Background: an optimization exercise with open tools, aiming at small area. Do not read the settings as production practice. Where RTL was checked, it was by simulation tests only, not by an equivalence proof against the original. The series may have gaps, and a smaller design here may also do less where the tests do not look. Only the layout flow was run in run 5; the RTL was not checked for function there.

`flow/run.sh`:
```
#!/bin/bash
# synth_recipe.tcl (not shown) runs the flow's synth.tcl, then flattens the netlist and writes it again
# the make line also repeats each setting of config.mk as NAME=value (left out here)
make -C /OpenROAD-flow-scripts/flow DESIGN_CONFIG=/design/flow/config.mk WORK_HOME=/design/flow/orfs CLKGATE_MAP_FILE= SYNTH_SCRIPT=/design/flow/synth_recipe.tcl finish
```
`flow/config.mk`:
```
export PLATFORM = sky130hd
export DESIGN_NAME = tt_um_ieeeuoftasic_simproc
export DESIGN_NICKNAME = tt_um_ieeeuoftasic_simproc
export VERILOG_FILES = /design/flow/design.v
export SDC_FILE = /design/flow/constraint.sdc
export NUM_CORES = 4
export LEC_CHECK = 0
export CAP_MARGIN = 20
export CORE_MARGIN = 2
export CORE_UTILIZATION = 45
export SLEW_MARGIN = 20
```
`flow/constraint.sdc`:
```
create_clock -name core_clock -period 20.0 [get_ports {clk}]
set_input_delay 4.0000 -clock core_clock [delete_from_list [all_inputs] [get_ports {clk}]]
set_output_delay 4.0000 -clock core_clock [all_outputs]
set_load 0.01 [all_outputs]
```
`flow/design.v`:
```
module simproc_system #(
    parameter CLK_BITS = 10
) (
    input  logic                        clk,
    input  logic                        rst,
    input  logic    [CLK_BITS - 1 : 0]  clk_per_bit,
    input  logic                        uart_rx,
    output logic                        uart_tx,
    output logic                        halt,
    output logic                        done
);
    logic [7:0] cmd_byte;
    logic [7:0] addr_byte;
    logic [7:0] data_byte;
    logic [7:0] tx_reg;
    logic [7:0] mem_din;
    logic [7:0] mem_dout;
    logic [7:0] mem_addr;
    logic       mem_we;
    logic [7:0] din_b;
    logic [7:0] addr_b;
    logic       we_b;
    logic [7:0] dout_b;
    logic [7:0] rx_data;
    logic       rx_done;
    logic [7:0] tx_data;
    logic       tx_en;
    logic       tx_busy;
    logic       tx_done;
    logic [7:0] pc_set_val;
    logic       pc_set_wr;
    logic       run;
    logic [7:0] pc_val;
    dp_ram #(
        .DATA_WIDTH(8),
        .MEM_DEPTH(64)
    ) RAM1 (
        .clk(clk),
        .din_a(mem_din),
        .addr_a(mem_addr),
        .we_a(mem_we),
        .dout_a(mem_dout),
        .din_b(din_b),
        .addr_b(addr_b),
        .we_b(we_b),
        .dout_b(dout_b)
    );
    simproc CPU1 (
        .clk(clk),
        .rst(rst),
        .mem_din(mem_din),
        .mem_addr(mem_addr),
        .mem_we(mem_we),
        .mem_dout(mem_dout),
        .pc_set_val(pc_set_val),
        .pc_set_wr(pc_set_wr),
        .run(run),
        .pc_val(pc_val),
        .halt(halt),
        .done(done)
    );
    UART_wrapper #(
        .CLK_BITS(CLK_BITS),
        .DATA_WIDTH(8),
        .PARITY_BITS(0),
        .STOP_BITS(1)
    ) UART1 (
        .clk(clk),
        .rst(rst),
        .clk_per_bit(clk_per_bit),
        .TX_dataIn(tx_data),
        .TX_en(tx_en),
        .RX_dataIn(uart_rx),
        .TX_out(uart_tx),
        .TX_done(tx_done),
        .TX_busy(tx_busy),
        .RX_dataOut(rx_data),
        .RX_done(rx_done),
        .RX_parityError()
    );
    typedef enum logic [2:0] { 
        UART_IDLE,
        WAIT_CMD,
        WAIT_ADDR,
        WAIT_DATA,
        EXEC,
        SEND_RESP,
        SEND_WAIT
    } uart_state_t;
    typedef enum logic [7:0] {
        CMD_READ    = 8'hA3,
        CMD_WRITE   = 8'h5C,
        CMD_PING    = 8'hF0,
        CMD_RUN     = 8'h3F,
        CMD_HALT    = 8'hC7,
        CMD_STEP    = 8'h6D,
        CMD_SET_PC  = 8'h99,
        CMD_GET_PC  = 8'hB2 
    } cmd_t;
    uart_state_t uart_curr_state, uart_next_state;
    logic       tx_start;
    logic [7:0] tx_buffer;
    logic       run_reg;
    logic       step_pulse;
    always_comb begin
        uart_next_state = uart_curr_state;
        tx_data         = 8'h00;
        tx_en           = 0;
        tx_buffer       = 8'b0;
        run             = step_pulse | run_reg;
        pc_set_val      = 8'b0;
        pc_set_wr       = 0;
        din_b           = 8'b0;
        addr_b          = 8'b0;
        we_b            = 0;
        case(uart_curr_state)
            UART_IDLE: begin
                uart_next_state = WAIT_CMD;
            end
            WAIT_CMD: begin
                if (rx_done) begin
                    uart_next_state = WAIT_ADDR;
                end
            end
            WAIT_ADDR: begin
                if (rx_done) begin
                    uart_next_state = WAIT_DATA;
                end
            end
            WAIT_DATA: begin
                if (rx_done) begin
                    uart_next_state = EXEC;
                end
            end 
            EXEC: begin
                uart_next_state = WAIT_CMD;
                case (cmd_byte)
                    CMD_READ: begin
                        addr_b          = addr_byte;
                        tx_buffer       = dout_b;
                        uart_next_state = SEND_RESP;
                    end
                    CMD_WRITE: begin
                        addr_b          = addr_byte;
                        din_b           = data_byte;
                        we_b            = 1;
                        uart_next_state = WAIT_CMD;
                    end
                    CMD_PING: begin
                        tx_buffer       = 8'hAA;
                        uart_next_state = SEND_RESP;
                    end
                    CMD_RUN: begin
                        uart_next_state = WAIT_CMD;
                    end
                    CMD_HALT: begin
                        uart_next_state = WAIT_CMD;
                    end
                    CMD_STEP: begin
                        uart_next_state = WAIT_CMD;
                    end
                    CMD_SET_PC: begin
                        pc_set_val      = addr_byte;
                        pc_set_wr       = 1; 
                        uart_next_state = WAIT_CMD;
                    end
                    CMD_GET_PC: begin
                        tx_buffer       = pc_val;
                        uart_next_state = SEND_RESP;
                    end
                    default: begin
                        uart_next_state = WAIT_CMD;
                    end
                endcase
            end
            SEND_RESP: begin
                tx_data = tx_reg;
                tx_en   = 1;
                uart_next_state = SEND_WAIT;
            end
            SEND_WAIT: begin
                tx_data = tx_reg;
                if (tx_done) begin
                    uart_next_state = WAIT_CMD;
                end
                else begin
                    uart_next_state = SEND_WAIT;
                end
            end
            default: uart_next_state = UART_IDLE;
        endcase
    end
    always_ff @(posedge clk) begin
        if (rst) begin
            uart_curr_state <= UART_IDLE;
            cmd_byte        <= 8'b0;
            addr_byte       <= 8'b0;
            data_byte       <= 8'b0;
            tx_reg          <= 8'b0;
            run_reg         <= 0;
            step_pulse      <= 0;
        end
        else begin
            uart_curr_state <= uart_next_state;
            if (rx_done) begin
                case (uart_curr_state)
                    WAIT_CMD:   cmd_byte    <= rx_data;
                    WAIT_ADDR:  addr_byte   <= rx_data;
                    WAIT_DATA:  data_byte   <= rx_data;
                endcase
            end
            if (uart_curr_state == EXEC && uart_next_state == SEND_RESP) begin
                tx_reg <= tx_buffer;
            end
            if (uart_curr_state == EXEC && cmd_byte == CMD_RUN) begin
                run_reg <= 1;
            end
            else if (uart_curr_state == EXEC && cmd_byte == CMD_HALT) begin
                run_reg <= 0;
            end
            if (uart_curr_state == EXEC && cmd_byte == CMD_STEP) begin
                step_pulse <= 1;
            end
            else begin
                step_pulse <= 0;
            end
        end
    end
endmodule
module simproc (
    input  logic            clk,
    input  logic            rst,
    output logic    [7:0]   mem_din,
    output logic    [7:0]   mem_addr,
    output logic            mem_we,
    input  logic    [7:0]   mem_dout,
    input  logic    [7:0]   pc_set_val,
    input  logic            pc_set_wr,
    input  logic            run,
    output logic    [7:0]   pc_val,
    output logic            halt,
    output logic            done
);
    logic [2:0] alu_op;
    logic [7:0] alu_in_a;
    logic [7:0] alu_in_b;
    logic       alu_n, alu_z;
    logic [7:0] alu_out;
    logic       rf_write;
    logic [1:0] rf_reg_a_in;
    logic [1:0] rf_reg_b_in;
    logic [1:0] rf_reg_w_in;
    logic [7:0] rf_data_w_in;
    logic [7:0] rf_data_a_out;
    logic [7:0] rf_data_b_out;
    logic [7:0] pc_in;
    logic       pc_wr;
    logic [7:0] pc_out;
    ALU ALU1 (
        .ALUop(alu_op),
        .A(alu_in_a),
        .B(alu_in_b),
        .N(alu_n),
        .Z(alu_z),
        .ALUout(alu_out)
    );
    register_file RF1 (
        .clk(clk),
        .rst(rst),
        .RFWrite(rf_write),
        .regA(rf_reg_a_in),
        .regB(rf_reg_b_in),
        .regW(rf_reg_w_in),
        .dataW(rf_data_w_in),
        .dataA(rf_data_a_out),
        .dataB(rf_data_b_out)
    );
    program_counter PC1 (
        .clk(clk),
        .rst(rst),
        .pc_in(pc_in),
        .pc_wr(pc_wr),
        .pc_out(pc_out)
    );
    logic [7:0] instr_reg_in;
    logic [7:0] instr_reg_out;
    logic [7:0] mdr_in;
    logic [7:0] mdr_out;
    logic [7:0] reg_a_in;
    logic [7:0] reg_a_out;
    logic [7:0] reg_b_in;
    logic [7:0] reg_b_out;
    logic [7:0] alu_reg_in;
    logic [7:0] alu_reg_out;
    logic       n_flag_in, z_flag_in;
    logic       n_flag_out, z_flag_out;
    logic       ir_load;
    logic       mdr_load;
    logic       ab_load;
    logic       alu_out_load;
    logic       flag_wr;
    always_comb begin
        n_flag_in       = alu_n;
        z_flag_in       = alu_z;
        alu_reg_in      = alu_out;
        reg_a_in        = rf_data_a_out;
        reg_b_in        = rf_data_b_out;
        mdr_in          = mem_dout;
        instr_reg_in    = mem_dout;
        pc_val          = pc_out;
    end
    typedef enum logic[2:0] { 
        IDLE, CYCLE_1, CYCLE_2, CYCLE_3, CYCLE_4, CYCLE_5
    } state_t;
    typedef enum logic [2:0] {
        ALU_ADD  = 3'b000,
        ALU_SUB  = 3'b001,
        ALU_OR   = 3'b010,
        ALU_NAND = 3'b011,
        ALU_SHL  = 3'b100,
        ALU_SHR  = 3'b101
    } aluop_t;
    typedef enum logic [3:0] {
        OP_ADD   = 4'b0100,
        OP_SUB   = 4'b0110,
        OP_NAND  = 4'b1000,
        OP_ORI   = 4'b0111,   
        OP_LOAD  = 4'b0000,
        OP_STORE = 4'b0010,
        OP_BNZ   = 4'b1001,
        OP_BPZ   = 4'b0101,
        OP_BZ    = 4'b1010,
        OP_SHIFT = 4'b0011,   
        OP_JUMP  = 4'b0001    
    } opcode_t;
    typedef enum logic {
        SHIFT_R  = 1'b0,
        SHIFT_L  = 1'b1
    } shift_t;
    state_t curr_state, next_state;
    always_comb begin
        next_state      = curr_state;
        done            = 0;
        halt            = 0;
        pc_in           = 8'b0;
        pc_wr           = 0;
        alu_in_a        = 8'b0;
        alu_in_b        = 8'b0;
        mem_addr        = 8'b0;
        mem_we          = 0;
        mem_din         = 8'b0;
        ir_load         = 0;
        rf_write        = 0;
        rf_data_w_in    = 8'b0;
        alu_op          = ALU_ADD;
        alu_out_load    = 0;
        flag_wr         = 0;
        rf_reg_a_in     = 2'b0;
        rf_reg_b_in     = 2'b0;
        ab_load         = 0;
        mdr_load        = 0;
        rf_reg_w_in     = 2'b0;
        case (curr_state)
            IDLE: begin
                halt = 1;
                pc_in = pc_set_val;
                pc_wr = pc_set_wr;
                if (run) begin
                    next_state = CYCLE_1;
                end
                else begin
                    next_state = IDLE;
                end
            end
            CYCLE_1: begin
                mem_addr        = pc_out;
                ir_load         = 1;
                alu_in_a        = pc_out;
                alu_in_b        = 8'h01;
                alu_op          = ALU_ADD;
                pc_in           = alu_out;
                pc_wr           = 1;
                next_state      = CYCLE_2;
            end
            CYCLE_2: begin
                rf_reg_a_in     = instr_reg_out[7:6];
                rf_reg_b_in     = instr_reg_out[5:4];
                ab_load         = 1;
                next_state      = CYCLE_3;
            end
            CYCLE_3: begin
                next_state = IDLE;
                if (instr_reg_out[3:0] == OP_ADD || instr_reg_out[3:0] == OP_SUB ||
                    instr_reg_out[3:0] == OP_NAND) begin
                    case (instr_reg_out[3:0])
                        OP_ADD:  alu_op = ALU_ADD;
                        OP_SUB:  alu_op = ALU_SUB;
                        OP_NAND: alu_op = ALU_NAND;
                        default: alu_op = ALU_ADD;
                    endcase
                    alu_in_a        = reg_a_out;
                    alu_in_b        = reg_b_out;
                    alu_out_load    = 1;
                    flag_wr         = 1;
                    next_state = CYCLE_4;
                end
                else if (instr_reg_out[2:0] == OP_SHIFT[2:0]) begin
                    if (instr_reg_out[5] == 1)
                        alu_op = ALU_SHL;
                    else
                        alu_op = ALU_SHR;
                    alu_in_a        = reg_a_out;
                    alu_in_b        = {6'b0, instr_reg_out[4:3]};
                    alu_out_load    = 1;
                    flag_wr         = 1;
                    next_state      = CYCLE_4;
                end
                else if (instr_reg_out[3:0] == OP_LOAD) begin
                    mem_addr        = reg_b_out;
                    mdr_load        = 1;
                    next_state      = CYCLE_4;
                end
                else if (instr_reg_out[3:0] == OP_STORE) begin
                    mem_addr        = reg_b_out;
                    mem_din         = reg_a_out;
                    mem_we          = 1;
                    done            = 1;
                    if (run)
                        next_state = CYCLE_1;
                    else
                        next_state = IDLE;
                end
                else if (instr_reg_out[3:0] == OP_BNZ || instr_reg_out[3:0] == OP_BPZ ||
                    instr_reg_out[3:0] == OP_BZ || instr_reg_out[3:0] == OP_JUMP) begin
                    case (instr_reg_out[3:0])
                        OP_BNZ: if (!z_flag_out) pc_wr = 1;
                        OP_BPZ: if (!n_flag_out) pc_wr = 1;
                        OP_BZ:  if (z_flag_out)  pc_wr = 1;
                        OP_JUMP:                 pc_wr = 1;
                    endcase
                    alu_in_a        = pc_out;
                    alu_in_b        = {{4{instr_reg_out[7]}}, instr_reg_out[7:4]};
                    alu_op          = ALU_ADD;
                    pc_in           = alu_out;
                    done            = 1;
                    if (run)
                        next_state = CYCLE_1;
                    else
                        next_state = IDLE;
                end
                else if (instr_reg_out[2:0] == OP_ORI[2:0]) begin
                    rf_reg_a_in     = 2'b0;  
                    ab_load         = 1;
                    next_state      = CYCLE_4;
                end
            end
            CYCLE_4: begin
                next_state = IDLE;
                if (instr_reg_out[3:0] == OP_ADD || instr_reg_out[3:0] == OP_SUB ||
                    instr_reg_out[3:0] == OP_NAND || instr_reg_out[2:0] == OP_SHIFT[2:0]) 
                    begin
                    rf_reg_w_in     = instr_reg_out[7:6];
                    rf_data_w_in    = alu_reg_out;
                    rf_write        = 1;
                    done            = 1;
                    if (run)
                        next_state = CYCLE_1;
                    else
                        next_state = IDLE;
                end
                else if (instr_reg_out[3:0] == OP_LOAD) begin
                    rf_reg_w_in     = instr_reg_out[7:6];
                    rf_data_w_in    = mdr_out;
                    rf_write        = 1;
                    done            = 1;
                    if (run)
                        next_state = CYCLE_1;
                    else
                        next_state = IDLE;
                end
                else if (instr_reg_out[2:0] == OP_ORI[2:0]) begin
                    alu_in_a        = reg_a_out;
                    alu_in_b        = {3'b0, instr_reg_out[7:3]};
                    alu_op          = ALU_OR;
                    alu_out_load    = 1;
                    flag_wr         = 1;
                    next_state      = CYCLE_5;
                end
            end
            CYCLE_5: begin
                    rf_reg_w_in     = 2'b0;  
                    rf_data_w_in    = alu_reg_out;
                    rf_write        = 1;
                    done            = 1;
                    if (run)
                        next_state = CYCLE_1;
                    else
                        next_state = IDLE;
            end
            default: next_state = IDLE;
        endcase
    end
    always_ff @(posedge clk) begin
        if (rst) begin
            curr_state      <= IDLE;
            instr_reg_out   <= 8'b0;
            mdr_out         <= 8'b0;
            reg_a_out       <= 8'b0;
            reg_b_out       <= 8'b0;
            alu_reg_out     <= 8'b0;
            n_flag_out      <= 0;
            z_flag_out      <= 0;
        end
        else begin
            curr_state <= next_state;
            if (ir_load) begin
                instr_reg_out   <= instr_reg_in;
            end
            if (mdr_load) begin
                mdr_out         <= mdr_in;
            end
            if (ab_load) begin
                reg_a_out       <= reg_a_in;
                reg_b_out       <= reg_b_in;
            end
            if (alu_out_load) begin
                alu_reg_out     <= alu_reg_in;
            end
            if (flag_wr) begin
                n_flag_out      <= n_flag_in;
                z_flag_out      <= z_flag_in;
            end
        end
    end
endmodule
module register_file (
	input  logic            clk,
    input  logic            rst,
	input  logic            RFWrite,
	input  logic    [1:0]   regA,
	input  logic    [1:0]   regB,
	input  logic    [1:0]   regW,
	input  logic    [7:0]   dataW,
	output logic    [7:0]   dataA,
	output logic    [7:0]   dataB
);
    logic [7:0] rf[0:3];
	always_ff @ (posedge clk) begin
        if (rst) begin
            rf[0] <= 8'b0;
            rf[1] <= 8'b0;
            rf[2] <= 8'b0;
            rf[3] <= 8'b0;
        end
		else if (RFWrite) begin
            rf[regW] <= dataW;
		end
	end
	always_comb begin
        dataA = rf[regA];
        dataB = rf[regB];
    end
endmodule
module program_counter (
    input  logic            clk,
    input  logic            rst,
    input  logic    [7:0]   pc_in,
    input  logic            pc_wr,
    output logic    [7:0]   pc_out
); 
    always_ff @ (posedge clk) begin
        if (rst) begin
            pc_out <= 8'b0;
        end
        else if (pc_wr) begin
            pc_out <= pc_in;
        end
    end
endmodule
module ALU (
    input  logic    [2:0]   ALUop,
    input  logic    [7:0]   A,
    input  logic    [7:0]   B,
    output logic            N,
    output logic            Z,
    output logic    [7:0]   ALUout
);
    typedef enum logic [2:0] {
        ADD  = 3'b000,
        SUB  = 3'b001,
        OR   = 3'b010,
        NAND = 3'b011,
        SHL  = 3'b100,
        SHR  = 3'b101
    } aluop_t;
    always @ (*) begin
        case(ALUop) 
            ADD:        ALUout = A + B;
            SUB:        ALUout = A - B;
            OR:         ALUout = A | B;
            NAND:       ALUout = ~(A & B);
            SHL:        ALUout = A << B[1:0];
            SHR:        ALUout = A >> B[1:0];
            default:    ALUout = 8'h00; 
        endcase
    end
    assign N = ALUout[7];
    assign Z = ~(|ALUout);
endmodule
module dp_ram #(
    parameter DATA_WIDTH = 8,
    parameter MEM_DEPTH = 32
) (
    input  logic            clk,
	input  logic    [7:0]   din_a,
    input  logic    [7:0]   addr_a,
    input  logic            we_a,
    output logic    [7:0]   dout_a,
    input  logic    [7:0]   din_b,
    input  logic    [7:0]   addr_b,
    input  logic            we_b,
    output logic    [7:0]   dout_b
);
    logic [7:0] mem [0:MEM_DEPTH-1];
    localparam MEM_ABITS = $clog2(MEM_DEPTH);
    always_ff @ (posedge clk) begin
        if (we_a) begin
            mem[addr_a[MEM_ABITS-1:0]] <= din_a;
        end
        if (we_b) begin
            mem[addr_b[MEM_ABITS-1:0]] <= din_b;
        end
    end
    always_comb begin
        dout_a = mem[addr_a[MEM_ABITS-1:0]];
        dout_b = mem[addr_b[MEM_ABITS-1:0]];
    end    
endmodule
module UART_wrapper #(
    parameter CLK_BITS     = 8,  
    parameter DATA_WIDTH   = 8,
    parameter PARITY_BITS  = 0,
    parameter STOP_BITS    = 1
) (
    input  logic                    clk,
    input  logic                    rst,
    input  logic   [CLK_BITS-1:0]   clk_per_bit,
    input  logic   [DATA_WIDTH-1:0] TX_dataIn,
    input  logic                    TX_en,
    input  logic                    RX_dataIn,
    output logic                    TX_out,
    output logic                    TX_done,
    output logic                    TX_busy,
    output logic   [DATA_WIDTH-1:0] RX_dataOut,
    output logic                    RX_done,
    output logic                    RX_parityError
);
    UART_TX #(
        .CLK_BITS(CLK_BITS),
        .DATA_WIDTH(DATA_WIDTH),
        .PARITY_BITS(PARITY_BITS),
        .STOP_BITS(STOP_BITS)
        ) 
        UART_TX1 ( 
        .clk(clk),
        .rst(rst),
        .clk_per_bit(clk_per_bit),
        .dataIn(TX_dataIn),
        .TXen(TX_en),
        .TXout(TX_out),
        .TXdone(TX_done),
        .busy(TX_busy)
    );
    UART_RX #(
        .CLK_BITS(CLK_BITS),
        .DATA_WIDTH(DATA_WIDTH),
        .PARITY_BITS(PARITY_BITS),
        .STOP_BITS(STOP_BITS)
        )
        UART_RX1 (
        .clk(clk),
        .rst(rst),
        .clk_per_bit(clk_per_bit),
        .dataIn(RX_dataIn),
        .RXout(RX_dataOut),
        .RXdone(RX_done),
        .parityError(RX_parityError)
    );
endmodule
module UART_RX #(
    parameter CLK_BITS = 8,    
    parameter DATA_WIDTH = 8,
    parameter STOP_BITS = 2,   
    parameter PARITY_BITS = 1,
    parameter PACKET_SIZE = DATA_WIDTH + STOP_BITS + PARITY_BITS + 1
) ( 
    input  logic                                clk,
    input  logic                                rst,
    input  logic    [CLK_BITS - 1 : 0]          clk_per_bit,
    input  logic                                dataIn,
    output logic    [DATA_WIDTH - 1 : 0]        RXout,
    output logic                                RXdone,
    output logic                                parityError
);
    localparam indexBits = $clog2(PACKET_SIZE);
    logic   [indexBits - 1 : 0]     index;
    logic   [CLK_BITS - 1 : 0]      clkCount;
    logic                           regInMeta;
    logic                           regIn;
    logic                           parity;
    logic    [DATA_WIDTH - 1 : 0]    dataOut;
    logic                           dataDone;
    always_ff @(posedge clk) begin
        regInMeta <= dataIn;
        regIn <= regInMeta;
    end
    typedef enum logic [1:0] {
        IDLE,
        START,
        RECEIVE,
        DONE
    } 
    state_t;
    state_t state;
    always_ff @(posedge clk) begin
        if (rst) begin
            dataOut <= 0;
            state <= IDLE;
            index <= 1'b0;
            clkCount <= 0;
            dataDone <= 0;
        end
        else begin
            case (state)
                IDLE: begin
                    clkCount <= 0;
                    index <= 0;
                    dataOut <= 0;
                    dataDone <= 0;
                    if (regIn == 1'b0) begin     
                        state <= START;
                    end
                    else begin
                        state <= IDLE;
                    end
                end
                START: begin
                    if (clkCount == ((clk_per_bit - 1) >> 1)) begin
                        clkCount <= 0;
                        state <= RECEIVE;
                    end
                    else begin
                        clkCount <= clkCount + 1;
                        state <= START;
                    end
                end
                RECEIVE: begin
                    if (clkCount < clk_per_bit - 1) begin
                        clkCount <= clkCount + 1;
                        state <= RECEIVE;
                    end
                    else begin
                        clkCount <= 0;
                        if (index < DATA_WIDTH) begin
                            dataOut[index] <= regIn;
                            index <= index + 1;
                            state <= RECEIVE;
                        end
                        else if (index == DATA_WIDTH && PARITY_BITS > 0) begin
                            parity <= regIn;
                            state <= DONE;
                        end
                        else begin
                            state <= DONE;
                        end
                    end
                end
                DONE: begin
                    if (clkCount < clk_per_bit - 1) begin
                        clkCount <= clkCount + 1;
                        state <= DONE;
                    end
                    else begin
                        clkCount <= 0;
                        state <= IDLE;
                        dataDone <= 1'b1;
                        index <= 0;
                        RXout <= dataOut;
                    end
                end
                default: begin
                    state <= IDLE;
                end
            endcase
        end 
    end
    always_comb begin
        RXdone = dataDone;
        if (PARITY_BITS > 0) begin
            parityError = (^RXout) ^ parity;
        end
        else begin
            parityError = 0;
        end
    end
endmodule
module UART_TX #(
    parameter CLK_BITS = 8,          
    parameter DATA_WIDTH = 8,
    parameter STOP_BITS = 1,         
    parameter PARITY_BITS = 1,       
    parameter PACKET_SIZE = DATA_WIDTH + STOP_BITS + PARITY_BITS + 1 
) ( 
    input  logic                                clk,
    input  logic                                rst,
    input  logic      [CLK_BITS - 1 : 0]        clk_per_bit,
    input  logic      [DATA_WIDTH - 1 : 0]      dataIn,
    input  logic                                TXen,
    output logic                                TXout,
    output logic                                TXdone,
    output logic                                busy
);
    localparam indexBits = $clog2(PACKET_SIZE);
    logic   [PACKET_SIZE - 1 : 0]       packet;
    logic                               parityBit;
    logic   [indexBits - 1 : 0]         index;
    logic   [CLK_BITS - 1 : 0]          clkCount;
    typedef enum logic [1:0] {
        IDLE,
        TRANSMIT,
        DONE
    } 
    state_t;
    state_t state;
    always_comb begin
        parityBit = ^dataIn;     
    end
    always_ff @(posedge clk) begin
        if (rst) begin
            TXout       <= 1'b1;
            state       <= IDLE;
            busy        <= 1'b0;
            index       <= 1'b0;
            clkCount    <= 0;
            TXdone      <= 0;
        end
        else begin
            case (state)
                IDLE: begin
                    TXout       <= 1'b1;
                    index       <= 1'b0;
                    clkCount    <= 0;
                    TXdone      <= 0;
                    if (TXen) begin
                        if (PARITY_BITS > 0) begin
                            packet <= {{STOP_BITS{1'b1}}, parityBit, dataIn, 1'b0};
                        end 
                        else begin
                            packet <= {{STOP_BITS{1'b1}}, dataIn, 1'b0};
                        end
                        busy <= 1'b1;
                        state <= TRANSMIT;
                    end
                    else begin
                        state <= IDLE;
                    end
                end
                TRANSMIT: begin
                    TXout <= packet[index];
                    if (clkCount < clk_per_bit - 1) begin
                        clkCount <= clkCount + 1;
                        state <= TRANSMIT;
                    end
                    else begin
                        clkCount <= 0;
                        if (index == PACKET_SIZE - 1) begin
                            state <= DONE;
                        end
                        else begin
                            index <= index + 1;
                            state <= TRANSMIT;
                        end
                    end
                end
                DONE: begin
                    state       <= IDLE;
                    busy        <= 1'b0;
                    TXdone      <= 1'b1;
                    index       <= 1'b0;
                    clkCount    <= 0;
                end
                default: begin
                    state <= IDLE;
                end
            endcase
        end 
    end
endmodule
`default_nettype none
module tt_um_ieeeuoftasic_simproc (
    input  wire [7:0] ui_in,     
    output wire [7:0] uo_out,    
    input  wire [7:0] uio_in,    
    output wire [7:0] uio_out,   
    output wire [7:0] uio_oe,    
    input  wire       ena,       
    input  wire       clk,       
    input  wire       rst_n      
);
  wire rst;
  wire [9:0] clk_per_bit;
  assign clk_per_bit = {uio_in[7:0], 2'b00};  
  assign rst = ~rst_n;
  assign uio_oe = 8'b0000_0000;  
  assign uio_out = 8'b0000_0000;  
  assign uo_out[7:3] = 5'b0_0000;  
  simproc_system #(
     .CLK_BITS(10)
  ) U1 (
      .clk(clk),
      .rst(rst),
      .clk_per_bit(clk_per_bit),
      .uart_rx(ui_in[0]),
      .uart_tx(uo_out[0]),
      .halt(uo_out[1]),
      .done(uo_out[2])
  );
  wire _unused = &{ui_in[7:1], ena, 1'b0};
endmodule
```
Figure 1. Cell area per tile (run 1).
Drawn at 1 px/um. 30 x 30 tiles, from black (low) to pale yellow (high), 0 to 100% covered.
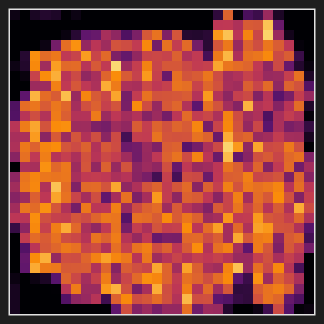
The emptiest ninth of the die: upper left. 10% of the tiles are nearly empty. 6.6% of the tiles are over 75% full. The mean over all tiles is 47%.

Figure 2. Cell placement (run 1).
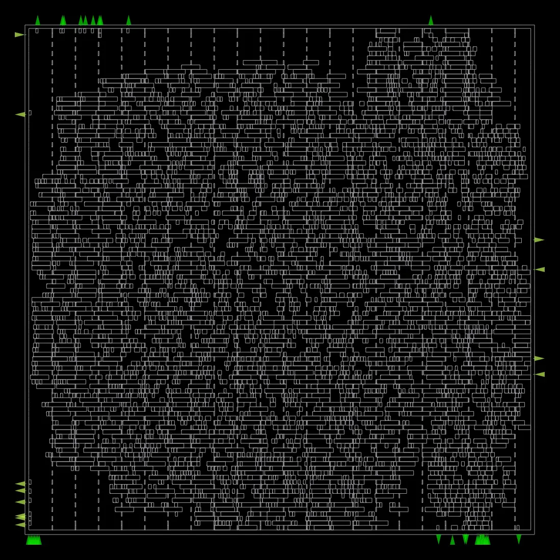
Seq/total area: 43.9%
Final Util: 49.6%
n_taps: 1176

==> key figures, run 1 <==
Floorplanning
  • Die area: 92400 um^2
  • Die height: 304 um
  • Initial Util: 45.2%
  • # IOs: 43
  • CORE AREA: 89600 um^2
  • Row count: between 100 and 150
  • Die width: about 300 um

Min path
  • Hold endpoint: U1.UART1.UART_RX1.regIn$_DFF_P_
  • HP Class: reg -> reg
  • Worst hold start: U1.UART1.UART_RX1.regInMeta$_DFF_P_
  • Min-Delay Path Depth: 0

Clock tree
  • Clock Latency Late Sink: 0.70 ns
  • CTS buffer count: 81
  • CTS sink cnt: just under 700
  • CTS clock-pin slew for the worst setup and hold paths: around 0.060 ns
  • CTS Buffer Depth: 3
  • Post-CTS sizing: 0
  • H-tree depth: 3
  • TritonCTS clock tree: done
  • Root Driver: clkbuf_16
  • Post-CTS Setup Bufs: 0
  • Cts hold-fix bufs: 0

Yosys
  • #FFs+latches synth: between 600 and 700
  • Largest family of logic cells by synthesized area: compound AO/OA/AOI/OAI gates
  • Simple-Gate Fraction of Synth Area: roughly 17%
  • Mux contribution to synthesized area: around 5.2%
  • Ys async rst share: 0%
  • Compound-Gate Fraction of Synth Area: 23.3%
  • Top cells by area, synth: edfxtp_1, nand2_1, o21ai_0
  • Synthesized area: around 40000 um^2
  • Most frequent cells after synthesis: nand2_1, o21ai_0, edfxtp_1, clkbuf_1, nor2_1
  • Post-Syn Area per Cell: 9.08 um^2
  • Area share of the largest cell type after synthesis: around two fifths
  • Cell accounting for the most synthesized area: edfxtp_1
  • Post-synthesis adder-cell area fraction: ~1.2%
  • Seq/Total Area, Yosys: about half
  • EDFF count, synth: 560
  • Cells after Synth: about 4.5k
  • Synth Area in XOR/XNOR: less than 1%
  • Count leader, synth: nand2_1
  • Ys Warns: 8
  • Post-synth top flop: edfxtp_1
  • Netlist cell types: roughly 110

Finish
  • Buffers outside the clock class: 150
  • Area Growth Syn to Fin: 9.81%
  • Share of post-route cells with drive strength above 1: about a tenth
  • CLK BUF: 110
  • ClkCell Share: between 6 and 7%
  • Fraction of area in multi-input gates: between 40 and 50%
  • Commonest non-fill, non-tap cell in the layout: nand2_1
  • Sequential cell count: between 600 and 700
  • Finished Layout Cells: 5540
  • NonClk Buf Share: 2.61%
  • Most frequent cells in the layout: nand2_1, o21ai_0, edfxtp_1, nor2_1, a21oi_1
  • Fin nets: about 4.3k
  • Fill cells: between 8k and 9k
  • Post-route cell area: between 40000 and 50000 um^2
  • Nonclk inv count: 28
  • Max-area cell class: registers
  • Area occupied by multi-input gates: between 15000 and 20000 um^2
  • Antenna cells: 5
  • Max reg flops: roughly 510
  • Multi-input comb cells: 3337

Route
  • Routed length per instance: roughly 34 um
  • Met1 wire length: 68.0 mm
  • Routed length on met3: roughly 30 mm
  • Initial DRC Count: approximately 7.0k
  • Number of vias per cell: around 7
  • DRT Pass-1 Iters: 9
  • Final antenna-violating net count: 0
  • Final wirelength: between 150 and 200 mm
  • Max Used Layer: met5
  • DR vias: 38.7k
  • # DRC: 0
  • Met2 wire len: around 73 mm

Timing
  • Slew headroom: a little under an eighth
  • Skew final: between 0.03 and 0.04 ns
  • Ratio of final minimum period to clock period: a little over a third
  • Setup-failing EPs final: 0
  • Final Hold Viols: 0
  • RSZ-0062 raised after global routing: false
  • Final WS setup: between 10 and 15 ns
  • Setup_tns: 0 ns
  • Worst hold slack: 0.341 ns
  • Final critical-path required period: roughly 7.2 ns
  • Slew @ Worst Pin: around 1.3 ns
  • Fin. max-slew vios: 0
  • Fmax achieved: roughly 0.14 GHz

Placed design
  • Buffers on Ports: 13
  • Placed insts: 5382
  • Detailed Place HPWL: between 100 and 150 mm
  • Gpl congestion: between 1 and 1.5
  • Pre-CTS setup slack: 12.29 ns
  • Area post-placement: 41600 um^2

Worst setup path
  • CP required: 16.00 ns
  • Worst Path Max Fanout: 20
  • CP max stage cell: dfxtp_1
  • R2R Path Start: U1.CPU1.curr_state[0]$_SDFF_PN0_
  • Cell count along the critical path: 5
  • Crit-path cells: nand2_1 -> nor2_1 -> nor3_1 -> o21ai_0 -> clkdlybuf4s50_1
  • WS Path Type: reg -> out
  • Worst setup SP type: flip-flop
  • Crit path arrival time: about 3.2 ns
  • Reg2reg path depth: 7
  • R2R Setup Slk: around 14 ns
  • Critical path buffer and inverter count: 1
  • CP peak stage delay: approximately 0.83 ns
  • Crit. End Element: primary output
  • CP top delay family: flip-flops
  • RR Endpoint: U1.RAM1.mem[25][5]$_DFFE_PP_
  • Worst setup path endpoint: uo_out[2]
  • Critical path startpoint: U1.CPU1.instr_reg_out[0]$_SDFFE_PN0N_

GRT
  • Global route hottest layer: met2
  • Vias in the first global route: around 35k
  • GR Util All Layers: about two fifths
  • GRT overflow: 0
  • Met1 usage: 51.0%
  • GR Util met3: ~17%
  • Initial antenna violation count: 11
  • GR Util met2: between 50% and 60%
  • Largest net degree at the start of global routing: 66
  • First-pass GRT wire length: about 260 mm

Outcome
  • Run status: complete, no violations

Job
  • Max Cap Viol: 0
Figure 3. Sequential cells coloured by netlist name (run 1).
Drawn at 1.5 px/um.
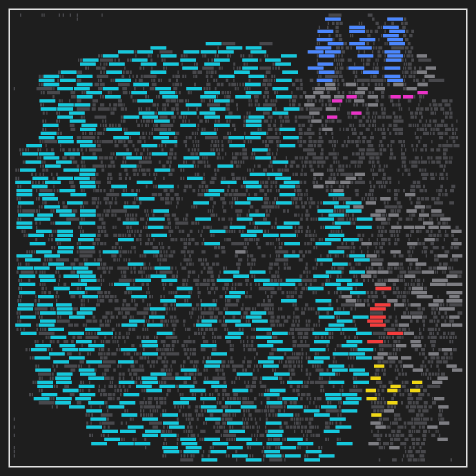
Key: magenta = `U1.CPU1.alu_reg_out` [sequential cells 7, where upper right]; yellow = `U1.UART1.UART_TX1.clkCount` [sequential cells 10, where lower right]; blue = `U1.CPU1.RF1.rf` [sequential cells 32, where upper right]; red = `U1.UART1.UART_TX1.packet` [sequential cells 8]; cyan = `U1.RAM1.mem` [sequential cells 512, where all over the die]
Another 125 sequential cells are not coloured.
register area: 19500 um^2

Figure 4. Port wiring (run 1).
Drawn at 2 px/um.
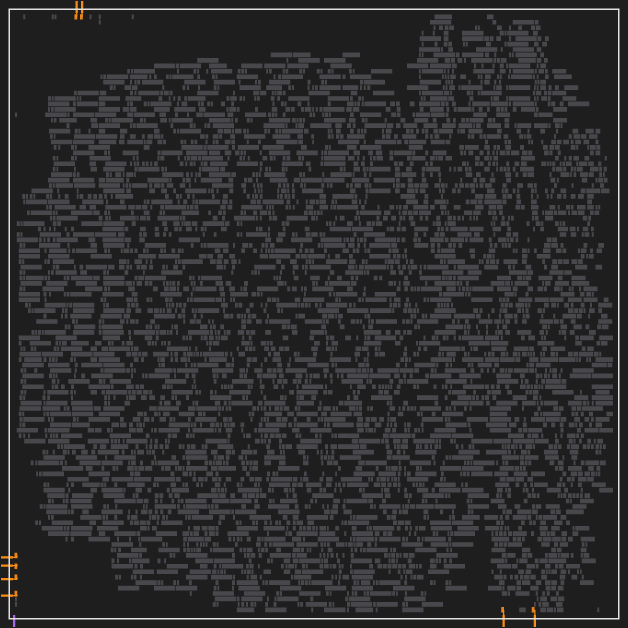

--- run 2 (changed files replaced; the others as in run 1) ---
==> flow/design.v <==
module simproc_system #(
    parameter CLK_BITS = 10
) (
    input  logic                        clk,
    input  logic                        rst,
    input  logic    [CLK_BITS - 1 : 0]  clk_per_bit,
    input  logic                        uart_rx,
    output logic                        uart_tx,
    output logic                        halt,
    output logic                        done
);
    logic [7:0] u;
    assign u = clk_per_bit[9:2];
    localparam logic [1:0] R_IDLE = 2'd0, R_START = 2'd1, R_RECV = 2'd2, R_DONE = 2'd3;
    logic       rx_meta, rx_in;
    logic [1:0] rx_state;
    logic [9:0] rx_cnt;
    logic [8:0] rx_sr;           
    logic       rx_done;
    logic       rx_tick;
    assign rx_tick = (rx_cnt == 10'd1);
    always_ff @(posedge clk) begin
        rx_meta <= uart_rx;
        rx_in   <= rx_meta;
    end
    always_ff @(posedge clk) begin
        if (rst) begin
            rx_state <= R_IDLE;
            rx_done  <= 1'b0;
        end else begin
            rx_done <= 1'b0;
            case (rx_state)
                R_IDLE:  if (!rx_in) rx_state <= R_START;
                R_START: if (rx_tick) rx_state <= R_RECV;
                R_RECV:  if (rx_tick && rx_sr[0]) rx_state <= R_DONE;
                default: if (rx_tick) begin
                    rx_state <= R_IDLE;
                    rx_done  <= 1'b1;
                end
            endcase
        end
    end
    always_ff @(posedge clk) begin
        if (rx_state == R_IDLE)
            rx_cnt <= {1'b0, u, 1'b0};
        else if (rx_tick)
            rx_cnt <= {u, 2'b00};
        else
            rx_cnt <= rx_cnt - 10'd1;
        if (rx_tick) begin
            if (rx_state == R_START)
                rx_sr <= 9'h100;
            else if (rx_state == R_RECV && !rx_sr[0])
                rx_sr <= {rx_in, rx_sr[8:1]};
        end
    end
    logic [7:0] rx_byte;
    assign rx_byte = rx_sr[8:1];
    localparam logic [2:0] S_WCMD = 3'd0, S_WADDR = 3'd1, S_WDATA = 3'd2, S_EXEC = 3'd3,
                           S_RESP = 3'd4, S_XMIT = 3'd5, S_XDONE = 3'd6, S_XFIN = 3'd7;
    localparam logic [3:0] K_NOP = 4'd0, K_READ = 4'd1, K_WRITE = 4'd2, K_PING = 4'd3,
                           K_RUN = 4'd4, K_HALT = 4'd5, K_STEP = 4'd6, K_SETPC = 4'd7,
                           K_GETPC = 4'd8;
    logic [2:0] cs;
    logic [3:0] ci;              
    logic [7:0] ad;              
    logic       late;            
    logic       run_reg, step_pulse;
    logic       tx_out;
    logic [9:0] tx_cnt;
    logic       tx_tick;
    logic [3:0] rx_code;
    always_comb begin
        case (rx_byte)
            8'hA3:   rx_code = K_READ;
            8'h5C:   rx_code = K_WRITE;
            8'hF0:   rx_code = K_PING;
            8'h3F:   rx_code = K_RUN;
            8'hC7:   rx_code = K_HALT;
            8'h6D:   rx_code = K_STEP;
            8'h99:   rx_code = K_SETPC;
            8'hB2:   rx_code = K_GETPC;
            default: rx_code = K_NOP;
        endcase
    end
    assign tx_tick = (tx_cnt == 10'd1);
    logic exec, is_read, is_ping, is_getpc, is_resp;
    assign exec     = (cs == S_EXEC);
    assign is_read  = (ci == K_READ);
    assign is_ping  = (ci == K_PING);
    assign is_getpc = (ci == K_GETPC);
    assign is_resp  = is_read | is_ping | is_getpc;
    logic [7:0] pc;
    logic       cpu_rd;          
    logic [7:0] rdata;
    logic [7:0] resp_val;
    always_comb begin
        if (is_ping)       resp_val = 8'hAA;
        else if (is_getpc) resp_val = pc;
        else               resp_val = rdata;
    end
    always_ff @(posedge clk) begin
        if (rst) begin
            cs         <= S_WCMD;
            run_reg    <= 1'b0;
            step_pulse <= 1'b0;
            tx_out     <= 1'b1;
        end else begin
            step_pulse <= exec && ci == K_STEP;
            if (exec && ci == K_RUN)  run_reg <= 1'b1;
            if (exec && ci == K_HALT) run_reg <= 1'b0;
            tx_out <= (cs == S_XMIT) ? (ci != 4'd0 ? ad[0] : 1'b0) : 1'b1;
            case (cs)
                S_WCMD:  if (rx_done) cs <= S_WADDR;
                S_WADDR: if (rx_done) cs <= S_WDATA;
                S_WDATA: if (rx_done) cs <= S_EXEC;
                S_EXEC:  cs <= is_resp ? S_RESP : S_WCMD;
                S_RESP:  cs <= S_XMIT;
                S_XMIT:  if (tx_tick && ci == 4'd9) cs <= S_XDONE;
                S_XDONE: cs <= S_XFIN;
                default: cs <= S_WCMD;
            endcase
        end
    end
    always_ff @(posedge clk) begin
        case (cs)
            S_WCMD:  if (rx_done) ci <= rx_code;
            S_RESP:  ci <= 4'd0;
            S_XMIT:  if (tx_tick) ci <= ci + 4'd1;
            default: ;
        endcase
        case (cs)
            S_WADDR: if (rx_done) ad <= rx_byte;
            S_EXEC:  if (is_resp && !(is_read && cpu_rd)) ad <= resp_val;
            S_RESP:  if (late) ad <= rdata;
            S_XMIT:  if (tx_tick && ci != 4'd0) ad <= {1'b1, ad[7:1]};
            default: ;
        endcase
        if (exec) late <= is_read && cpu_rd;
        if (cs == S_RESP || tx_tick)
            tx_cnt <= {u, 2'b00};
        else
            tx_cnt <= tx_cnt - 10'd1;
    end
    assign uart_tx = tx_out;
    logic run;
    assign run = step_pulse | run_reg;
    logic uart_we, pc_set_wr;
    assign uart_we   = exec && ci == K_WRITE;
    assign pc_set_wr = exec && ci == K_SETPC;
    logic [7:0] mem [0:63];
    logic [5:0] raddr, waddr;
    logic [7:0] wdata;
    logic       mem_we;
    logic       pend;            
    assign rdata = mem[raddr];
    always_ff @(posedge clk) begin
        if (mem_we) mem[waddr] <= wdata;
    end
    localparam logic [2:0] C_IDLE = 3'd0, C_1 = 3'd1, C_2 = 3'd2, C_3 = 3'd3,
                           C_4 = 3'd4, C_5 = 3'd5;
    logic [2:0] st;
    logic [7:0] ir;
    logic       nf, zf;
    logic [7:0] rf [0:3];
    logic [3:0] op;
    assign op = ir[3:0];
    logic op_arith, op_shift, op_load, op_store, op_br, op_ori;
    assign op_arith = (op == 4'b0100) || (op == 4'b0110) || (op == 4'b1000);
    assign op_shift = !op_arith && (op[2:0] == 3'b011);
    assign op_load  = (op == 4'b0000);
    assign op_store = (op == 4'b0010);
    assign op_br    = (op == 4'b1001) || (op == 4'b0101) || (op == 4'b1010) || (op == 4'b0001);
    assign op_ori   = (op[2:0] == 3'b111);
    logic [1:0] ra;
    logic [7:0] a, b;
    assign ra = op_ori ? 2'b00 : ir[7:6];
    assign a  = rf[ra];
    assign b  = rf[ir[5:4]];
    logic [7:0] alu;
    always_comb begin
        case (op)
            4'b0100: alu = a + b;
            4'b0110: alu = a - b;
            4'b1000: alu = ~(a & b);
            4'b0011, 4'b1011: alu = ir[5] ? (a << ir[4:3]) : (a >> ir[4:3]);
            default: alu = a | {3'b000, ir[7:3]};
        endcase
    end
    logic taken;
    always_comb begin
        case (op)
            4'b1001: taken = !zf;
            4'b0101: taken = !nf;
            4'b1010: taken = zf;
            default: taken = 1'b1;
        endcase
    end
    logic in_c3, fin;
    assign in_c3 = (st == C_3);
    assign cpu_rd = (st == C_1) || (in_c3 && op_load);
    always_comb begin
        case (st)
            C_3:     fin = op_store || op_br;
            C_4:     fin = !op_ori;
            C_5:     fin = 1'b1;
            default: fin = 1'b0;
        endcase
    end
    assign done = fin;
    assign halt = (st == C_IDLE);
    logic cpu_we;
    assign cpu_we = in_c3 && op_store;
    assign raddr  = (st == C_1) ? pc[5:0] : (in_c3 && op_load) ? b[5:0] : ad[5:0];
    assign mem_we = cpu_we || uart_we || pend;
    assign waddr  = cpu_we ? b[5:0] : ad[5:0];
    assign wdata  = cpu_we ? a : rx_byte;
    always_ff @(posedge clk) begin
        pend <= cpu_we && uart_we;
    end
    always_ff @(posedge clk) begin
        if (rst) begin
            st <= C_IDLE;
        end else begin
            case (st)
                C_IDLE:  if (run) st <= C_1;
                C_1:     st <= C_2;
                C_2:     st <= C_3;
                C_3:     begin
                    if (op_arith || op_shift || op_load || op_ori) st <= C_4;
                    else if (op_store || op_br) st <= run ? C_1 : C_IDLE;
                    else st <= C_IDLE;
                end
                C_4:     st <= op_ori ? C_5 : (run ? C_1 : C_IDLE);
                C_5:     st <= run ? C_1 : C_IDLE;
                default: st <= C_IDLE;
            endcase
        end
    end
    always_ff @(posedge clk) begin
        if (st == C_1)
            ir <= (pend && pc[5:0] == ad[5:0]) ? rx_byte : rdata;
    end
    always_ff @(posedge clk) begin
        if (rst) begin
            pc <= 8'h00;
        end else if (st == C_1) begin
            pc <= pc + 8'd1;
        end else if (in_c3 && op_br && taken) begin
            pc <= pc + {{4{ir[7]}}, ir[7:4]};
        end else if (st == C_IDLE && pc_set_wr) begin
            pc <= ad;
        end
    end
    logic rf_we, fl_we;
    assign rf_we = in_c3 && (op_arith || op_shift || op_load || op_ori);
    assign fl_we = in_c3 && (op_arith || op_shift || op_ori);
    always_ff @(posedge clk) begin
        if (rst) begin
            nf <= 1'b0;
            zf <= 1'b0;
            rf[0] <= 8'h00;
            rf[1] <= 8'h00;
            rf[2] <= 8'h00;
            rf[3] <= 8'h00;
        end else begin
            if (fl_we) begin
                nf <= alu[7];
                zf <= (alu == 8'h00);
            end
            if (rf_we) rf[ra] <= op_load ? rdata : alu;
        end
    end
endmodule
`default_nettype none
module tt_um_ieeeuoftasic_simproc (
    input  wire [7:0] ui_in,     
    output wire [7:0] uo_out,    
    input  wire [7:0] uio_in,    
    output wire [7:0] uio_out,   
    output wire [7:0] uio_oe,    
    input  wire       ena,       
    input  wire       clk,       
    input  wire       rst_n      
);
  wire rst;
  wire [9:0] clk_per_bit;
  assign clk_per_bit = {uio_in[7:0], 2'b00};  
  assign rst = ~rst_n;
  assign uio_oe = 8'b0000_0000;  
  assign uio_out = 8'b0000_0000;  
  assign uo_out[7:3] = 5'b0_0000;  
  simproc_system #(
     .CLK_BITS(10)
  ) U1 (
      .clk(clk),
      .rst(rst),
      .clk_per_bit(clk_per_bit),
      .uart_rx(ui_in[0]),
      .uart_tx(uo_out[0]),
      .halt(uo_out[1]),
      .done(uo_out[2])
  );
  wire _unused = &{ui_in[7:1], ena, 1'b0};
endmodule
Figure 5. Port wiring (run 2).
Drawn at 2 px/um.
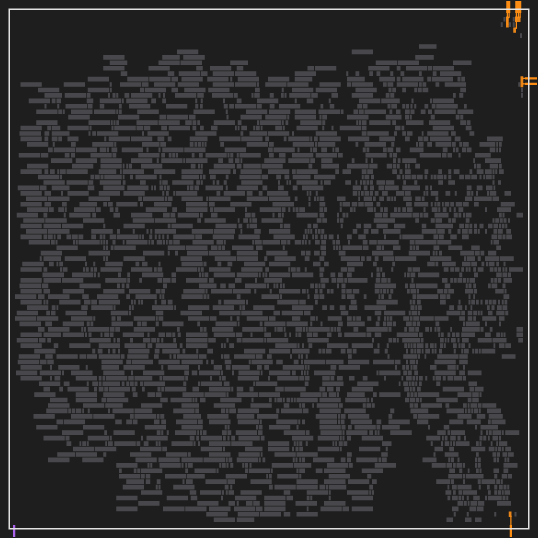
Key: purple = `ena` [bits 1, direction input, edge bottom, end cells 0, buffers 0]; orange = `uio_out` [bits 8, direction output, edge 5 top, 2 right, 1 bottom, end cells 8, buffers 0, wire 38.7 um]
# IOs: 43
Buffers on Ports: 13

Figure 6. Cell placement (run 2).
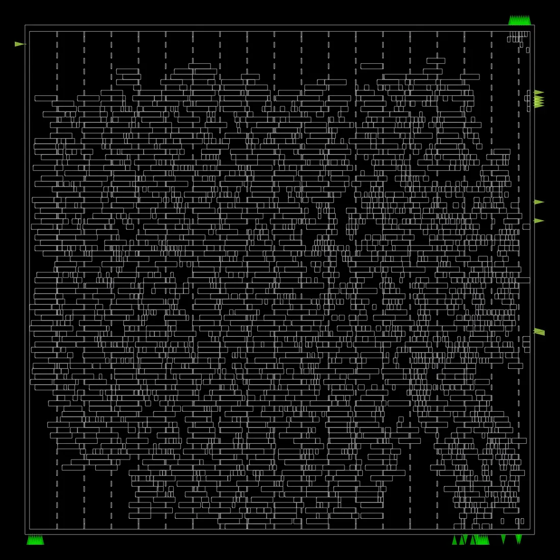
Fill cells: 5579
Finished Layout Cells: 3298
sequential cell count: 621
n_taps: 855

==> key figures, run 2 <==
Clock tree
  • Cts hold-fix bufs: 0
  • Post-CTS Setup Bufs: 0
  • CTS clock-pin slew for the worst setup and hold paths: 0.06 ns
  • Root Driver: clkbuf_16

Finish
  • Buffers outside the clock class: 58
  • Final Util: ~50%
  • Area occupied by multi-input gates: between 10000 and 15000 um^2
  • CLK BUF: just over 80
  • Multi-input comb cells: ~1.6k
  • Fraction of area in multi-input gates: between 30% and 40%
  • Nonclk inv count: 46
  • Max reg flops: approximately 510
  • Commonest non-fill, non-tap cell in the layout: edfxtp_1
  • ClkCell Share: under 10%

Worst setup path
  • Worst setup SP type: flip-flop
  • Crit. End Element: primary output
  • R2R Setup Slk: around 14 ns
  • Reg2reg path depth: 11
  • R2R Path Start: U1.ir[3]$_DFFE_PP_
  • Crit-path cells: nor4bb_1 -> o21ai_0 -> o211ai_1 -> clkdlybuf4s50_1
  • CP required: 16.00 ns
  • Worst setup path endpoint: uo_out[2]
  • Critical path buffer and inverter count: 1
  • CP peak stage delay: between 0.9 and 1 ns

Placed design
  • Area post-placement: around 30000 um^2
  • Placed insts: ~3.2k
  • Gpl congestion: about 0.89

Route
  • Number of vias per cell: roughly 6.2
  • Routed length on met3: roughly 7.3 mm
  • Max Used Layer: met4

Outcome
  • Run status: complete, no violations

GRT
  • Vias in the first global route: around 19k
  • Global route hottest layer: met2
  • GR Util met3: under 10%
  • Initial antenna violation count: 0
  • GR Util All Layers: roughly 25%

Min path
  • Worst hold start: U1.rx_meta$_DFF_P_
  • Hold endpoint: U1.rx_in$_DFF_P_
  • Min-Delay Path Depth: 0

Yosys
  • Cells after Synth: 2428
  • Seq/Total Area, Yosys: a little over 60%
  • Ys async rst share: 0%
  • Post-Syn Area per Cell: between 10 and 15 um^2
  • Largest family of logic cells by synthesized area: compound AO/OA/AOI/OAI gates
  • Cell accounting for the most synthesized area: edfxtp_1

Timing
  • Setup_tns: 0 ns
  • Slew headroom: between 20% and 30%
  • Final critical-path required period: 6.96 ns
  • RSZ-0062 raised after global routing: false
  • Fmax achieved: between 0.1 and 0.15 GHz

Floorplanning
  • Die area: 67100 um^2
  • CORE AREA: 64300 um^2
  • Row count: just over 90
Figure 7. Sequential cells coloured by netlist name (run 2).
Drawn at 2 px/um.
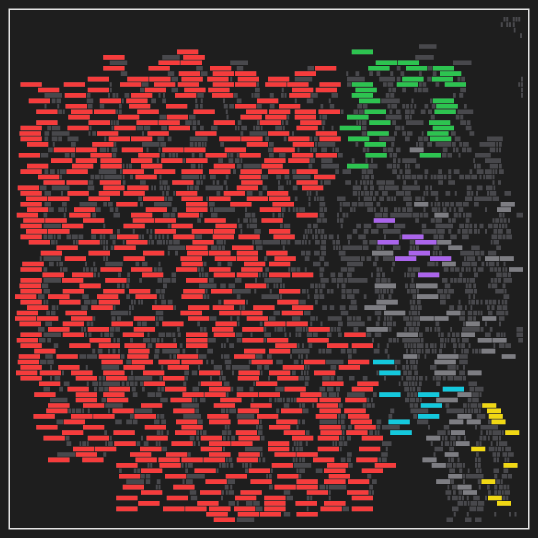

## Run 3: files that changed since run 2, shown whole
==> flow/design.v <==
module simproc_system #(
    parameter CLK_BITS = 10
) (
    input  logic                        clk,
    input  logic                        rst,
    input  logic    [CLK_BITS - 1 : 0]  clk_per_bit,
    input  logic                        uart_rx,
    output logic                        uart_tx,
    output logic                        halt,
    output logic                        done
);
    logic [7:0] u;
    assign u = clk_per_bit[9:2];
    logic       rx_done;
    logic [7:0] rx_byte;
    logic [7:0] pc, ad, rdata, wdata;
    logic [5:0] raddr, waddr;
    logic       cpu_rd, run, uart_we, pc_set_wr, mem_we;
    uart_rx_unit RX (
        .clk(clk), .rst(rst), .u(u), .uart_rx(uart_rx),
        .rx_done(rx_done), .rx_byte(rx_byte)
    );
    cmd_unit CMD (
        .clk(clk), .rst(rst), .u(u), .rx_done(rx_done), .rx_byte(rx_byte),
        .pc(pc), .cpu_rd(cpu_rd), .rdata(rdata),
        .uart_tx(uart_tx), .run(run), .uart_we(uart_we), .pc_set_wr(pc_set_wr), .ad(ad)
    );
    cpu_unit CPU (
        .clk(clk), .rst(rst), .run(run), .uart_we(uart_we), .pc_set_wr(pc_set_wr),
        .ad(ad), .rdata(rdata), .rx_byte(rx_byte),
        .pc(pc), .cpu_rd(cpu_rd), .halt(halt), .done(done),
        .raddr(raddr), .waddr(waddr), .wdata(wdata), .mem_we(mem_we)
    );
    mem_unit MEM (
        .clk(clk), .raddr(raddr), .waddr(waddr), .wdata(wdata), .we(mem_we),
        .rdata(rdata)
    );
endmodule
module uart_rx_unit (
    input  logic       clk,
    input  logic       rst,
    input  logic [7:0] u,
    input  logic       uart_rx,
    output logic       rx_done,
    output logic [7:0] rx_byte
);
    localparam logic [1:0] R_IDLE = 2'd0, R_START = 2'd1, R_RECV = 2'd2, R_DONE = 2'd3;
    logic       rx_meta, rx_in;
    logic [1:0] state;
    logic [9:0] cnt;             
    logic [8:0] sr;              
    logic       start, tick;
    assign start   = (state == R_START);
    assign tick    = start ? (cnt == 10'd2) : (cnt == 10'd1);
    assign rx_byte = sr[8:1];
    always_ff @(posedge clk) begin
        rx_meta <= uart_rx;
        rx_in   <= rx_meta;
    end
    always_ff @(posedge clk) begin
        if (rst) begin
            state   <= R_IDLE;
            rx_done <= 1'b0;
        end else begin
            rx_done <= 1'b0;
            case (state)
                R_IDLE:  if (!rx_in) state <= R_START;
                R_START: if (tick) state <= R_RECV;
                R_RECV:  if (tick && sr[0]) state <= R_DONE;
                default: if (tick) begin
                    state   <= R_IDLE;
                    rx_done <= 1'b1;
                end
            endcase
        end
    end
    always_ff @(posedge clk) begin
        if (state == R_IDLE || tick)
            cnt <= {u, 2'b00};
        else
            cnt <= cnt - {8'd0, start, !start};
        if (tick) begin
            if (start)
                sr <= 9'h100;
            else if (state == R_RECV && !sr[0])
                sr <= {rx_in, sr[8:1]};
        end
    end
endmodule
module cmd_unit (
    input  logic       clk,
    input  logic       rst,
    input  logic [7:0] u,
    input  logic       rx_done,
    input  logic [7:0] rx_byte,
    input  logic [7:0] pc,
    input  logic       cpu_rd,
    input  logic [7:0] rdata,
    output logic       uart_tx,
    output logic       run,
    output logic       uart_we,
    output logic       pc_set_wr,
    output logic [7:0] ad
);
    localparam logic [2:0] S_WCMD = 3'd0, S_WADDR = 3'd1, S_WDATA = 3'd2, S_EXEC = 3'd3,
                           S_RESP = 3'd4, S_XMIT = 3'd5, S_XDONE = 3'd6, S_XFIN = 3'd7;
    localparam logic [3:0] K_NOP = 4'd0, K_READ = 4'd1, K_WRITE = 4'd2, K_PING = 4'd3,
                           K_RUN = 4'd4, K_HALT = 4'd5, K_STEP = 4'd6, K_SETPC = 4'd7,
                           K_GETPC = 4'd8;
    logic [2:0] cs;
    logic [3:0] ci;              
    logic       late;            
    logic       run_reg, step_pulse;
    logic [9:0] tx_cnt;
    logic       tx_tick;
    logic [3:0] rx_code;
    always_comb begin
        case (rx_byte)
            8'hA3:   rx_code = K_READ;
            8'h5C:   rx_code = K_WRITE;
            8'hF0:   rx_code = K_PING;
            8'h3F:   rx_code = K_RUN;
            8'hC7:   rx_code = K_HALT;
            8'h6D:   rx_code = K_STEP;
            8'h99:   rx_code = K_SETPC;
            8'hB2:   rx_code = K_GETPC;
            default: rx_code = K_NOP;
        endcase
    end
    assign tx_tick = (tx_cnt == 10'd1);
    logic exec, is_read, is_ping, is_getpc, is_resp;
    assign exec     = (cs == S_EXEC);
    assign is_read  = (ci == K_READ);
    assign is_ping  = (ci == K_PING);
    assign is_getpc = (ci == K_GETPC);
    assign is_resp  = is_read | is_ping | is_getpc;
    logic [7:0] resp_val;
    always_comb begin
        if (is_ping)       resp_val = 8'hAA;
        else if (is_getpc) resp_val = pc;
        else               resp_val = rdata;
    end
    always_ff @(posedge clk) begin
        if (rst) begin
            cs         <= S_WCMD;
            run_reg    <= 1'b0;
            step_pulse <= 1'b0;
            uart_tx    <= 1'b1;
        end else begin
            step_pulse <= exec && ci == K_STEP;
            if (exec && ci == K_RUN)  run_reg <= 1'b1;
            if (exec && ci == K_HALT) run_reg <= 1'b0;
            uart_tx <= (cs == S_XMIT) ? (ci != 4'd0 ? ad[0] : 1'b0) : 1'b1;
            case (cs)
                S_WCMD:  if (rx_done) cs <= S_WADDR;
                S_WADDR: if (rx_done) cs <= S_WDATA;
                S_WDATA: if (rx_done) cs <= S_EXEC;
                S_EXEC:  cs <= is_resp ? S_RESP : S_WCMD;
                S_RESP:  cs <= S_XMIT;
                S_XMIT:  if (tx_tick && ci == 4'd9) cs <= S_XDONE;
                S_XDONE: cs <= S_XFIN;
                default: cs <= S_WCMD;
            endcase
        end
    end
    always_ff @(posedge clk) begin
        case (cs)
            S_WCMD:  if (rx_done) ci <= rx_code;
            S_RESP:  ci <= 4'd0;
            S_XMIT:  if (tx_tick) ci <= ci + 4'd1;
            default: ;
        endcase
        case (cs)
            S_WADDR: if (rx_done) ad <= rx_byte;
            S_EXEC:  if (is_resp && !(is_read && cpu_rd)) ad <= resp_val;
            S_RESP:  if (late) ad <= rdata;
            S_XMIT:  if (tx_tick && ci != 4'd0) ad <= {1'b1, ad[7:1]};
            default: ;
        endcase
        if (exec) late <= is_read && cpu_rd;
        if (cs == S_RESP || tx_tick)
            tx_cnt <= {u, 2'b00};
        else
            tx_cnt <= tx_cnt - 10'd1;
    end
    assign run       = step_pulse | run_reg;
    assign uart_we   = exec && ci == K_WRITE;
    assign pc_set_wr = exec && ci == K_SETPC;
endmodule
module cpu_unit (
    input  logic       clk,
    input  logic       rst,
    input  logic       run,
    input  logic       uart_we,
    input  logic       pc_set_wr,
    input  logic [7:0] ad,
    input  logic [7:0] rdata,
    input  logic [7:0] rx_byte,
    output logic [7:0] pc,
    output logic       cpu_rd,
    output logic       halt,
    output logic       done,
    output logic [5:0] raddr,
    output logic [5:0] waddr,
    output logic [7:0] wdata,
    output logic       mem_we
);
    localparam logic [2:0] C_IDLE = 3'd0, C_1 = 3'd1, C_2 = 3'd2, C_3 = 3'd3,
                           C_4 = 3'd4, C_5 = 3'd5;
    logic [2:0] st;
    logic [7:0] ir;
    logic       nf, zf;
    logic [7:0] rf [0:3];
    logic       pend;            
    logic [3:0] op;
    assign op = ir[3:0];
    logic op_add, op_sub, op_nand, op_arith, op_shift, op_load, op_store, op_br, op_ori;
    assign op_add   = (op == 4'b0100);
    assign op_sub   = (op == 4'b0110);
    assign op_nand  = (op == 4'b1000);
    assign op_arith = op_add | op_sub | op_nand;
    assign op_shift = (op[2:0] == 3'b011);
    assign op_load  = (op == 4'b0000);
    assign op_store = (op == 4'b0010);
    assign op_br    = (op == 4'b1001) || (op == 4'b0101) || (op == 4'b1010) || (op == 4'b0001);
    assign op_ori   = (op[2:0] == 3'b111);
    logic [1:0] ra;
    logic [7:0] a, b;
    assign ra = op_ori ? 2'b00 : ir[7:6];
    assign a  = rf[ra];
    assign b  = rf[ir[5:4]];
    logic [7:0] sum;
    assign sum = a + (b ^ {8{op_sub}}) + {7'd0, op_sub};
    logic [6:0] sh;              
    logic       pass_a;
    always_comb begin
        sh = 7'd0;
        if (op_shift) begin
            if (ir[5]) sh[3 - ir[4:3]] = 1'b1;      
            else       sh[3 + ir[4:3]] = 1'b1;      
        end
    end
    assign pass_a = sh[3] | op_ori;
    logic [7:0] alu;
    always_comb begin
        for (int i = 0; i < 8; i++) begin
            alu[i] = (op_add | op_sub) & sum[i]
                   | op_nand & ~(a[i] & b[i])
                   | op_load & rdata[i]
                   | pass_a & a[i]
                   | (i < 5 ? op_ori & ir[(i + 3) % 8] : 1'b0);
            for (int k = 0; k < 7; k++)
                if (k != 3 && i + k - 3 >= 0 && i + k - 3 < 8)
                    alu[i] = alu[i] | sh[k] & a[(i + k + 5) % 8];
        end
    end
    logic taken;
    always_comb begin
        case (op)
            4'b1001: taken = !zf;
            4'b0101: taken = !nf;
            4'b1010: taken = zf;
            default: taken = 1'b1;
        endcase
    end
    logic in_c1, in_c3;
    assign in_c1  = (st == C_1);
    assign in_c3  = (st == C_3);
    assign cpu_rd = in_c1 || (in_c3 && op_load);
    always_comb begin
        case (st)
            C_3:     done = op_store || op_br;
            C_4:     done = !op_ori;
            C_5:     done = 1'b1;
            default: done = 1'b0;
        endcase
    end
    assign halt = (st == C_IDLE);
    logic cpu_we;
    assign cpu_we = in_c3 && op_store;
    assign raddr  = in_c1 ? pc[5:0] : (in_c3 && op_load) ? b[5:0] : ad[5:0];
    assign mem_we = cpu_we || uart_we || pend;
    assign waddr  = cpu_we ? b[5:0] : ad[5:0];
    assign wdata  = cpu_we ? a : rx_byte;
    always_ff @(posedge clk) begin
        pend <= cpu_we && uart_we;
    end
    always_ff @(posedge clk) begin
        if (rst) begin
            st <= C_IDLE;
        end else begin
            case (st)
                C_IDLE:  if (run) st <= C_1;
                C_1:     st <= C_2;
                C_2:     st <= C_3;
                C_3:     begin
                    if (op_arith || op_shift || op_load || op_ori) st <= C_4;
                    else if (op_store || op_br) st <= run ? C_1 : C_IDLE;
                    else st <= C_IDLE;
                end
                C_4:     st <= op_ori ? C_5 : (run ? C_1 : C_IDLE);
                C_5:     st <= run ? C_1 : C_IDLE;
                default: st <= C_IDLE;
            endcase
        end
    end
    always_ff @(posedge clk) begin
        if (in_c1)
            ir <= (pend && pc[5:0] == ad[5:0]) ? rx_byte : rdata;
    end
    logic [7:0] pc_sum;
    assign pc_sum = pc + (in_c1 ? 8'd1 : {{4{ir[7]}}, ir[7:4]});
    always_ff @(posedge clk) begin
        if (rst) begin
            pc <= 8'h00;
        end else if (in_c1 || (in_c3 && op_br && taken)) begin
            pc <= pc_sum;
        end else if (st == C_IDLE && pc_set_wr) begin
            pc <= ad;
        end
    end
    logic rf_we, fl_we;
    assign rf_we = in_c3 && (op_arith || op_shift || op_load || op_ori);
    assign fl_we = in_c3 && (op_arith || op_shift || op_ori);
    always_ff @(posedge clk) begin
        if (rst) begin
            nf <= 1'b0;
            zf <= 1'b0;
            rf[0] <= 8'h00;
            rf[1] <= 8'h00;
            rf[2] <= 8'h00;
            rf[3] <= 8'h00;
        end else begin
            if (fl_we) begin
                nf <= alu[7];
                zf <= (alu == 8'h00);
            end
            if (rf_we) rf[ra] <= alu;
        end
    end
endmodule
module mem_unit (
    input  logic       clk,
    input  logic [5:0] raddr,
    input  logic [5:0] waddr,
    input  logic [7:0] wdata,
    input  logic       we,
    output logic [7:0] rdata
);
    logic [7:0] mem [0:63];
    always_ff @(posedge clk) begin
        if (we) mem[waddr] <= wdata;
    end
    logic [65:0] sel;
    always_comb begin
        sel = 66'd0;
        sel[raddr] = 1'b1;
    end
    genvar bi, k;
    generate
        for (bi = 0; bi < 8; bi++) begin : g_bit
            logic [21:0] part;
            for (k = 0; k < 22; k++) begin : g_slice
                logic [2:0] d;
                if (3 * k + 2 < 64) begin : g_full
                    assign d = {mem[3 * k + 2][bi], mem[3 * k + 1][bi], mem[3 * k][bi]};
                end else begin : g_part
                    assign d = {2'b00, mem[3 * k][bi]};
                end
                ao222_slice S (.s(sel[3 * k + 2 : 3 * k]), .d(d), .y(part[k]));
            end
            assign rdata[bi] = ~&part;
        end
    endgenerate
endmodule
module ao222_slice (
    input  logic [2:0] s,
    input  logic [2:0] d,
    output logic       y
);
    assign y = ~|(s & d);
endmodule
`default_nettype none
module tt_um_ieeeuoftasic_simproc (
    input  wire [7:0] ui_in,     
    output wire [7:0] uo_out,    
    input  wire [7:0] uio_in,    
    output wire [7:0] uio_out,   
    output wire [7:0] uio_oe,    
    input  wire       ena,       
    input  wire       clk,       
    input  wire       rst_n      
);
  wire rst;
  wire [9:0] clk_per_bit;
  assign clk_per_bit = {uio_in[7:0], 2'b00};  
  assign rst = ~rst_n;
  assign uio_oe = 8'b0000_0000;  
  assign uio_out = 8'b0000_0000;  
  assign uo_out[7:3] = 5'b0_0000;  
  simproc_system #(
     .CLK_BITS(10)
  ) U1 (
      .clk(clk),
      .rst(rst),
      .clk_per_bit(clk_per_bit),
      .uart_rx(ui_in[0]),
      .uart_tx(uo_out[0]),
      .halt(uo_out[1]),
      .done(uo_out[2])
  );
  wire _unused = &{ui_in[7:1], ena, 1'b0};
endmodule
==> flow/config.mk <==
export PLATFORM = sky130hd
export DESIGN_NAME = tt_um_ieeeuoftasic_simproc
export DESIGN_NICKNAME = tt_um_ieeeuoftasic_simproc
export VERILOG_FILES = /design/flow/design.v
export SDC_FILE = /design/flow/constraint.sdc
export NUM_CORES = 4
export LEC_CHECK = 0
export CAP_MARGIN = 20
export CORE_MARGIN = 2
export CORE_UTILIZATION = 45
export CTS_BUF_LIST = sky130_fd_sc_hd__clkbuf_8
export CTS_CLUSTER_DIAMETER = 60
export CTS_CLUSTER_SIZE = 20
export SLEW_MARGIN = 20
export SYNTH_HIERARCHICAL = 1
Figure 8. Sequential cells coloured by netlist name (run 3).
Drawn at 2 px/um.
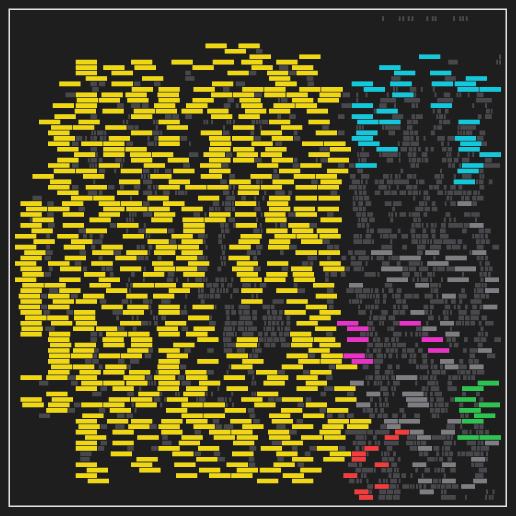
Key: cyan = `U1.CPU.rf` [sequential cells 32, where upper right]; magenta = `U1.CMD.ad` [sequential cells 8]; yellow = `U1.MEM.mem` [sequential cells 512]; green = `U1.RX.sr` [sequential cells 9, where lower right]; red = `U1.CMD.tx_cnt` [sequential cells 10, where lower right]
Final Util: 48.8%
register area: 18200 um^2
Seq/total area: 63.2%

Figure 9. Cell area per tile (run 3).
Drawn at 1.5 px/um. 25 x 25 tiles, from black (low) to pale yellow (high), 0 to 100% covered.
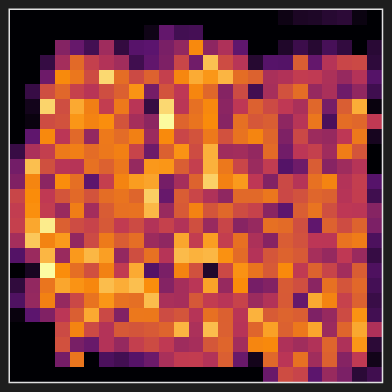
13% of the tiles are nearly empty. 10% of the tiles are over 75% full. The fullest tile reaches 99%. The mean over all tiles is 45%.
Initial Util: 45.4%
CORE AREA: 58900 um^2

==> key figures, run 3 <==
Outcome
  • Run status: complete, no violations

Finish
  • Sequential cell count: about 620
  • Finished Layout Cells: approximately 2.7k
  • Most frequent cells in the layout: edfxtp_1, nor2_1, a222oi_1, a21oi_1, nand2_1
  • Max-area cell class: registers
  • Fill cells: 4991
  • Max reg flops: slightly above 500
  • Area occupied by multi-input gates: between 8000 and 9000 um^2
  • Share of post-route cells with drive strength above 1: 10.0%
  • Fraction of area in multi-input gates: 28.3%
  • Post-route cell area: around 29000 um^2
  • Antenna cells: 0
  • Commonest non-fill, non-tap cell in the layout: edfxtp_1
  • Multi-input comb cells: approximately 1.1k
  • Buffers outside the clock class: 39
  • ClkCell Share: about 3.4%
  • CLK BUF: 48
  • NonClk Buf Share: approximately 1.1%
  • Area Growth Syn to Fin: 7.57%
  • Nonclk inv count: 46
  • Fin nets: roughly 2k

Yosys
  • Most frequent cells after synthesis: edfxtp_1, nor2_1, a222oi_1, a21oi_1, nand2_1
  • Ys async rst share: 0%
  • Area share of the largest cell type after synthesis: between 60% and 70%
  • EDFF count, synth: around 570
  • #FFs+latches synth: approximately 620
  • Synthesized area: about 27000 um^2
  • Post-synthesis adder-cell area fraction: 1.72%
  • Seq/Total Area, Yosys: between 60% and 70%
  • Count leader, synth: edfxtp_1
  • Post-synth top flop: edfxtp_1
  • Ys Warns: 10
  • Post-Syn Area per Cell: around 14 um^2
  • Mux contribution to synthesized area: under 10%
  • Top cells by area, synth: edfxtp_1, a222oi_1, dfxtp_1
  • Simple-Gate Fraction of Synth Area: between 10% and 20%
  • Cell accounting for the most synthesized area: edfxtp_1
  • Synth Area in XOR/XNOR: 1.44%
  • Cells after Synth: around 1.9k
  • Netlist cell types: about 100
  • Compound-Gate Fraction of Synth Area: approximately an eighth
  • Largest family of logic cells by synthesized area: compound AO/OA/AOI/OAI gates

Worst setup path
  • Crit path arrival time: around 9.2 ns
  • CP max stage cell: a21oi_1
  • WS Path Type: reg -> reg
  • R2R Path Start: U1.CPU.ir[0]$_DFFE_PP_
  • CP top delay family: simple AND/OR/NAND/NOR gates
  • Critical path buffer and inverter count: 2
  • R2R Setup Slk: approximately 11 ns
  • Worst setup SP type: flip-flop
  • RR Endpoint: U1.CPU.zf$_SDFFE_PP0P_
  • Worst Path Max Fanout: 20
  • Reg2reg path depth: 22
  • Cell count along the critical path: 22
  • CP required: 20.63 ns
  • Crit. End Element: flip-flop
  • Crit-path cells: nor4_2 -> buf_4 -> nor2b_1 -> a22oi_1 -> nand2_1 -> inv_1 -> ha_1 -> nand2b_1 -> o32ai_2 -> a21oi_1 -> nor2_1 -> a222oi_1 -> nand4_1 -> nor4_1 -> nand4_1 -> a22oi_1 -> o21ai_0 -> a221o_1 -> nor4_2 -> and2_1 -> and4_1 -> a31o_1
  • Critical path startpoint: U1.CPU.ir[0]$_DFFE_PP_
  • Worst setup path endpoint: U1.CPU.zf$_SDFFE_PP0P_
  • CP peak stage delay: around 0.95 ns

Floorplanning
  • Die width: ~250 um
  • Row count: 89
  • Die height: approximately 250 um
  • Die area: slightly above 60000 um^2
  • N_taps: 773
  • # IOs: 43

Timing
  • Fmax achieved: between 0.1 and 0.15 GHz
  • Setup_tns: 0 ns
  • Setup-failing EPs final: 0
  • Slew @ Worst Pin: between 1 and 1.5 ns
  • Skew final: 0.0364 ns
  • Final Hold Viols: 0
  • Final WS setup: around 11 ns
  • Worst hold slack: about 0.34 ns
  • Final critical-path required period: approximately 8.5 ns
  • Ratio of final minimum period to clock period: a little over two fifths
  • RSZ-0062 raised after global routing: false
  • Slew headroom: roughly 20%
  • Fin. max-slew vios: 0

Route
  • # DRC: 0
  • Number of vias per cell: 6.38
  • Routed length per instance: between 20 and 30 um
  • Max Used Layer: met4
  • Met2 wire len: around 33 mm
  • Met1 wire length: 29.1 mm
  • Final antenna-violating net count: 0
  • Initial DRC Count: 2458
  • DRT Pass-1 Iters: 6
  • Routed length on met3: 5.79 mm
  • Final wirelength: about 70 mm
  • DR vias: 17.3k

Min path
  • Worst hold start: U1.RX.rx_meta$_DFF_P_
  • Min-Delay Path Depth: 0
  • HP Class: reg -> reg
  • Hold endpoint: U1.RX.rx_in$_DFF_P_

Placed design
  • Area post-placement: about 28000 um^2
  • Detailed Place HPWL: 46.7 mm
  • Gpl congestion: roughly 0.94
  • Pre-CTS setup slack: 11.86 ns
  • Buffers on Ports: 13
  • Placed insts: between 2k and 3k

Clock tree
  • H-tree depth: 2
  • CTS sink cnt: between 600 and 700
  • Post-CTS sizing: 0
  • CTS clock-pin slew for the worst setup and hold paths: around 0.10 ns
  • TritonCTS clock tree: done
  • Cts hold-fix bufs: 0
  • CTS buffer count: 46
  • Clock Latency Late Sink: approximately 0.7 ns
  • Root Driver: clkbuf_8
  • Post-CTS Setup Bufs: 0
  • CTS Buffer Depth: 3

GRT
  • Initial antenna violation count: 0
  • First-pass GRT wire length: 106 mm
  • GRT overflow: 0
  • GR Util All Layers: 23.1%
  • Met1 usage: between 30% and 40%
  • Vias in the first global route: 16.6k
  • Global route hottest layer: met2
  • GR Util met2: a little under two fifths
  • Largest net degree at the start of global routing: 65
  • GR Util met3: between 4 and 5%

Job
  • Max Cap Viol: 0
Figure 10. Cell placement (run 3).
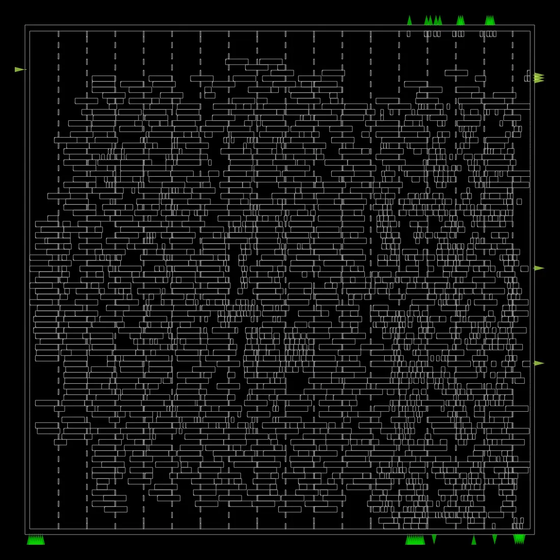

## Run 4: what changed since run 3
--- a/flow/config.mk
+++ b/flow/config.mk
@@ -8,8 +8,5 @@
 export CAP_MARGIN = 20
 export CORE_MARGIN = 2
 export CORE_UTILIZATION = 45
-export CTS_BUF_LIST = sky130_fd_sc_hd__clkbuf_8
-export CTS_CLUSTER_DIAMETER = 60
-export CTS_CLUSTER_SIZE = 20
 export SLEW_MARGIN = 20
 export SYNTH_HIERARCHICAL = 1
Figure 11. Cell placement (run 4).
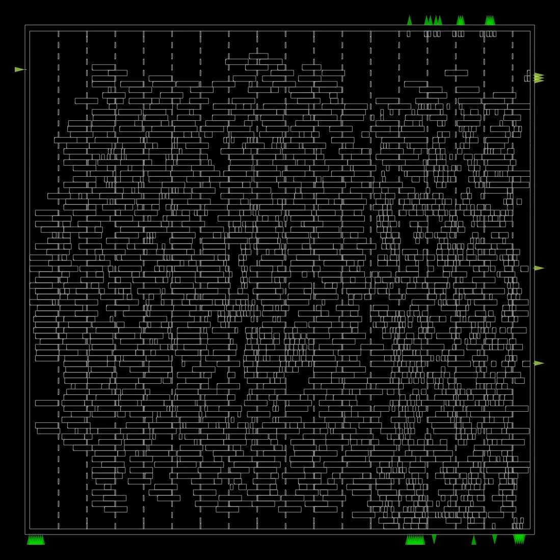
Seq/total area: 60.8%
n_taps: 773
Finished Layout Cells: 2745

==> key figures, run 4 <==
Worst setup path
  • Crit-path cells: nor4_2 -> buf_4 -> nor2b_1 -> a22oi_1 -> nand2_1 -> inv_1 -> ha_1 -> nand2b_1 -> o32ai_2 -> a21oi_1 -> nor2_1 -> a222oi_1 -> nand4_1 -> nor4_1 -> nand4_1 -> a22oi_1 -> o21ai_0 -> a221o_1 -> nor4_2 -> and2_1 -> and4_1 -> a31o_1
  • R2R Setup Slk: 11.51 ns
  • Critical path startpoint: U1.CPU.ir[1]$_DFFE_PP_
  • Critical path buffer and inverter count: 2
  • Crit. End Element: flip-flop
  • Crit path arrival time: 9.04 ns
  • CP top delay family: simple AND/OR/NAND/NOR gates
  • Worst setup SP type: flip-flop

Yosys
  • Compound-Gate Fraction of Synth Area: a little over an eighth
  • Ys async rst share: 0%
  • Cell accounting for the most synthesized area: edfxtp_1
  • Top cells by area, synth: edfxtp_1, a222oi_1, dfxtp_1
  • Most frequent cells after synthesis: edfxtp_1, nor2_1, a222oi_1, a21oi_1, nand2_1
  • Post-synthesis adder-cell area fraction: 1.72%
  • Largest family of logic cells by synthesized area: compound AO/OA/AOI/OAI gates
  • Mux contribution to synthesized area: approximately 1.9%
  • Ys Warns: 10
  • Count leader, synth: edfxtp_1
  • Post-Syn Area per Cell: about 14 um^2
  • Simple-Gate Fraction of Synth Area: approximately 11%
  • Area share of the largest cell type after synthesis: roughly 64%
  • Synth Area in XOR/XNOR: under 10%
  • Seq/Total Area, Yosys: ~68%

Finish
  • Area occupied by multi-input gates: between 8000 and 9000 um^2
  • NonClk Buf Share: under 10%
  • Sequential cell count: about 620
  • Antenna cells: 0
  • Commonest non-fill, non-tap cell in the layout: edfxtp_1
  • Area Growth Syn to Fin: 11.8%

Floorplanning
  • Die area: approximately 60000 um^2
  • CORE AREA: 58900 um^2
  • # IOs: 43
  • Die height: roughly 250 um
  • Die width: 248 um

Clock tree
  • Post-CTS sizing: 0
  • Cts hold-fix bufs: 0
  • TritonCTS clock tree: done
  • CTS clock-pin slew for the worst setup and hold paths: 0.06 ns
  • H-tree depth: 3
  • CTS buffer count: between 60 and 70
  • CTS Buffer Depth: 3

Outcome
  • Run status: complete, no violations

GRT
  • GR Util met2: a little under two fifths
  • Global route hottest layer: met2
  • Met1 usage: about a third
  • Initial antenna violation count: 0
  • Vias in the first global route: ~17k

Timing
  • Final critical-path required period: ~8.5 ns
  • Worst hold slack: approximately 0.33 ns
  • RSZ-0062 raised after global routing: false
  • Final Hold Viols: 0
  • Setup_tns: 0 ns
  • Fin. max-slew vios: 0
  • Setup-failing EPs final: 0

Route
  • DR vias: 17.5k
  • Final wirelength: roughly 71 mm
  • # DRC: 0
  • DRT Pass-1 Iters: 6
  • Final antenna-violating net count: 0
  • Number of vias per cell: between 6 and 7
  • Routed length on met3: approximately 5.5 mm

Placed design
  • Area post-placement: 27800 um^2
  • Buffers on Ports: 13
  • Gpl congestion: 0.938

Min path
  • Hold endpoint: U1.RX.rx_in$_DFF_P_
  • HP Class: reg -> reg
Figure 12. Top view of the die (run 4).
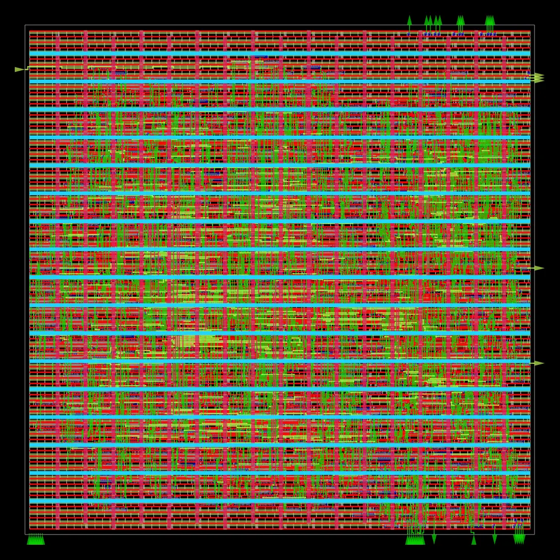
row count: 89
post-route cell area: 29900 um^2

Figure 13. Sequential cells coloured by netlist name (run 4).
Drawn at 2 px/um.
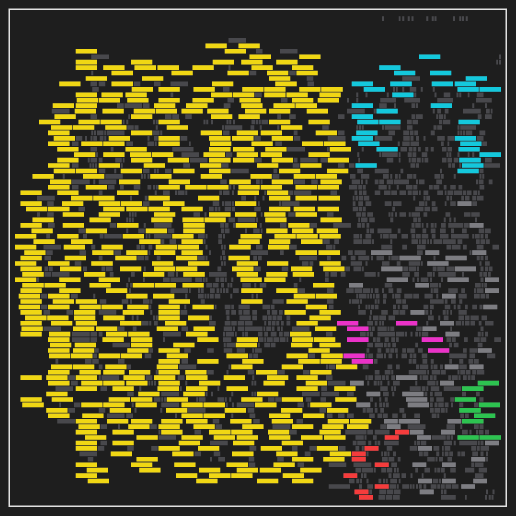

## Run 5: what changed since run 4
--- a/flow/design.v
+++ b/flow/design.v
@@ -140,6 +140,13 @@
         else if (is_getpc) resp_val = pc;
         else               resp_val = rdata;
     end
+    logic       ad_en;
+    logic [7:0] ad_d;
+    assign ad_en = (cs == S_WADDR && rx_done)
+                 || (exec && is_resp && !(is_read && cpu_rd))
+                 || (cs == S_RESP && late)
+                 || (cs == S_XMIT && tx_tick && ci != 4'd0);
+    assign ad_d  = (cs == S_WADDR) ? rx_byte : (cs == S_XMIT) ? {1'b1, ad[7:1]} : resp_val;
     always_ff @(posedge clk) begin
         if (rst) begin
             cs         <= S_WCMD;
@@ -170,13 +177,7 @@
             S_XMIT:  if (tx_tick) ci <= ci + 4'd1;
             default: ;
         endcase
-        case (cs)
-            S_WADDR: if (rx_done) ad <= rx_byte;
-            S_EXEC:  if (is_resp && !(is_read && cpu_rd)) ad <= resp_val;
-            S_RESP:  if (late) ad <= rdata;
-            S_XMIT:  if (tx_tick && ci != 4'd0) ad <= {1'b1, ad[7:1]};
-            default: ;
-        endcase
+        if (ad_en) ad <= ad_d;
         if (exec) late <= is_read && cpu_rd;
         if (cs == S_RESP || tx_tick)
             tx_cnt <= {u, 2'b00};
@@ -227,33 +228,12 @@
     logic [1:0] ra;
     logic [7:0] a, b;
     assign ra = op_ori ? 2'b00 : ir[7:6];
-    assign a  = rf[ra];
-    assign b  = rf[ir[5:4]];
-    logic [7:0] sum;
-    assign sum = a + (b ^ {8{op_sub}}) + {7'd0, op_sub};
-    logic [6:0] sh;              
-    logic       pass_a;
-    always_comb begin
-        sh = 7'd0;
-        if (op_shift) begin
-            if (ir[5]) sh[3 - ir[4:3]] = 1'b1;      
-            else       sh[3 + ir[4:3]] = 1'b1;      
-        end
-    end
-    assign pass_a = sh[3] | op_ori;
+    rf_read RR (.r0(rf[0]), .r1(rf[1]), .r2(rf[2]), .r3(rf[3]), .ra(ra), .rb(ir[5:4]), .a(a), .b(b));
     logic [7:0] alu;
-    always_comb begin
-        for (int i = 0; i < 8; i++) begin
-            alu[i] = (op_add | op_sub) & sum[i]
-                   | op_nand & ~(a[i] & b[i])
-                   | op_load & rdata[i]
-                   | pass_a & a[i]
-                   | (i < 5 ? op_ori & ir[(i + 3) % 8] : 1'b0);
-            for (int k = 0; k < 7; k++)
-                if (k != 3 && i + k - 3 >= 0 && i + k - 3 < 8)
-                    alu[i] = alu[i] | sh[k] & a[(i + k + 5) % 8];
-        end
-    end
+    alu_unit ALU (
+        .a(a), .b(b), .ir(ir), .rdata(rdata), .op_add(op_add), .op_sub(op_sub),
+        .op_nand(op_nand), .op_shift(op_shift), .op_load(op_load), .op_ori(op_ori), .alu(alu)
+    );
     logic taken;
     always_comb begin
         case (op)
@@ -278,10 +258,13 @@
     assign halt = (st == C_IDLE);
     logic cpu_we;
     assign cpu_we = in_c3 && op_store;
-    assign raddr  = in_c1 ? pc[5:0] : (in_c3 && op_load) ? b[5:0] : ad[5:0];
+    logic [7:0] ir_d;
+    mem_ports MP (
+        .in_c1(in_c1), .ld(in_c3 && op_load), .cpu_we(cpu_we), .pend(pend),
+        .pc(pc), .b(b), .a(a), .ad(ad), .rx_byte(rx_byte), .rdata(rdata),
+        .raddr(raddr), .waddr(waddr), .wdata(wdata), .ir_d(ir_d)
+    );
     assign mem_we = cpu_we || uart_we || pend;
-    assign waddr  = cpu_we ? b[5:0] : ad[5:0];
-    assign wdata  = cpu_we ? a : rx_byte;
     always_ff @(posedge clk) begin
         pend <= cpu_we && uart_we;
     end
@@ -305,39 +288,36 @@
         end
     end
     always_ff @(posedge clk) begin
-        if (in_c1)
-            ir <= (pend && pc[5:0] == ad[5:0]) ? rx_byte : rdata;
+        if (in_c1) ir <= ir_d;
     end
     logic [7:0] pc_sum;
     assign pc_sum = pc + (in_c1 ? 8'd1 : {{4{ir[7]}}, ir[7:4]});
+    logic       pc_en;
+    logic [7:0] pc_d;
+    assign pc_en = rst || in_c1 || (in_c3 && op_br && taken) || (halt && pc_set_wr);
+    assign pc_d  = {8{!rst}} & (halt ? ad : pc_sum);
     always_ff @(posedge clk) begin
-        if (rst) begin
-            pc <= 8'h00;
-        end else if (in_c1 || (in_c3 && op_br && taken)) begin
-            pc <= pc_sum;
-        end else if (st == C_IDLE && pc_set_wr) begin
-            pc <= ad;
-        end
+        if (pc_en) pc <= pc_d;
     end
     logic rf_we, fl_we;
     assign rf_we = in_c3 && (op_arith || op_shift || op_load || op_ori);
     assign fl_we = in_c3 && (op_arith || op_shift || op_ori);
+    logic [7:0] rf_d;
+    assign rf_d = {8{!rst}} & alu;
     always_ff @(posedge clk) begin
-        if (rst) begin
-            nf <= 1'b0;
-            zf <= 1'b0;
-            rf[0] <= 8'h00;
-            rf[1] <= 8'h00;
-            rf[2] <= 8'h00;
-            rf[3] <= 8'h00;
-        end else begin
-            if (fl_we) begin
-                nf <= alu[7];
-                zf <= (alu == 8'h00);
-            end
-            if (rf_we) rf[ra] <= alu;
+        if (rst || fl_we) begin
+            nf <= rf_d[7];
+            zf <= !rst && (alu == 8'h00);
         end
     end
+    genvar w;
+    generate
+        for (w = 0; w < 4; w++) begin : g_rf
+            always_ff @(posedge clk) begin
+                if (rst || (rf_we && ra == w)) rf[w] <= rf_d;
+            end
+        end
+    endgenerate
 endmodule
 module mem_unit (
     input  logic       clk,
@@ -351,24 +331,23 @@
     always_ff @(posedge clk) begin
         if (we) mem[waddr] <= wdata;
     end
-    logic [65:0] sel;
+    logic [63:0] sel;
     always_comb begin
-        sel = 66'd0;
+        sel = 64'd0;
         sel[raddr] = 1'b1;
     end
     genvar bi, k;
     generate
         for (bi = 0; bi < 8; bi++) begin : g_bit
             logic [21:0] part;
-            for (k = 0; k < 22; k++) begin : g_slice
-                logic [2:0] d;
-                if (3 * k + 2 < 64) begin : g_full
-                    assign d = {mem[3 * k + 2][bi], mem[3 * k + 1][bi], mem[3 * k][bi]};
-                end else begin : g_part
-                    assign d = {2'b00, mem[3 * k][bi]};
-                end
-                ao222_slice S (.s(sel[3 * k + 2 : 3 * k]), .d(d), .y(part[k]));
+            for (k = 0; k < 21; k++) begin : g_slice
+                ao222_slice S (
+                    .s(sel[3 * k + 2 : 3 * k]),
+                    .d({mem[3 * k + 2][bi], mem[3 * k + 1][bi], mem[3 * k][bi]}),
+                    .y(part[k])
+                );
             end
+            assign part[21] = ~(sel[63] & mem[63][bi]);
             assign rdata[bi] = ~&part;
         end
     endgenerate
@@ -380,6 +359,76 @@
 );
     assign y = ~|(s & d);
 endmodule
+module rf_read (
+    input  logic [7:0] r0, r1, r2, r3,
+    input  logic [1:0] ra, rb,
+    output logic [7:0] a, b
+);
+    always_comb begin
+        case (ra)
+            2'd0:    a = r0;
+            2'd1:    a = r1;
+            2'd2:    a = r2;
+            default: a = r3;
+        endcase
+        case (rb)
+            2'd0:    b = r0;
+            2'd1:    b = r1;
+            2'd2:    b = r2;
+            default: b = r3;
+        endcase
+    end
+endmodule
+module mem_ports (
+    input  logic       in_c1, ld, cpu_we, pend,
+    input  logic [7:0] pc, b, a, ad, rx_byte, rdata,
+    output logic [5:0] raddr, waddr,
+    output logic [7:0] wdata, ir_d
+);
+    assign raddr = in_c1 ? pc[5:0] : ld ? b[5:0] : ad[5:0];
+    assign waddr = cpu_we ? b[5:0] : ad[5:0];
+    assign wdata = cpu_we ? a : rx_byte;
+    assign ir_d  = (pend && pc[5:0] == ad[5:0]) ? rx_byte : rdata;
+endmodule
+module alu_unit (
+    input  logic [7:0] a, b, ir, rdata,
+    input  logic       op_add, op_sub, op_nand, op_shift, op_load, op_ori,
+    output logic [7:0] alu
+);
+    logic [7:0] sum;
+    logic [8:0] c;
+    logic [7:0] bb;
+    assign bb   = b ^ {8{op_sub}};
+    always_comb begin
+        c[0] = op_sub;
+        for (int i = 0; i < 8; i++) begin
+            sum[i]   = a[i] ^ bb[i] ^ c[i];
+            c[i + 1] = (a[i] & bb[i]) | (c[i] & (a[i] ^ bb[i]));
+        end
+    end
+    logic [6:0] sh;              
+    logic       pass_a;
+    always_comb begin
+        sh = 7'd0;
+        if (op_shift) begin
+            if (ir[5]) sh[3 - ir[4:3]] = 1'b1;      
+            else       sh[3 + ir[4:3]] = 1'b1;      
+        end
+    end
+    assign pass_a = sh[3] | op_ori;
+    always_comb begin
+        for (int i = 0; i < 8; i++) begin
+            alu[i] = (op_add | op_sub) & sum[i]
+                   | op_nand & ~(a[i] & b[i])
+                   | op_load & rdata[i]
+                   | pass_a & a[i]
+                   | (i < 5 ? op_ori & ir[(i + 3) % 8] : 1'b0);
+            for (int k = 0; k < 7; k++)
+                if (k != 3 && i + k - 3 >= 0 && i + k - 3 < 8)
+                    alu[i] = alu[i] | sh[k] & a[(i + k + 5) % 8];
+        end
+    end
+endmodule
 `default_nettype none
 module tt_um_ieeeuoftasic_simproc (
     input  wire [7:0] ui_in,     
--- a/flow/config.mk
+++ b/flow/config.mk
@@ -7,6 +7,9 @@
 export LEC_CHECK = 0
 export CAP_MARGIN = 20
 export CORE_MARGIN = 2
-export CORE_UTILIZATION = 45
+export CORE_UTILIZATION = 65
+export CTS_BUF_LIST = sky130_fd_sc_hd__clkbuf_8
+export CTS_CLUSTER_DIAMETER = 50
+export CTS_CLUSTER_SIZE = 16
 export SLEW_MARGIN = 20
 export SYNTH_HIERARCHICAL = 1
Figure 14. Sequential cells coloured by netlist name (run 5).
Drawn at 2 px/um.
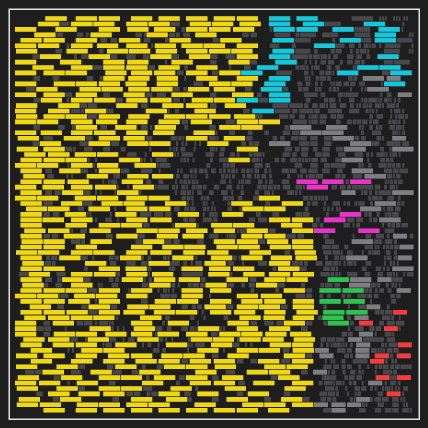
Key: green = `U1.RX.sr` [sequential cells 9]; magenta = `U1.CMD.ad` [sequential cells 8, where middle right]; cyan = `U1.CPU.rf` [sequential cells 32]; red = `U1.CMD.tx_cnt` [sequential cells 10, where lower right]; yellow = `U1.MEM.mem` [sequential cells 512]
Another 48 sequential cells are not coloured.

==> key figures, run 5 <==
Outcome
  • Run status: complete, no violations

Worst setup path
  • Worst setup path endpoint: U1.CPU.zf$_DFFE_PP_
  • Critical path startpoint: U1.CPU.ir[3]$_DFFE_PP_
  • CP required: ~20 ns
  • Crit. End Element: flip-flop
  • Worst setup SP type: flip-flop
  • Cell count along the critical path: 24
  • CP peak stage delay: 0.74 ns
  • WS Path Type: reg -> reg
  • CP max stage cell: edfxtp_1
  • CP top delay family: simple AND/OR/NAND/NOR gates
  • Worst Path Max Fanout: 23
  • Critical path buffer and inverter count: 3
  • Most frequent CP cell: nor4_1
  • RR Endpoint: U1.CPU.zf$_DFFE_PP_
  • Crit-path cells: nor2_1 -> nand2_1 -> nor3_1 -> buf_4 -> mux2i_1 -> o21ai_1 -> buf_4 -> inv_1 -> ha_1 -> or3b_1 -> o31a_1 -> nand3_1 -> nor2_1 -> a222oi_1 -> nand4_1 -> nor4_1 -> o311ai_2 -> a22o_1 -> a221oi_1 -> o221ai_1 -> a221o_1 -> nor4_1 -> nand2_1 -> nor4_1
  • R2R Path Start: U1.CPU.ir[3]$_DFFE_PP_
  • Crit path arrival time: a little over 8 ns
  • R2R Setup Slk: between 10 and 15 ns
  • Reg2reg path depth: 24

Floorplanning
  • # IOs: 43
  • N_taps: 525
  • Initial Util: 65.7%
  • Die width: 204 um
  • Row count: 73
  • Die area: about 42000 um^2
  • CORE AREA: 39600 um^2
  • Die height: a little over 200 um

Yosys
  • Netlist cell types: between 90 and 100
  • Synth Area in XOR/XNOR: under 10%
  • Post-Syn Area per Cell: 15.3 um^2
  • Cells after Synth: ~1.7k
  • Seq/Total Area, Yosys: between 70% and 80%
  • Most frequent cells after synthesis: edfxtp_1, a222oi_1, nor2_1, nand2_1, nand3_1
  • Largest family of logic cells by synthesized area: compound AO/OA/AOI/OAI gates
  • Compound-Gate Fraction of Synth Area: approximately 11%
  • Simple-Gate Fraction of Synth Area: approximately a tenth
  • Area share of the largest cell type after synthesis: about two thirds
  • Mux contribution to synthesized area: 3.32%
  • Post-synth top flop: edfxtp_1
  • #FFs+latches synth: 619
  • EDFF count, synth: just under 600
  • Top cells by area, synth: edfxtp_1, a222oi_1, dfxtp_1
  • Ys async rst share: 0%
  • Ys Warns: 14
  • Synthesized area: about 26000 um^2
  • Post-synthesis adder-cell area fraction: about 1.6%
  • Count leader, synth: edfxtp_1
  • Cell accounting for the most synthesized area: edfxtp_1

Min path
  • Min-Delay Path Depth: 0
  • Worst hold start: U1.RX.rx_meta$_DFF_P_
  • HP Class: reg -> reg
  • Hold endpoint: U1.RX.rx_in$_DFF_P_

Clock tree
  • H-tree depth: 2
  • CTS clock-pin slew for the worst setup and hold paths: approximately 0.080 ns
  • CTS buffer count: 52
  • CTS sink cnt: 619
  • CTS Buffer Depth: 3
  • Post-CTS Setup Bufs: 0
  • TritonCTS clock tree: done
  • Root Driver: clkbuf_8
  • Clock Latency Late Sink: around 0.68 ns
  • Post-CTS sizing: 0
  • Cts hold-fix bufs: 0

GRT
  • Initial antenna violation count: 1
  • GR Util All Layers: ~30%
  • First-pass GRT wire length: around 90 mm
  • Largest net degree at the start of global routing: 65
  • GRT overflow: 0
  • Global route hottest layer: met2
  • Met1 usage: 42.6%
  • GR Util met2: between 40% and 50%
  • GR Util met3: approximately 3.8%
  • Vias in the first global route: approximately 15k

Finish
  • Max-area cell class: registers
  • Most frequent cells in the layout: edfxtp_1, a222oi_1, nor2_1, nand2_1, clkbuf_8
  • Fin nets: 1786
  • NonClk Buf Share: ~1.4%
  • Seq/total area: between 60 and 70%
  • CLK BUF: 54
  • Fill cells: roughly 2.7k
  • Area occupied by multi-input gates: between 7000 and 8000 um^2
  • Fraction of area in multi-input gates: roughly a quarter
  • Share of post-route cells with drive strength above 1: between 10 and 15%
  • Commonest non-fill, non-tap cell in the layout: edfxtp_1
  • Nonclk inv count: 38
  • Multi-input comb cells: between 900 and 1k
  • Post-route cell area: between 20000 and 30000 um^2
  • Final Util: a little over two thirds
  • ClkCell Share: about 3.7%
  • Register area: around 18000 um^2
  • Sequential cell count: between 600 and 700
  • Max reg flops: between 500 and 600
  • Area Growth Syn to Fin: 6.51%
  • Finished Layout Cells: 2286
  • Buffers outside the clock class: between 40 and 50
  • Antenna cells: 0

Timing
  • Final Hold Viols: 0
  • Ratio of final minimum period to clock period: 38.2%
  • Slew headroom: roughly a quarter
  • Fmax achieved: roughly 0.13 GHz
  • Fin. max-slew vios: 0
  • Slew @ Worst Pin: between 1 and 1.5 ns
  • Worst hold slack: around 0.34 ns
  • Skew final: roughly 0.035 ns
  • RSZ-0062 raised after global routing: false
  • Final critical-path required period: roughly 7.6 ns
  • Final WS setup: roughly 12 ns
  • Setup_tns: 0 ns
  • Setup-failing EPs final: 0

Placed design
  • Placed insts: about 2.2k
  • Detailed Place HPWL: ~40 mm
  • Pre-CTS setup slack: between 10 and 15 ns
  • Gpl congestion: 0.883
  • Area post-placement: around 27000 um^2
  • Buffers on Ports: 13

Route
  • Max Used Layer: met4
  • Routed length on met3: approximately 5.5 mm
  • Routed length per instance: between 20 and 30 um
  • DR vias: about 16k
  • Final wirelength: ~60 mm
  • # DRC: 0
  • Final antenna-violating net count: 0
  • Initial DRC Count: approximately 2.3k
  • DRT Pass-1 Iters: 10
  • Met1 wire length: between 20 and 25 mm
  • Number of vias per cell: between 6 and 7
  • Met2 wire len: roughly 30 mm

Job
  • Max Cap Viol: 0
Figure 15. Port wiring (run 5).
Drawn at 3 px/um.
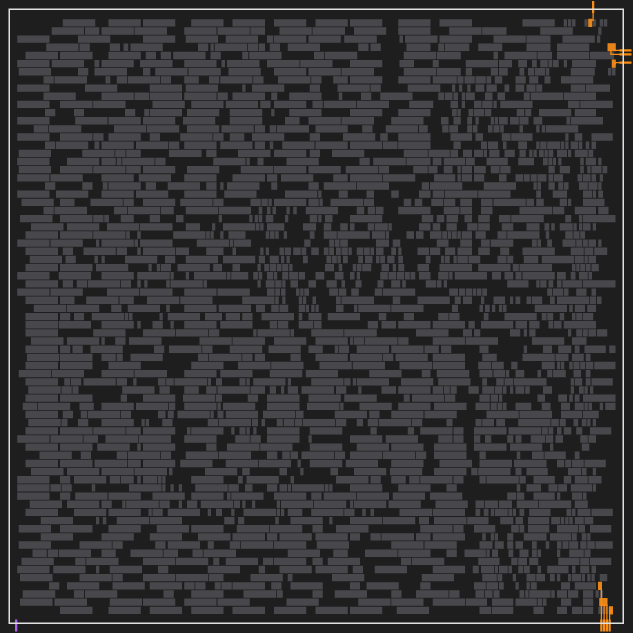
Key: orange = `uio_out` [bits 8, direction output, edge 4 bottom, 3 right, 1 top, end cells 8, buffers 0, wire 40.7 um]; purple = `ena` [bits 1, direction input, edge bottom, end cells 0, buffers 0]

Figure 16. Cell placement (run 5).
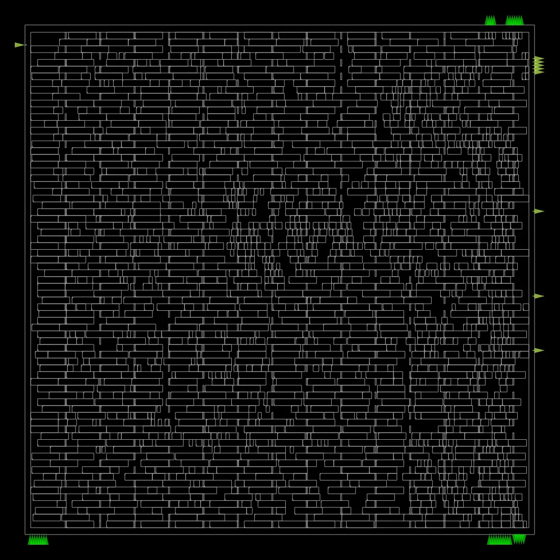

## Run 6: what changed since run 5
--- a/flow/design.v
+++ b/flow/design.v
@@ -328,13 +328,27 @@
     output logic [7:0] rdata
 );
     logic [7:0] mem [0:63];
-    always_ff @(posedge clk) begin
-        if (we) mem[waddr] <= wdata;
+    logic [7:0] wlo, whi;
+    logic [7:0] rlo, rhi;
+    always_comb begin
+        for (int i = 0; i < 8; i++) begin
+            wlo[i] = we && waddr[2:0] == i;
+            whi[i] = waddr[5:3] == i;
+            rlo[i] = raddr[2:0] == i;
+            rhi[i] = raddr[5:3] == i;
+        end
     end
+    genvar wi;
+    generate
+        for (wi = 0; wi < 64; wi++) begin : g_word
+            always_ff @(posedge clk) begin
+                if (wlo[wi % 8] && whi[wi / 8]) mem[wi] <= wdata;
+            end
+        end
+    endgenerate
     logic [63:0] sel;
     always_comb begin
-        sel = 64'd0;
-        sel[raddr] = 1'b1;
+        for (int i = 0; i < 64; i++) sel[i] = rlo[i % 8] & rhi[i / 8];
     end
     genvar bi, k;
     generate
--- a/flow/config.mk
+++ b/flow/config.mk
@@ -5,11 +5,11 @@
 export SDC_FILE = /design/flow/constraint.sdc
 export NUM_CORES = 4
 export LEC_CHECK = 0
-export CAP_MARGIN = 20
+export CAP_MARGIN = 0
 export CORE_MARGIN = 2
 export CORE_UTILIZATION = 65
 export CTS_BUF_LIST = sky130_fd_sc_hd__clkbuf_8
 export CTS_CLUSTER_DIAMETER = 50
 export CTS_CLUSTER_SIZE = 16
-export SLEW_MARGIN = 20
+export SLEW_MARGIN = 0
 export SYNTH_HIERARCHICAL = 1
Figure 17. Cell placement (run 6).
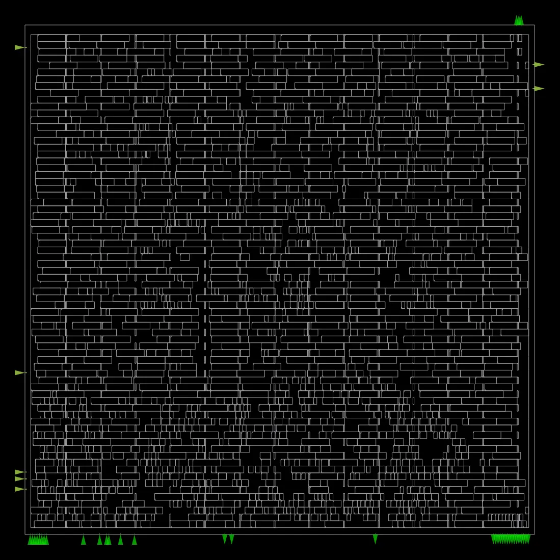
Finished Layout Cells: 2200
Seq/total area: 67.5%

Figure 18. Port wiring (run 6).
Drawn at 3 px/um.
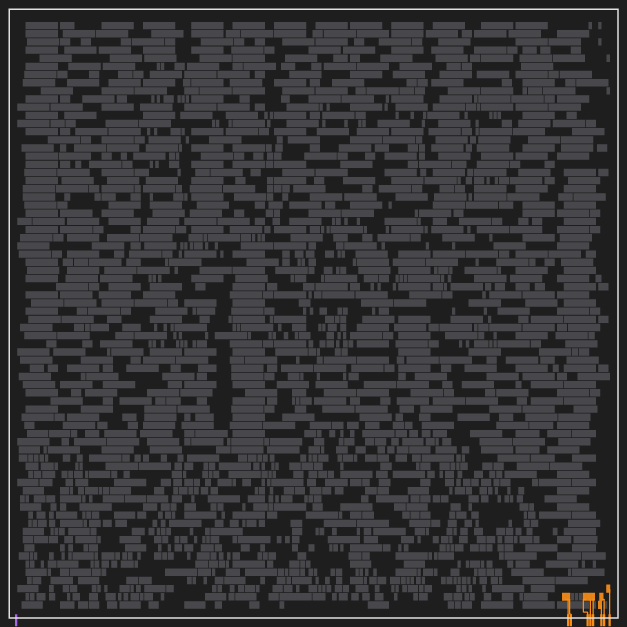
Key: purple = `ena` [bits 1, direction input, edge bottom, end cells 0, buffers 0]; orange = `uio_out` [bits 8, direction output, edge bottom, end cells 8, buffers 0, wire 50.8 um]

==> key figures, run 6 <==
Outcome
  • Run status: complete, no violations

Route
  • Initial DRC Count: roughly 2.4k
  • Routed length on met3: between 5 and 6 mm
  • Met2 wire len: about 28 mm
  • Number of vias per cell: between 6 and 7
  • DR vias: 15.4k
  • DRT Pass-1 Iters: 8
  • Routed length per instance: roughly 27 um
  • Max Used Layer: met5
  • Final wirelength: between 50 and 60 mm
  • # DRC: 0

Yosys
  • #FFs+latches synth: ~620
  • Ys async rst share: 0%
  • Post-synth top flop: edfxtp_1
  • Simple-Gate Fraction of Synth Area: 9.89%
  • Ys Warns: 15
  • Synthesized area: 25600 um^2
  • Most frequent cells after synthesis: edfxtp_1, nor2_1, a222oi_1, nand2_1, nand4_1
  • Synth Area in XOR/XNOR: under 10%
  • Top cells by area, synth: edfxtp_1, a222oi_1, nor2_1
  • Area share of the largest cell type after synthesis: around two thirds
  • Compound-Gate Fraction of Synth Area: between 10% and 20%
  • Netlist cell types: between 80 and 90
  • Post-Syn Area per Cell: about 16 um^2
  • Mux contribution to synthesized area: roughly 3.4%
  • Cell accounting for the most synthesized area: edfxtp_1
  • EDFF count, synth: ~600

Finish
  • Fill cells: about 2.6k
  • Share of post-route cells with drive strength above 1: under 10%
  • Fin nets: around 1.7k
  • Fraction of area in multi-input gates: approximately 25%
  • CLK BUF: 52
  • Multi-input comb cells: just over 900
  • Max reg flops: roughly 500
  • Commonest non-fill, non-tap cell in the layout: edfxtp_1
  • Antenna cells: 0
  • Area Growth Syn to Fin: 5.61%
  • Register area: 18200 um^2
  • Final Util: 69.8%
  • Sequential cell count: ~620
  • Area occupied by multi-input gates: ~6900 um^2
  • Nonclk inv count: 28
  • NonClk Buf Share: less than 1%
  • Buffers outside the clock class: 31
  • Post-route cell area: about 27000 um^2
  • ClkCell Share: 3.35%

Worst setup path
  • Critical path startpoint: U1.CPU.ir[5]$_DFFE_PP_
  • Worst setup SP type: flip-flop
  • Worst Path Max Fanout: 17
  • CP top delay family: compound AO/OA/AOI/OAI gates
  • R2R Path Start: U1.CPU.ir[5]$_DFFE_PP_
  • CP max stage cell: edfxtp_1
  • Crit-path cells: mux4_2 -> mux2i_1 -> o21ai_0 -> nand3b_1 -> nor2_1 -> a222oi_1 -> nand4_1 -> or4_1 -> a2111o_1 -> a22o_1 -> a221oi_1 -> o221ai_1 -> a221o_1 -> nor4_1 -> nand2_1 -> nor4_1
  • Worst setup path endpoint: U1.CPU.zf$_DFFE_PP_
  • Crit path arrival time: roughly 7.6 ns
  • Reg2reg path depth: 16
  • Crit. End Element: flip-flop
  • Most frequent CP cell: nor4_1
  • RR Endpoint: U1.CPU.zf$_DFFE_PP_
  • WS Path Type: reg -> reg
  • CP peak stage delay: approximately 0.88 ns
  • Critical path buffer and inverter count: 0
  • Cell count along the critical path: 16
  • CP required: about 20 ns
  • R2R Setup Slk: between 10 and 15 ns

Floorplanning
  • N_taps: 518
  • Die area: 41000 um^2
  • CORE AREA: about 39000 um^2
  • Row count: between 70 and 80
  • Die width: a little over 200 um
  • Die height: approximately 200 um

Clock tree
  • Post-CTS Setup Bufs: 0
  • CTS Buffer Depth: 3
  • CTS buffer count: 50
  • CTS clock-pin slew for the worst setup and hold paths: around 0.090 ns
  • Root Driver: clkbuf_8
  • CTS sink cnt: between 600 and 700
  • Clock Latency Late Sink: around 0.67 ns
  • Cts hold-fix bufs: 0
  • H-tree depth: 2
  • TritonCTS clock tree: done
  • Post-CTS sizing: 0

Timing
  • Slew headroom: between 20% and 30%
  • Final Hold Viols: 0
  • Slew @ Worst Pin: roughly 1.2 ns
  • Setup_tns: 0 ns
  • Fmax achieved: ~0.14 GHz
  • RSZ-0062 raised after global routing: false
  • Worst hold slack: around 0.33 ns
  • Fin. max-slew vios: 0
  • Ratio of final minimum period to clock period: a little over a third
  • Final WS setup: roughly 13 ns
  • Final critical-path required period: about 7.2 ns
  • Skew final: roughly 0.037 ns
  • Setup-failing EPs final: 0

Min path
  • Min-Delay Path Depth: 0
  • Hold endpoint: U1.RX.rx_in$_DFF_P_
  • HP Class: reg -> reg

Placed design
  • Placed insts: between 2k and 2.5k
  • Detailed Place HPWL: 38.5 mm
  • Buffers on Ports: 13
  • Gpl congestion: 0.859

GRT
  • Largest net degree at the start of global routing: between 60 and 70
  • Vias in the first global route: approximately 15k
  • GR Util met2: a little under half
  • First-pass GRT wire length: about 90 mm
  • GRT overflow: 0
  • Met1 usage: between 40% and 50%
  • Global route hottest layer: met2
  • Initial antenna violation count: 1
  • GR Util met3: between 4 and 5%
  • GR Util All Layers: between 20% and 30%

Job
  • Max Cap Viol: 0
Figure 19. Top view of the die (run 6).
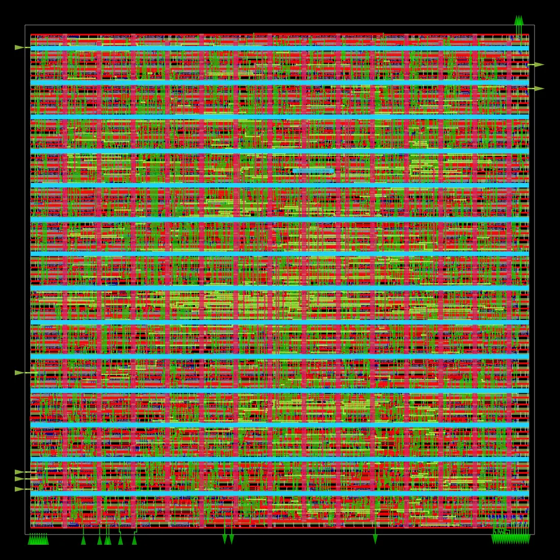

## Run 7: what changed since run 6
--- a/flow/config.mk
+++ b/flow/config.mk
@@ -5,11 +5,11 @@
 export SDC_FILE = /design/flow/constraint.sdc
 export NUM_CORES = 4
 export LEC_CHECK = 0
-export CAP_MARGIN = 0
+export CAP_MARGIN = 20
 export CORE_MARGIN = 2
 export CORE_UTILIZATION = 65
 export CTS_BUF_LIST = sky130_fd_sc_hd__clkbuf_8
 export CTS_CLUSTER_DIAMETER = 50
 export CTS_CLUSTER_SIZE = 16
-export SLEW_MARGIN = 0
+export SLEW_MARGIN = 20
 export SYNTH_HIERARCHICAL = 1
Figure 20. Top view of the die (run 7).
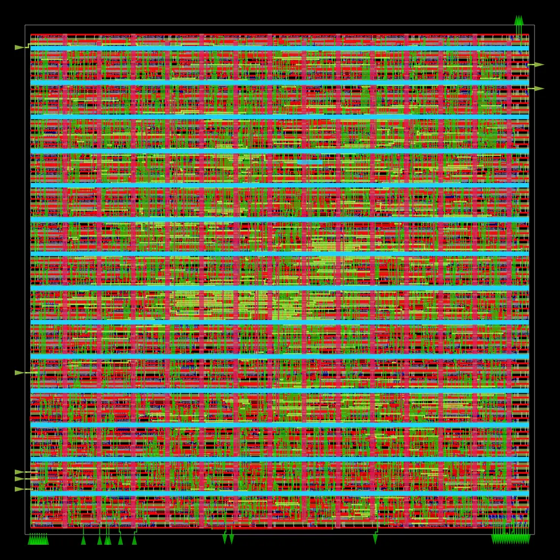
final wirelength: 59.6 mm
Final Util: 69.8%
die width: 202 um

==> key figures, run 7 <==
Outcome
  • Run status: complete, no violations

Worst setup path
  • Critical path startpoint: U1.CPU.ir[5]$_DFFE_PP_
  • Cell count along the critical path: 16
  • Crit. End Element: flip-flop
  • Crit-path cells: mux4_2 -> mux2i_1 -> o21ai_0 -> nand3b_1 -> nor2_1 -> a222oi_1 -> nand4_1 -> or4_1 -> a2111o_1 -> a22o_1 -> a221oi_1 -> o221ai_1 -> a221o_1 -> nor4_1 -> nand2_1 -> nor4_1
  • R2R Path Start: U1.CPU.ir[5]$_DFFE_PP_
  • CP max stage cell: edfxtp_1
  • CP peak stage delay: about 0.88 ns
  • Most frequent CP cell: nor4_1
  • Worst setup SP type: flip-flop
  • CP required: just over 20 ns
  • RR Endpoint: U1.CPU.zf$_DFFE_PP_
  • Reg2reg path depth: 16
  • R2R Setup Slk: between 10 and 15 ns
  • CP top delay family: compound AO/OA/AOI/OAI gates
  • WS Path Type: reg -> reg
  • Worst Path Max Fanout: 17
  • Worst setup path endpoint: U1.CPU.zf$_DFFE_PP_
  • Crit path arrival time: between 7 and 8 ns
  • Critical path buffer and inverter count: 0

Clock tree
  • Post-CTS sizing: 0
  • TritonCTS clock tree: done
  • Post-CTS Setup Bufs: 0
  • H-tree depth: 2
  • CTS sink cnt: between 600 and 700
  • Clock Latency Late Sink: slightly below 0.7 ns
  • CTS clock-pin slew for the worst setup and hold paths: approximately 0.1 ns
  • Cts hold-fix bufs: 0
  • CTS Buffer Depth: 3
  • Root Driver: clkbuf_8
  • CTS buffer count: 50

Floorplanning
  • CORE AREA: roughly 39000 um^2
  • # IOs: 43
  • Initial Util: roughly 66%
  • Row count: 72
  • N_taps: approximately 520
  • Die area: roughly 40000 um^2

Finish
  • Fin nets: 1704
  • ClkCell Share: roughly 3.4%
  • Multi-input comb cells: 930
  • Max reg flops: between 500 and 600
  • Commonest non-fill, non-tap cell in the layout: edfxtp_1
  • Max-area cell class: registers
  • Area Growth Syn to Fin: 5.70%
  • Fill cells: between 2k and 3k
  • Sequential cell count: around 620
  • Post-route cell area: 27000 um^2
  • NonClk Buf Share: less than 1%
  • Antenna cells: 0
  • Fraction of area in multi-input gates: 25.4%
  • Seq/total area: approximately 67%
  • Finished Layout Cells: 2205
  • Area occupied by multi-input gates: between 6000 and 7000 um^2
  • Share of post-route cells with drive strength above 1: 9.25%
  • CLK BUF: 50
  • Buffers outside the clock class: 31
  • Most frequent cells in the layout: edfxtp_1, nor2_1, a222oi_1, nand2_1, clkbuf_8
  • Nonclk inv count: 28

GRT
  • Initial antenna violation count: 2
  • Vias in the first global route: ~15k
  • GRT overflow: 0
  • GR Util All Layers: between 20 and 30%
  • GR Util met2: 45.5%
  • Met1 usage: 43.2%
  • Global route hottest layer: met2
  • Largest net degree at the start of global routing: 65
  • First-pass GRT wire length: around 89 mm
  • GR Util met3: about 5.3%

Yosys
  • Post-synth top flop: edfxtp_1
  • Netlist cell types: between 80 and 90
  • Simple-Gate Fraction of Synth Area: 9.89%
  • Ys Warns: 15
  • Cells after Synth: ~1.6k
  • Most frequent cells after synthesis: edfxtp_1, nor2_1, a222oi_1, nand2_1, nand4_1
  • Area share of the largest cell type after synthesis: 68.5%
  • Post-Syn Area per Cell: between 15 and 20 um^2
  • #FFs+latches synth: between 600 and 700
  • Synth Area in XOR/XNOR: ~1.1%
  • Count leader, synth: edfxtp_1
  • Top cells by area, synth: edfxtp_1, a222oi_1, nor2_1
  • Mux contribution to synthesized area: under 10%
  • Compound-Gate Fraction of Synth Area: a little over a tenth
  • Post-synthesis adder-cell area fraction: between 1 and 1.5%
  • Synthesized area: between 20000 and 30000 um^2
  • Cell accounting for the most synthesized area: edfxtp_1
  • Largest family of logic cells by synthesized area: compound AO/OA/AOI/OAI gates
  • EDFF count, synth: between 500 and 600
  • Seq/Total Area, Yosys: between 70% and 80%
  • Ys async rst share: 0%

Timing
  • Setup-failing EPs final: 0
  • Fmax achieved: about 0.14 GHz
  • Worst hold slack: 0.334 ns
  • Slew @ Worst Pin: around 1.1 ns
  • Skew final: about 0.025 ns
  • Ratio of final minimum period to clock period: a little over a third
  • Fin. max-slew vios: 0
  • Final WS setup: ~13 ns
  • RSZ-0062 raised after global routing: false
  • Slew headroom: between 20% and 30%
  • Setup_tns: 0 ns
  • Final Hold Viols: 0

Route
  • # DRC: 0
  • Number of vias per cell: 6.94
  • Initial DRC Count: 2254
  • Routed length per instance: approximately 27 um
  • DRT Pass-1 Iters: 9
  • Routed length on met3: 5.60 mm
  • DR vias: 15.3k
  • Final antenna-violating net count: 0
  • Met2 wire len: ~28 mm
  • Met1 wire length: between 20 and 25 mm
  • Max Used Layer: met5

Min path
  • Min-Delay Path Depth: 0
  • Hold endpoint: U1.RX.rx_in$_DFF_P_
  • Worst hold start: U1.RX.rx_meta$_DFF_P_
  • HP Class: reg -> reg

Placed design
  • Gpl congestion: around 0.86
  • Pre-CTS setup slack: roughly 13 ns
  • Detailed Place HPWL: around 38 mm
  • Area post-placement: 26100 um^2
  • Placed insts: about 2.1k
  • Buffers on Ports: 13

Job
  • Max Cap Viol: 0
Figure 21. Sequential cells coloured by netlist name (run 7).
Drawn at 2 px/um.
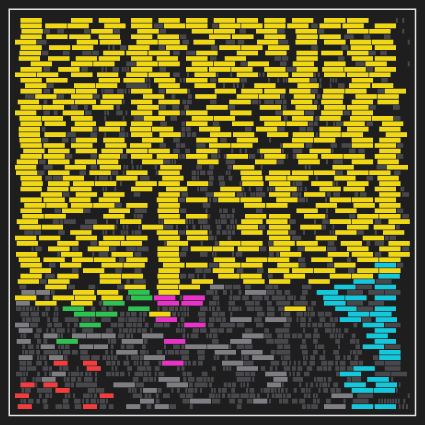
Key: green = `U1.RX.sr` [sequential cells 9, where lower left]; magenta = `U1.CMD.ad` [sequential cells 8, where bottom centre]; red = `U1.CMD.tx_cnt` [sequential cells 10, where lower left]; yellow = `U1.MEM.mem` [sequential cells 512]; cyan = `U1.CPU.rf` [sequential cells 32, where lower right]
Another 48 sequential cells are not coloured.
register area: 18200 um^2


## Gallery

Port wiring.
Plate I
Drawn at 2 px/um.
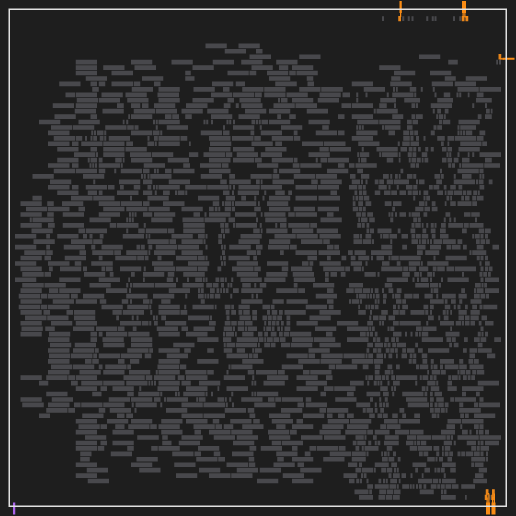
Plate II
Drawn at 3 px/um.
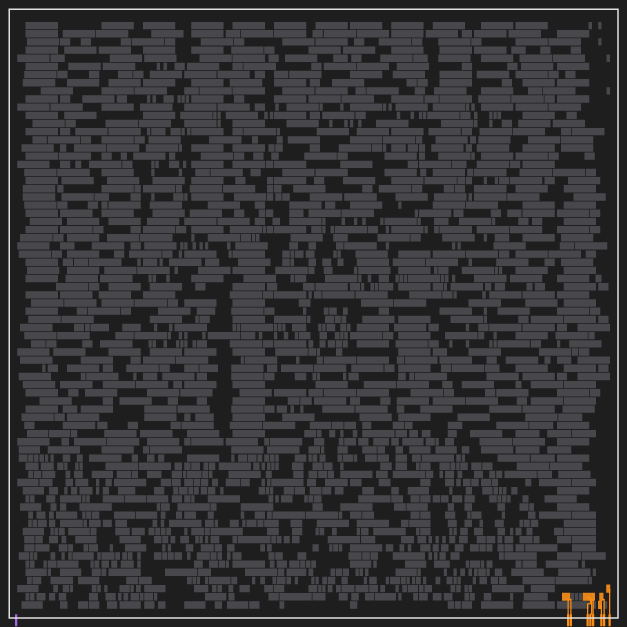
- run 3 = Plate I
- run 7 = Plate II
The one with the most cells is Plate I.
The one with the largest die is Plate I.

Key to Plate II:
Key: orange = `uio_out` [bits 8, direction output, edge bottom, end cells 8, buffers 0, wire 52.4 um]; purple = `ena` [bits 1, direction input, edge bottom, end cells 0, buffers 0]


==> notes/layouts.md <==
Pictures saved along the way, in no particular order.

Cell area per tile.
picture 1
Drawn at 2 px/um. 20 x 20 tiles, from black (low) to pale yellow (high), 0 to 100% covered.
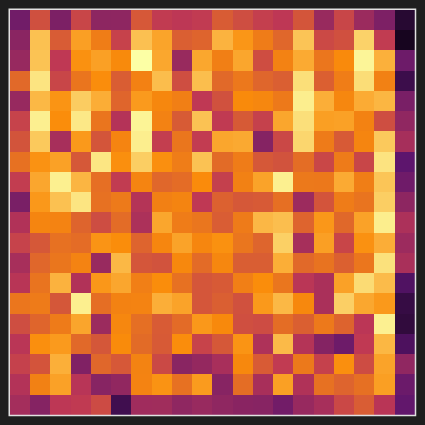
picture 2
Drawn at 1.5 px/um. 26 x 26 tiles, from black (low) to pale yellow (high), 0 to 100% covered.
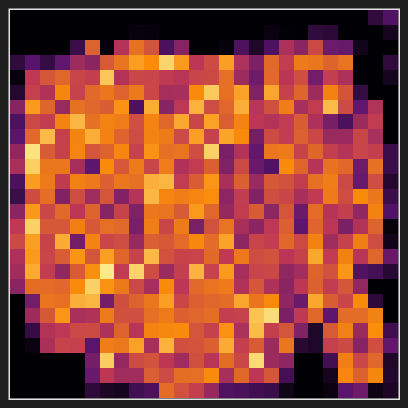
picture 3
Drawn at 2 px/um. 20 x 20 tiles, from black (low) to pale yellow (high), 0 to 100% covered.
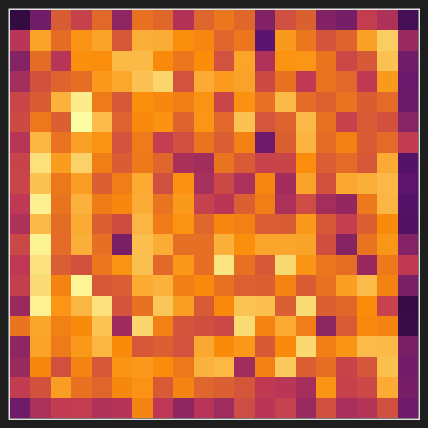
picture 4
Drawn at 1.5 px/um. 25 x 25 tiles, from black (low) to pale yellow (high), 0 to 100% covered.
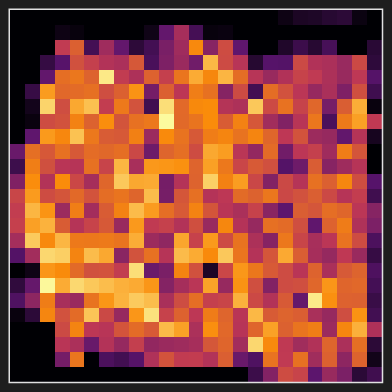
- picture 2 = run 2
- picture 1 = run 6
- picture 3 = run 5
- picture 4 = run 4

Key to picture 2:
14% of the tiles are nearly empty. The emptiest ninth of the die: upper right. 9.9% of the tiles are over 75% full.

-- static timing again, ports no longer ideal --
Ports are ideal in the flow. The routed layouts listed here were re-timed in OpenROAD.
Step 1: set_driving_cell puts a clkbuf_16 on clk and a buf_2 on each other input, an assumption about the parent block.
Step 2 adds t to the input delays and takes it off the output delays; t is the mean of the earliest and latest rising clock arrival at the registers after step 1. Input paths then give back, and output paths get back, about the clock's delay inside the block.
Slacks: ideal ports / drivers / drivers and shift; pairs: ideal ports / drivers.
run | shift t [ns] | setup slack, ns | pins driven straight from the clock port
run 1 | 0.749 | 12.779 / 12.709 / 12.213 | 1
run 2 | 0.676 | 13.041 / 12.977 / 13.598 | 1
run 3 | 0.732 | 11.471 / 11.471 / 11.471 | 1
run 4 | 0.661 | 11.512 / 11.512 / 11.512 | 1
run 5 | 0.720 | 12.363 / 12.363 / 12.363 | 1
run 6 | 0.710 | 12.832 / 12.832 / 12.832 | 1
run 7 | 0.726 | 12.967 / 12.967 / 12.967 | 1
After both steps every run listed still meets setup and hold. The setup slack of run 1, which loses most, moves by -0.070 ns with the drivers and by -0.566 ns with both steps.
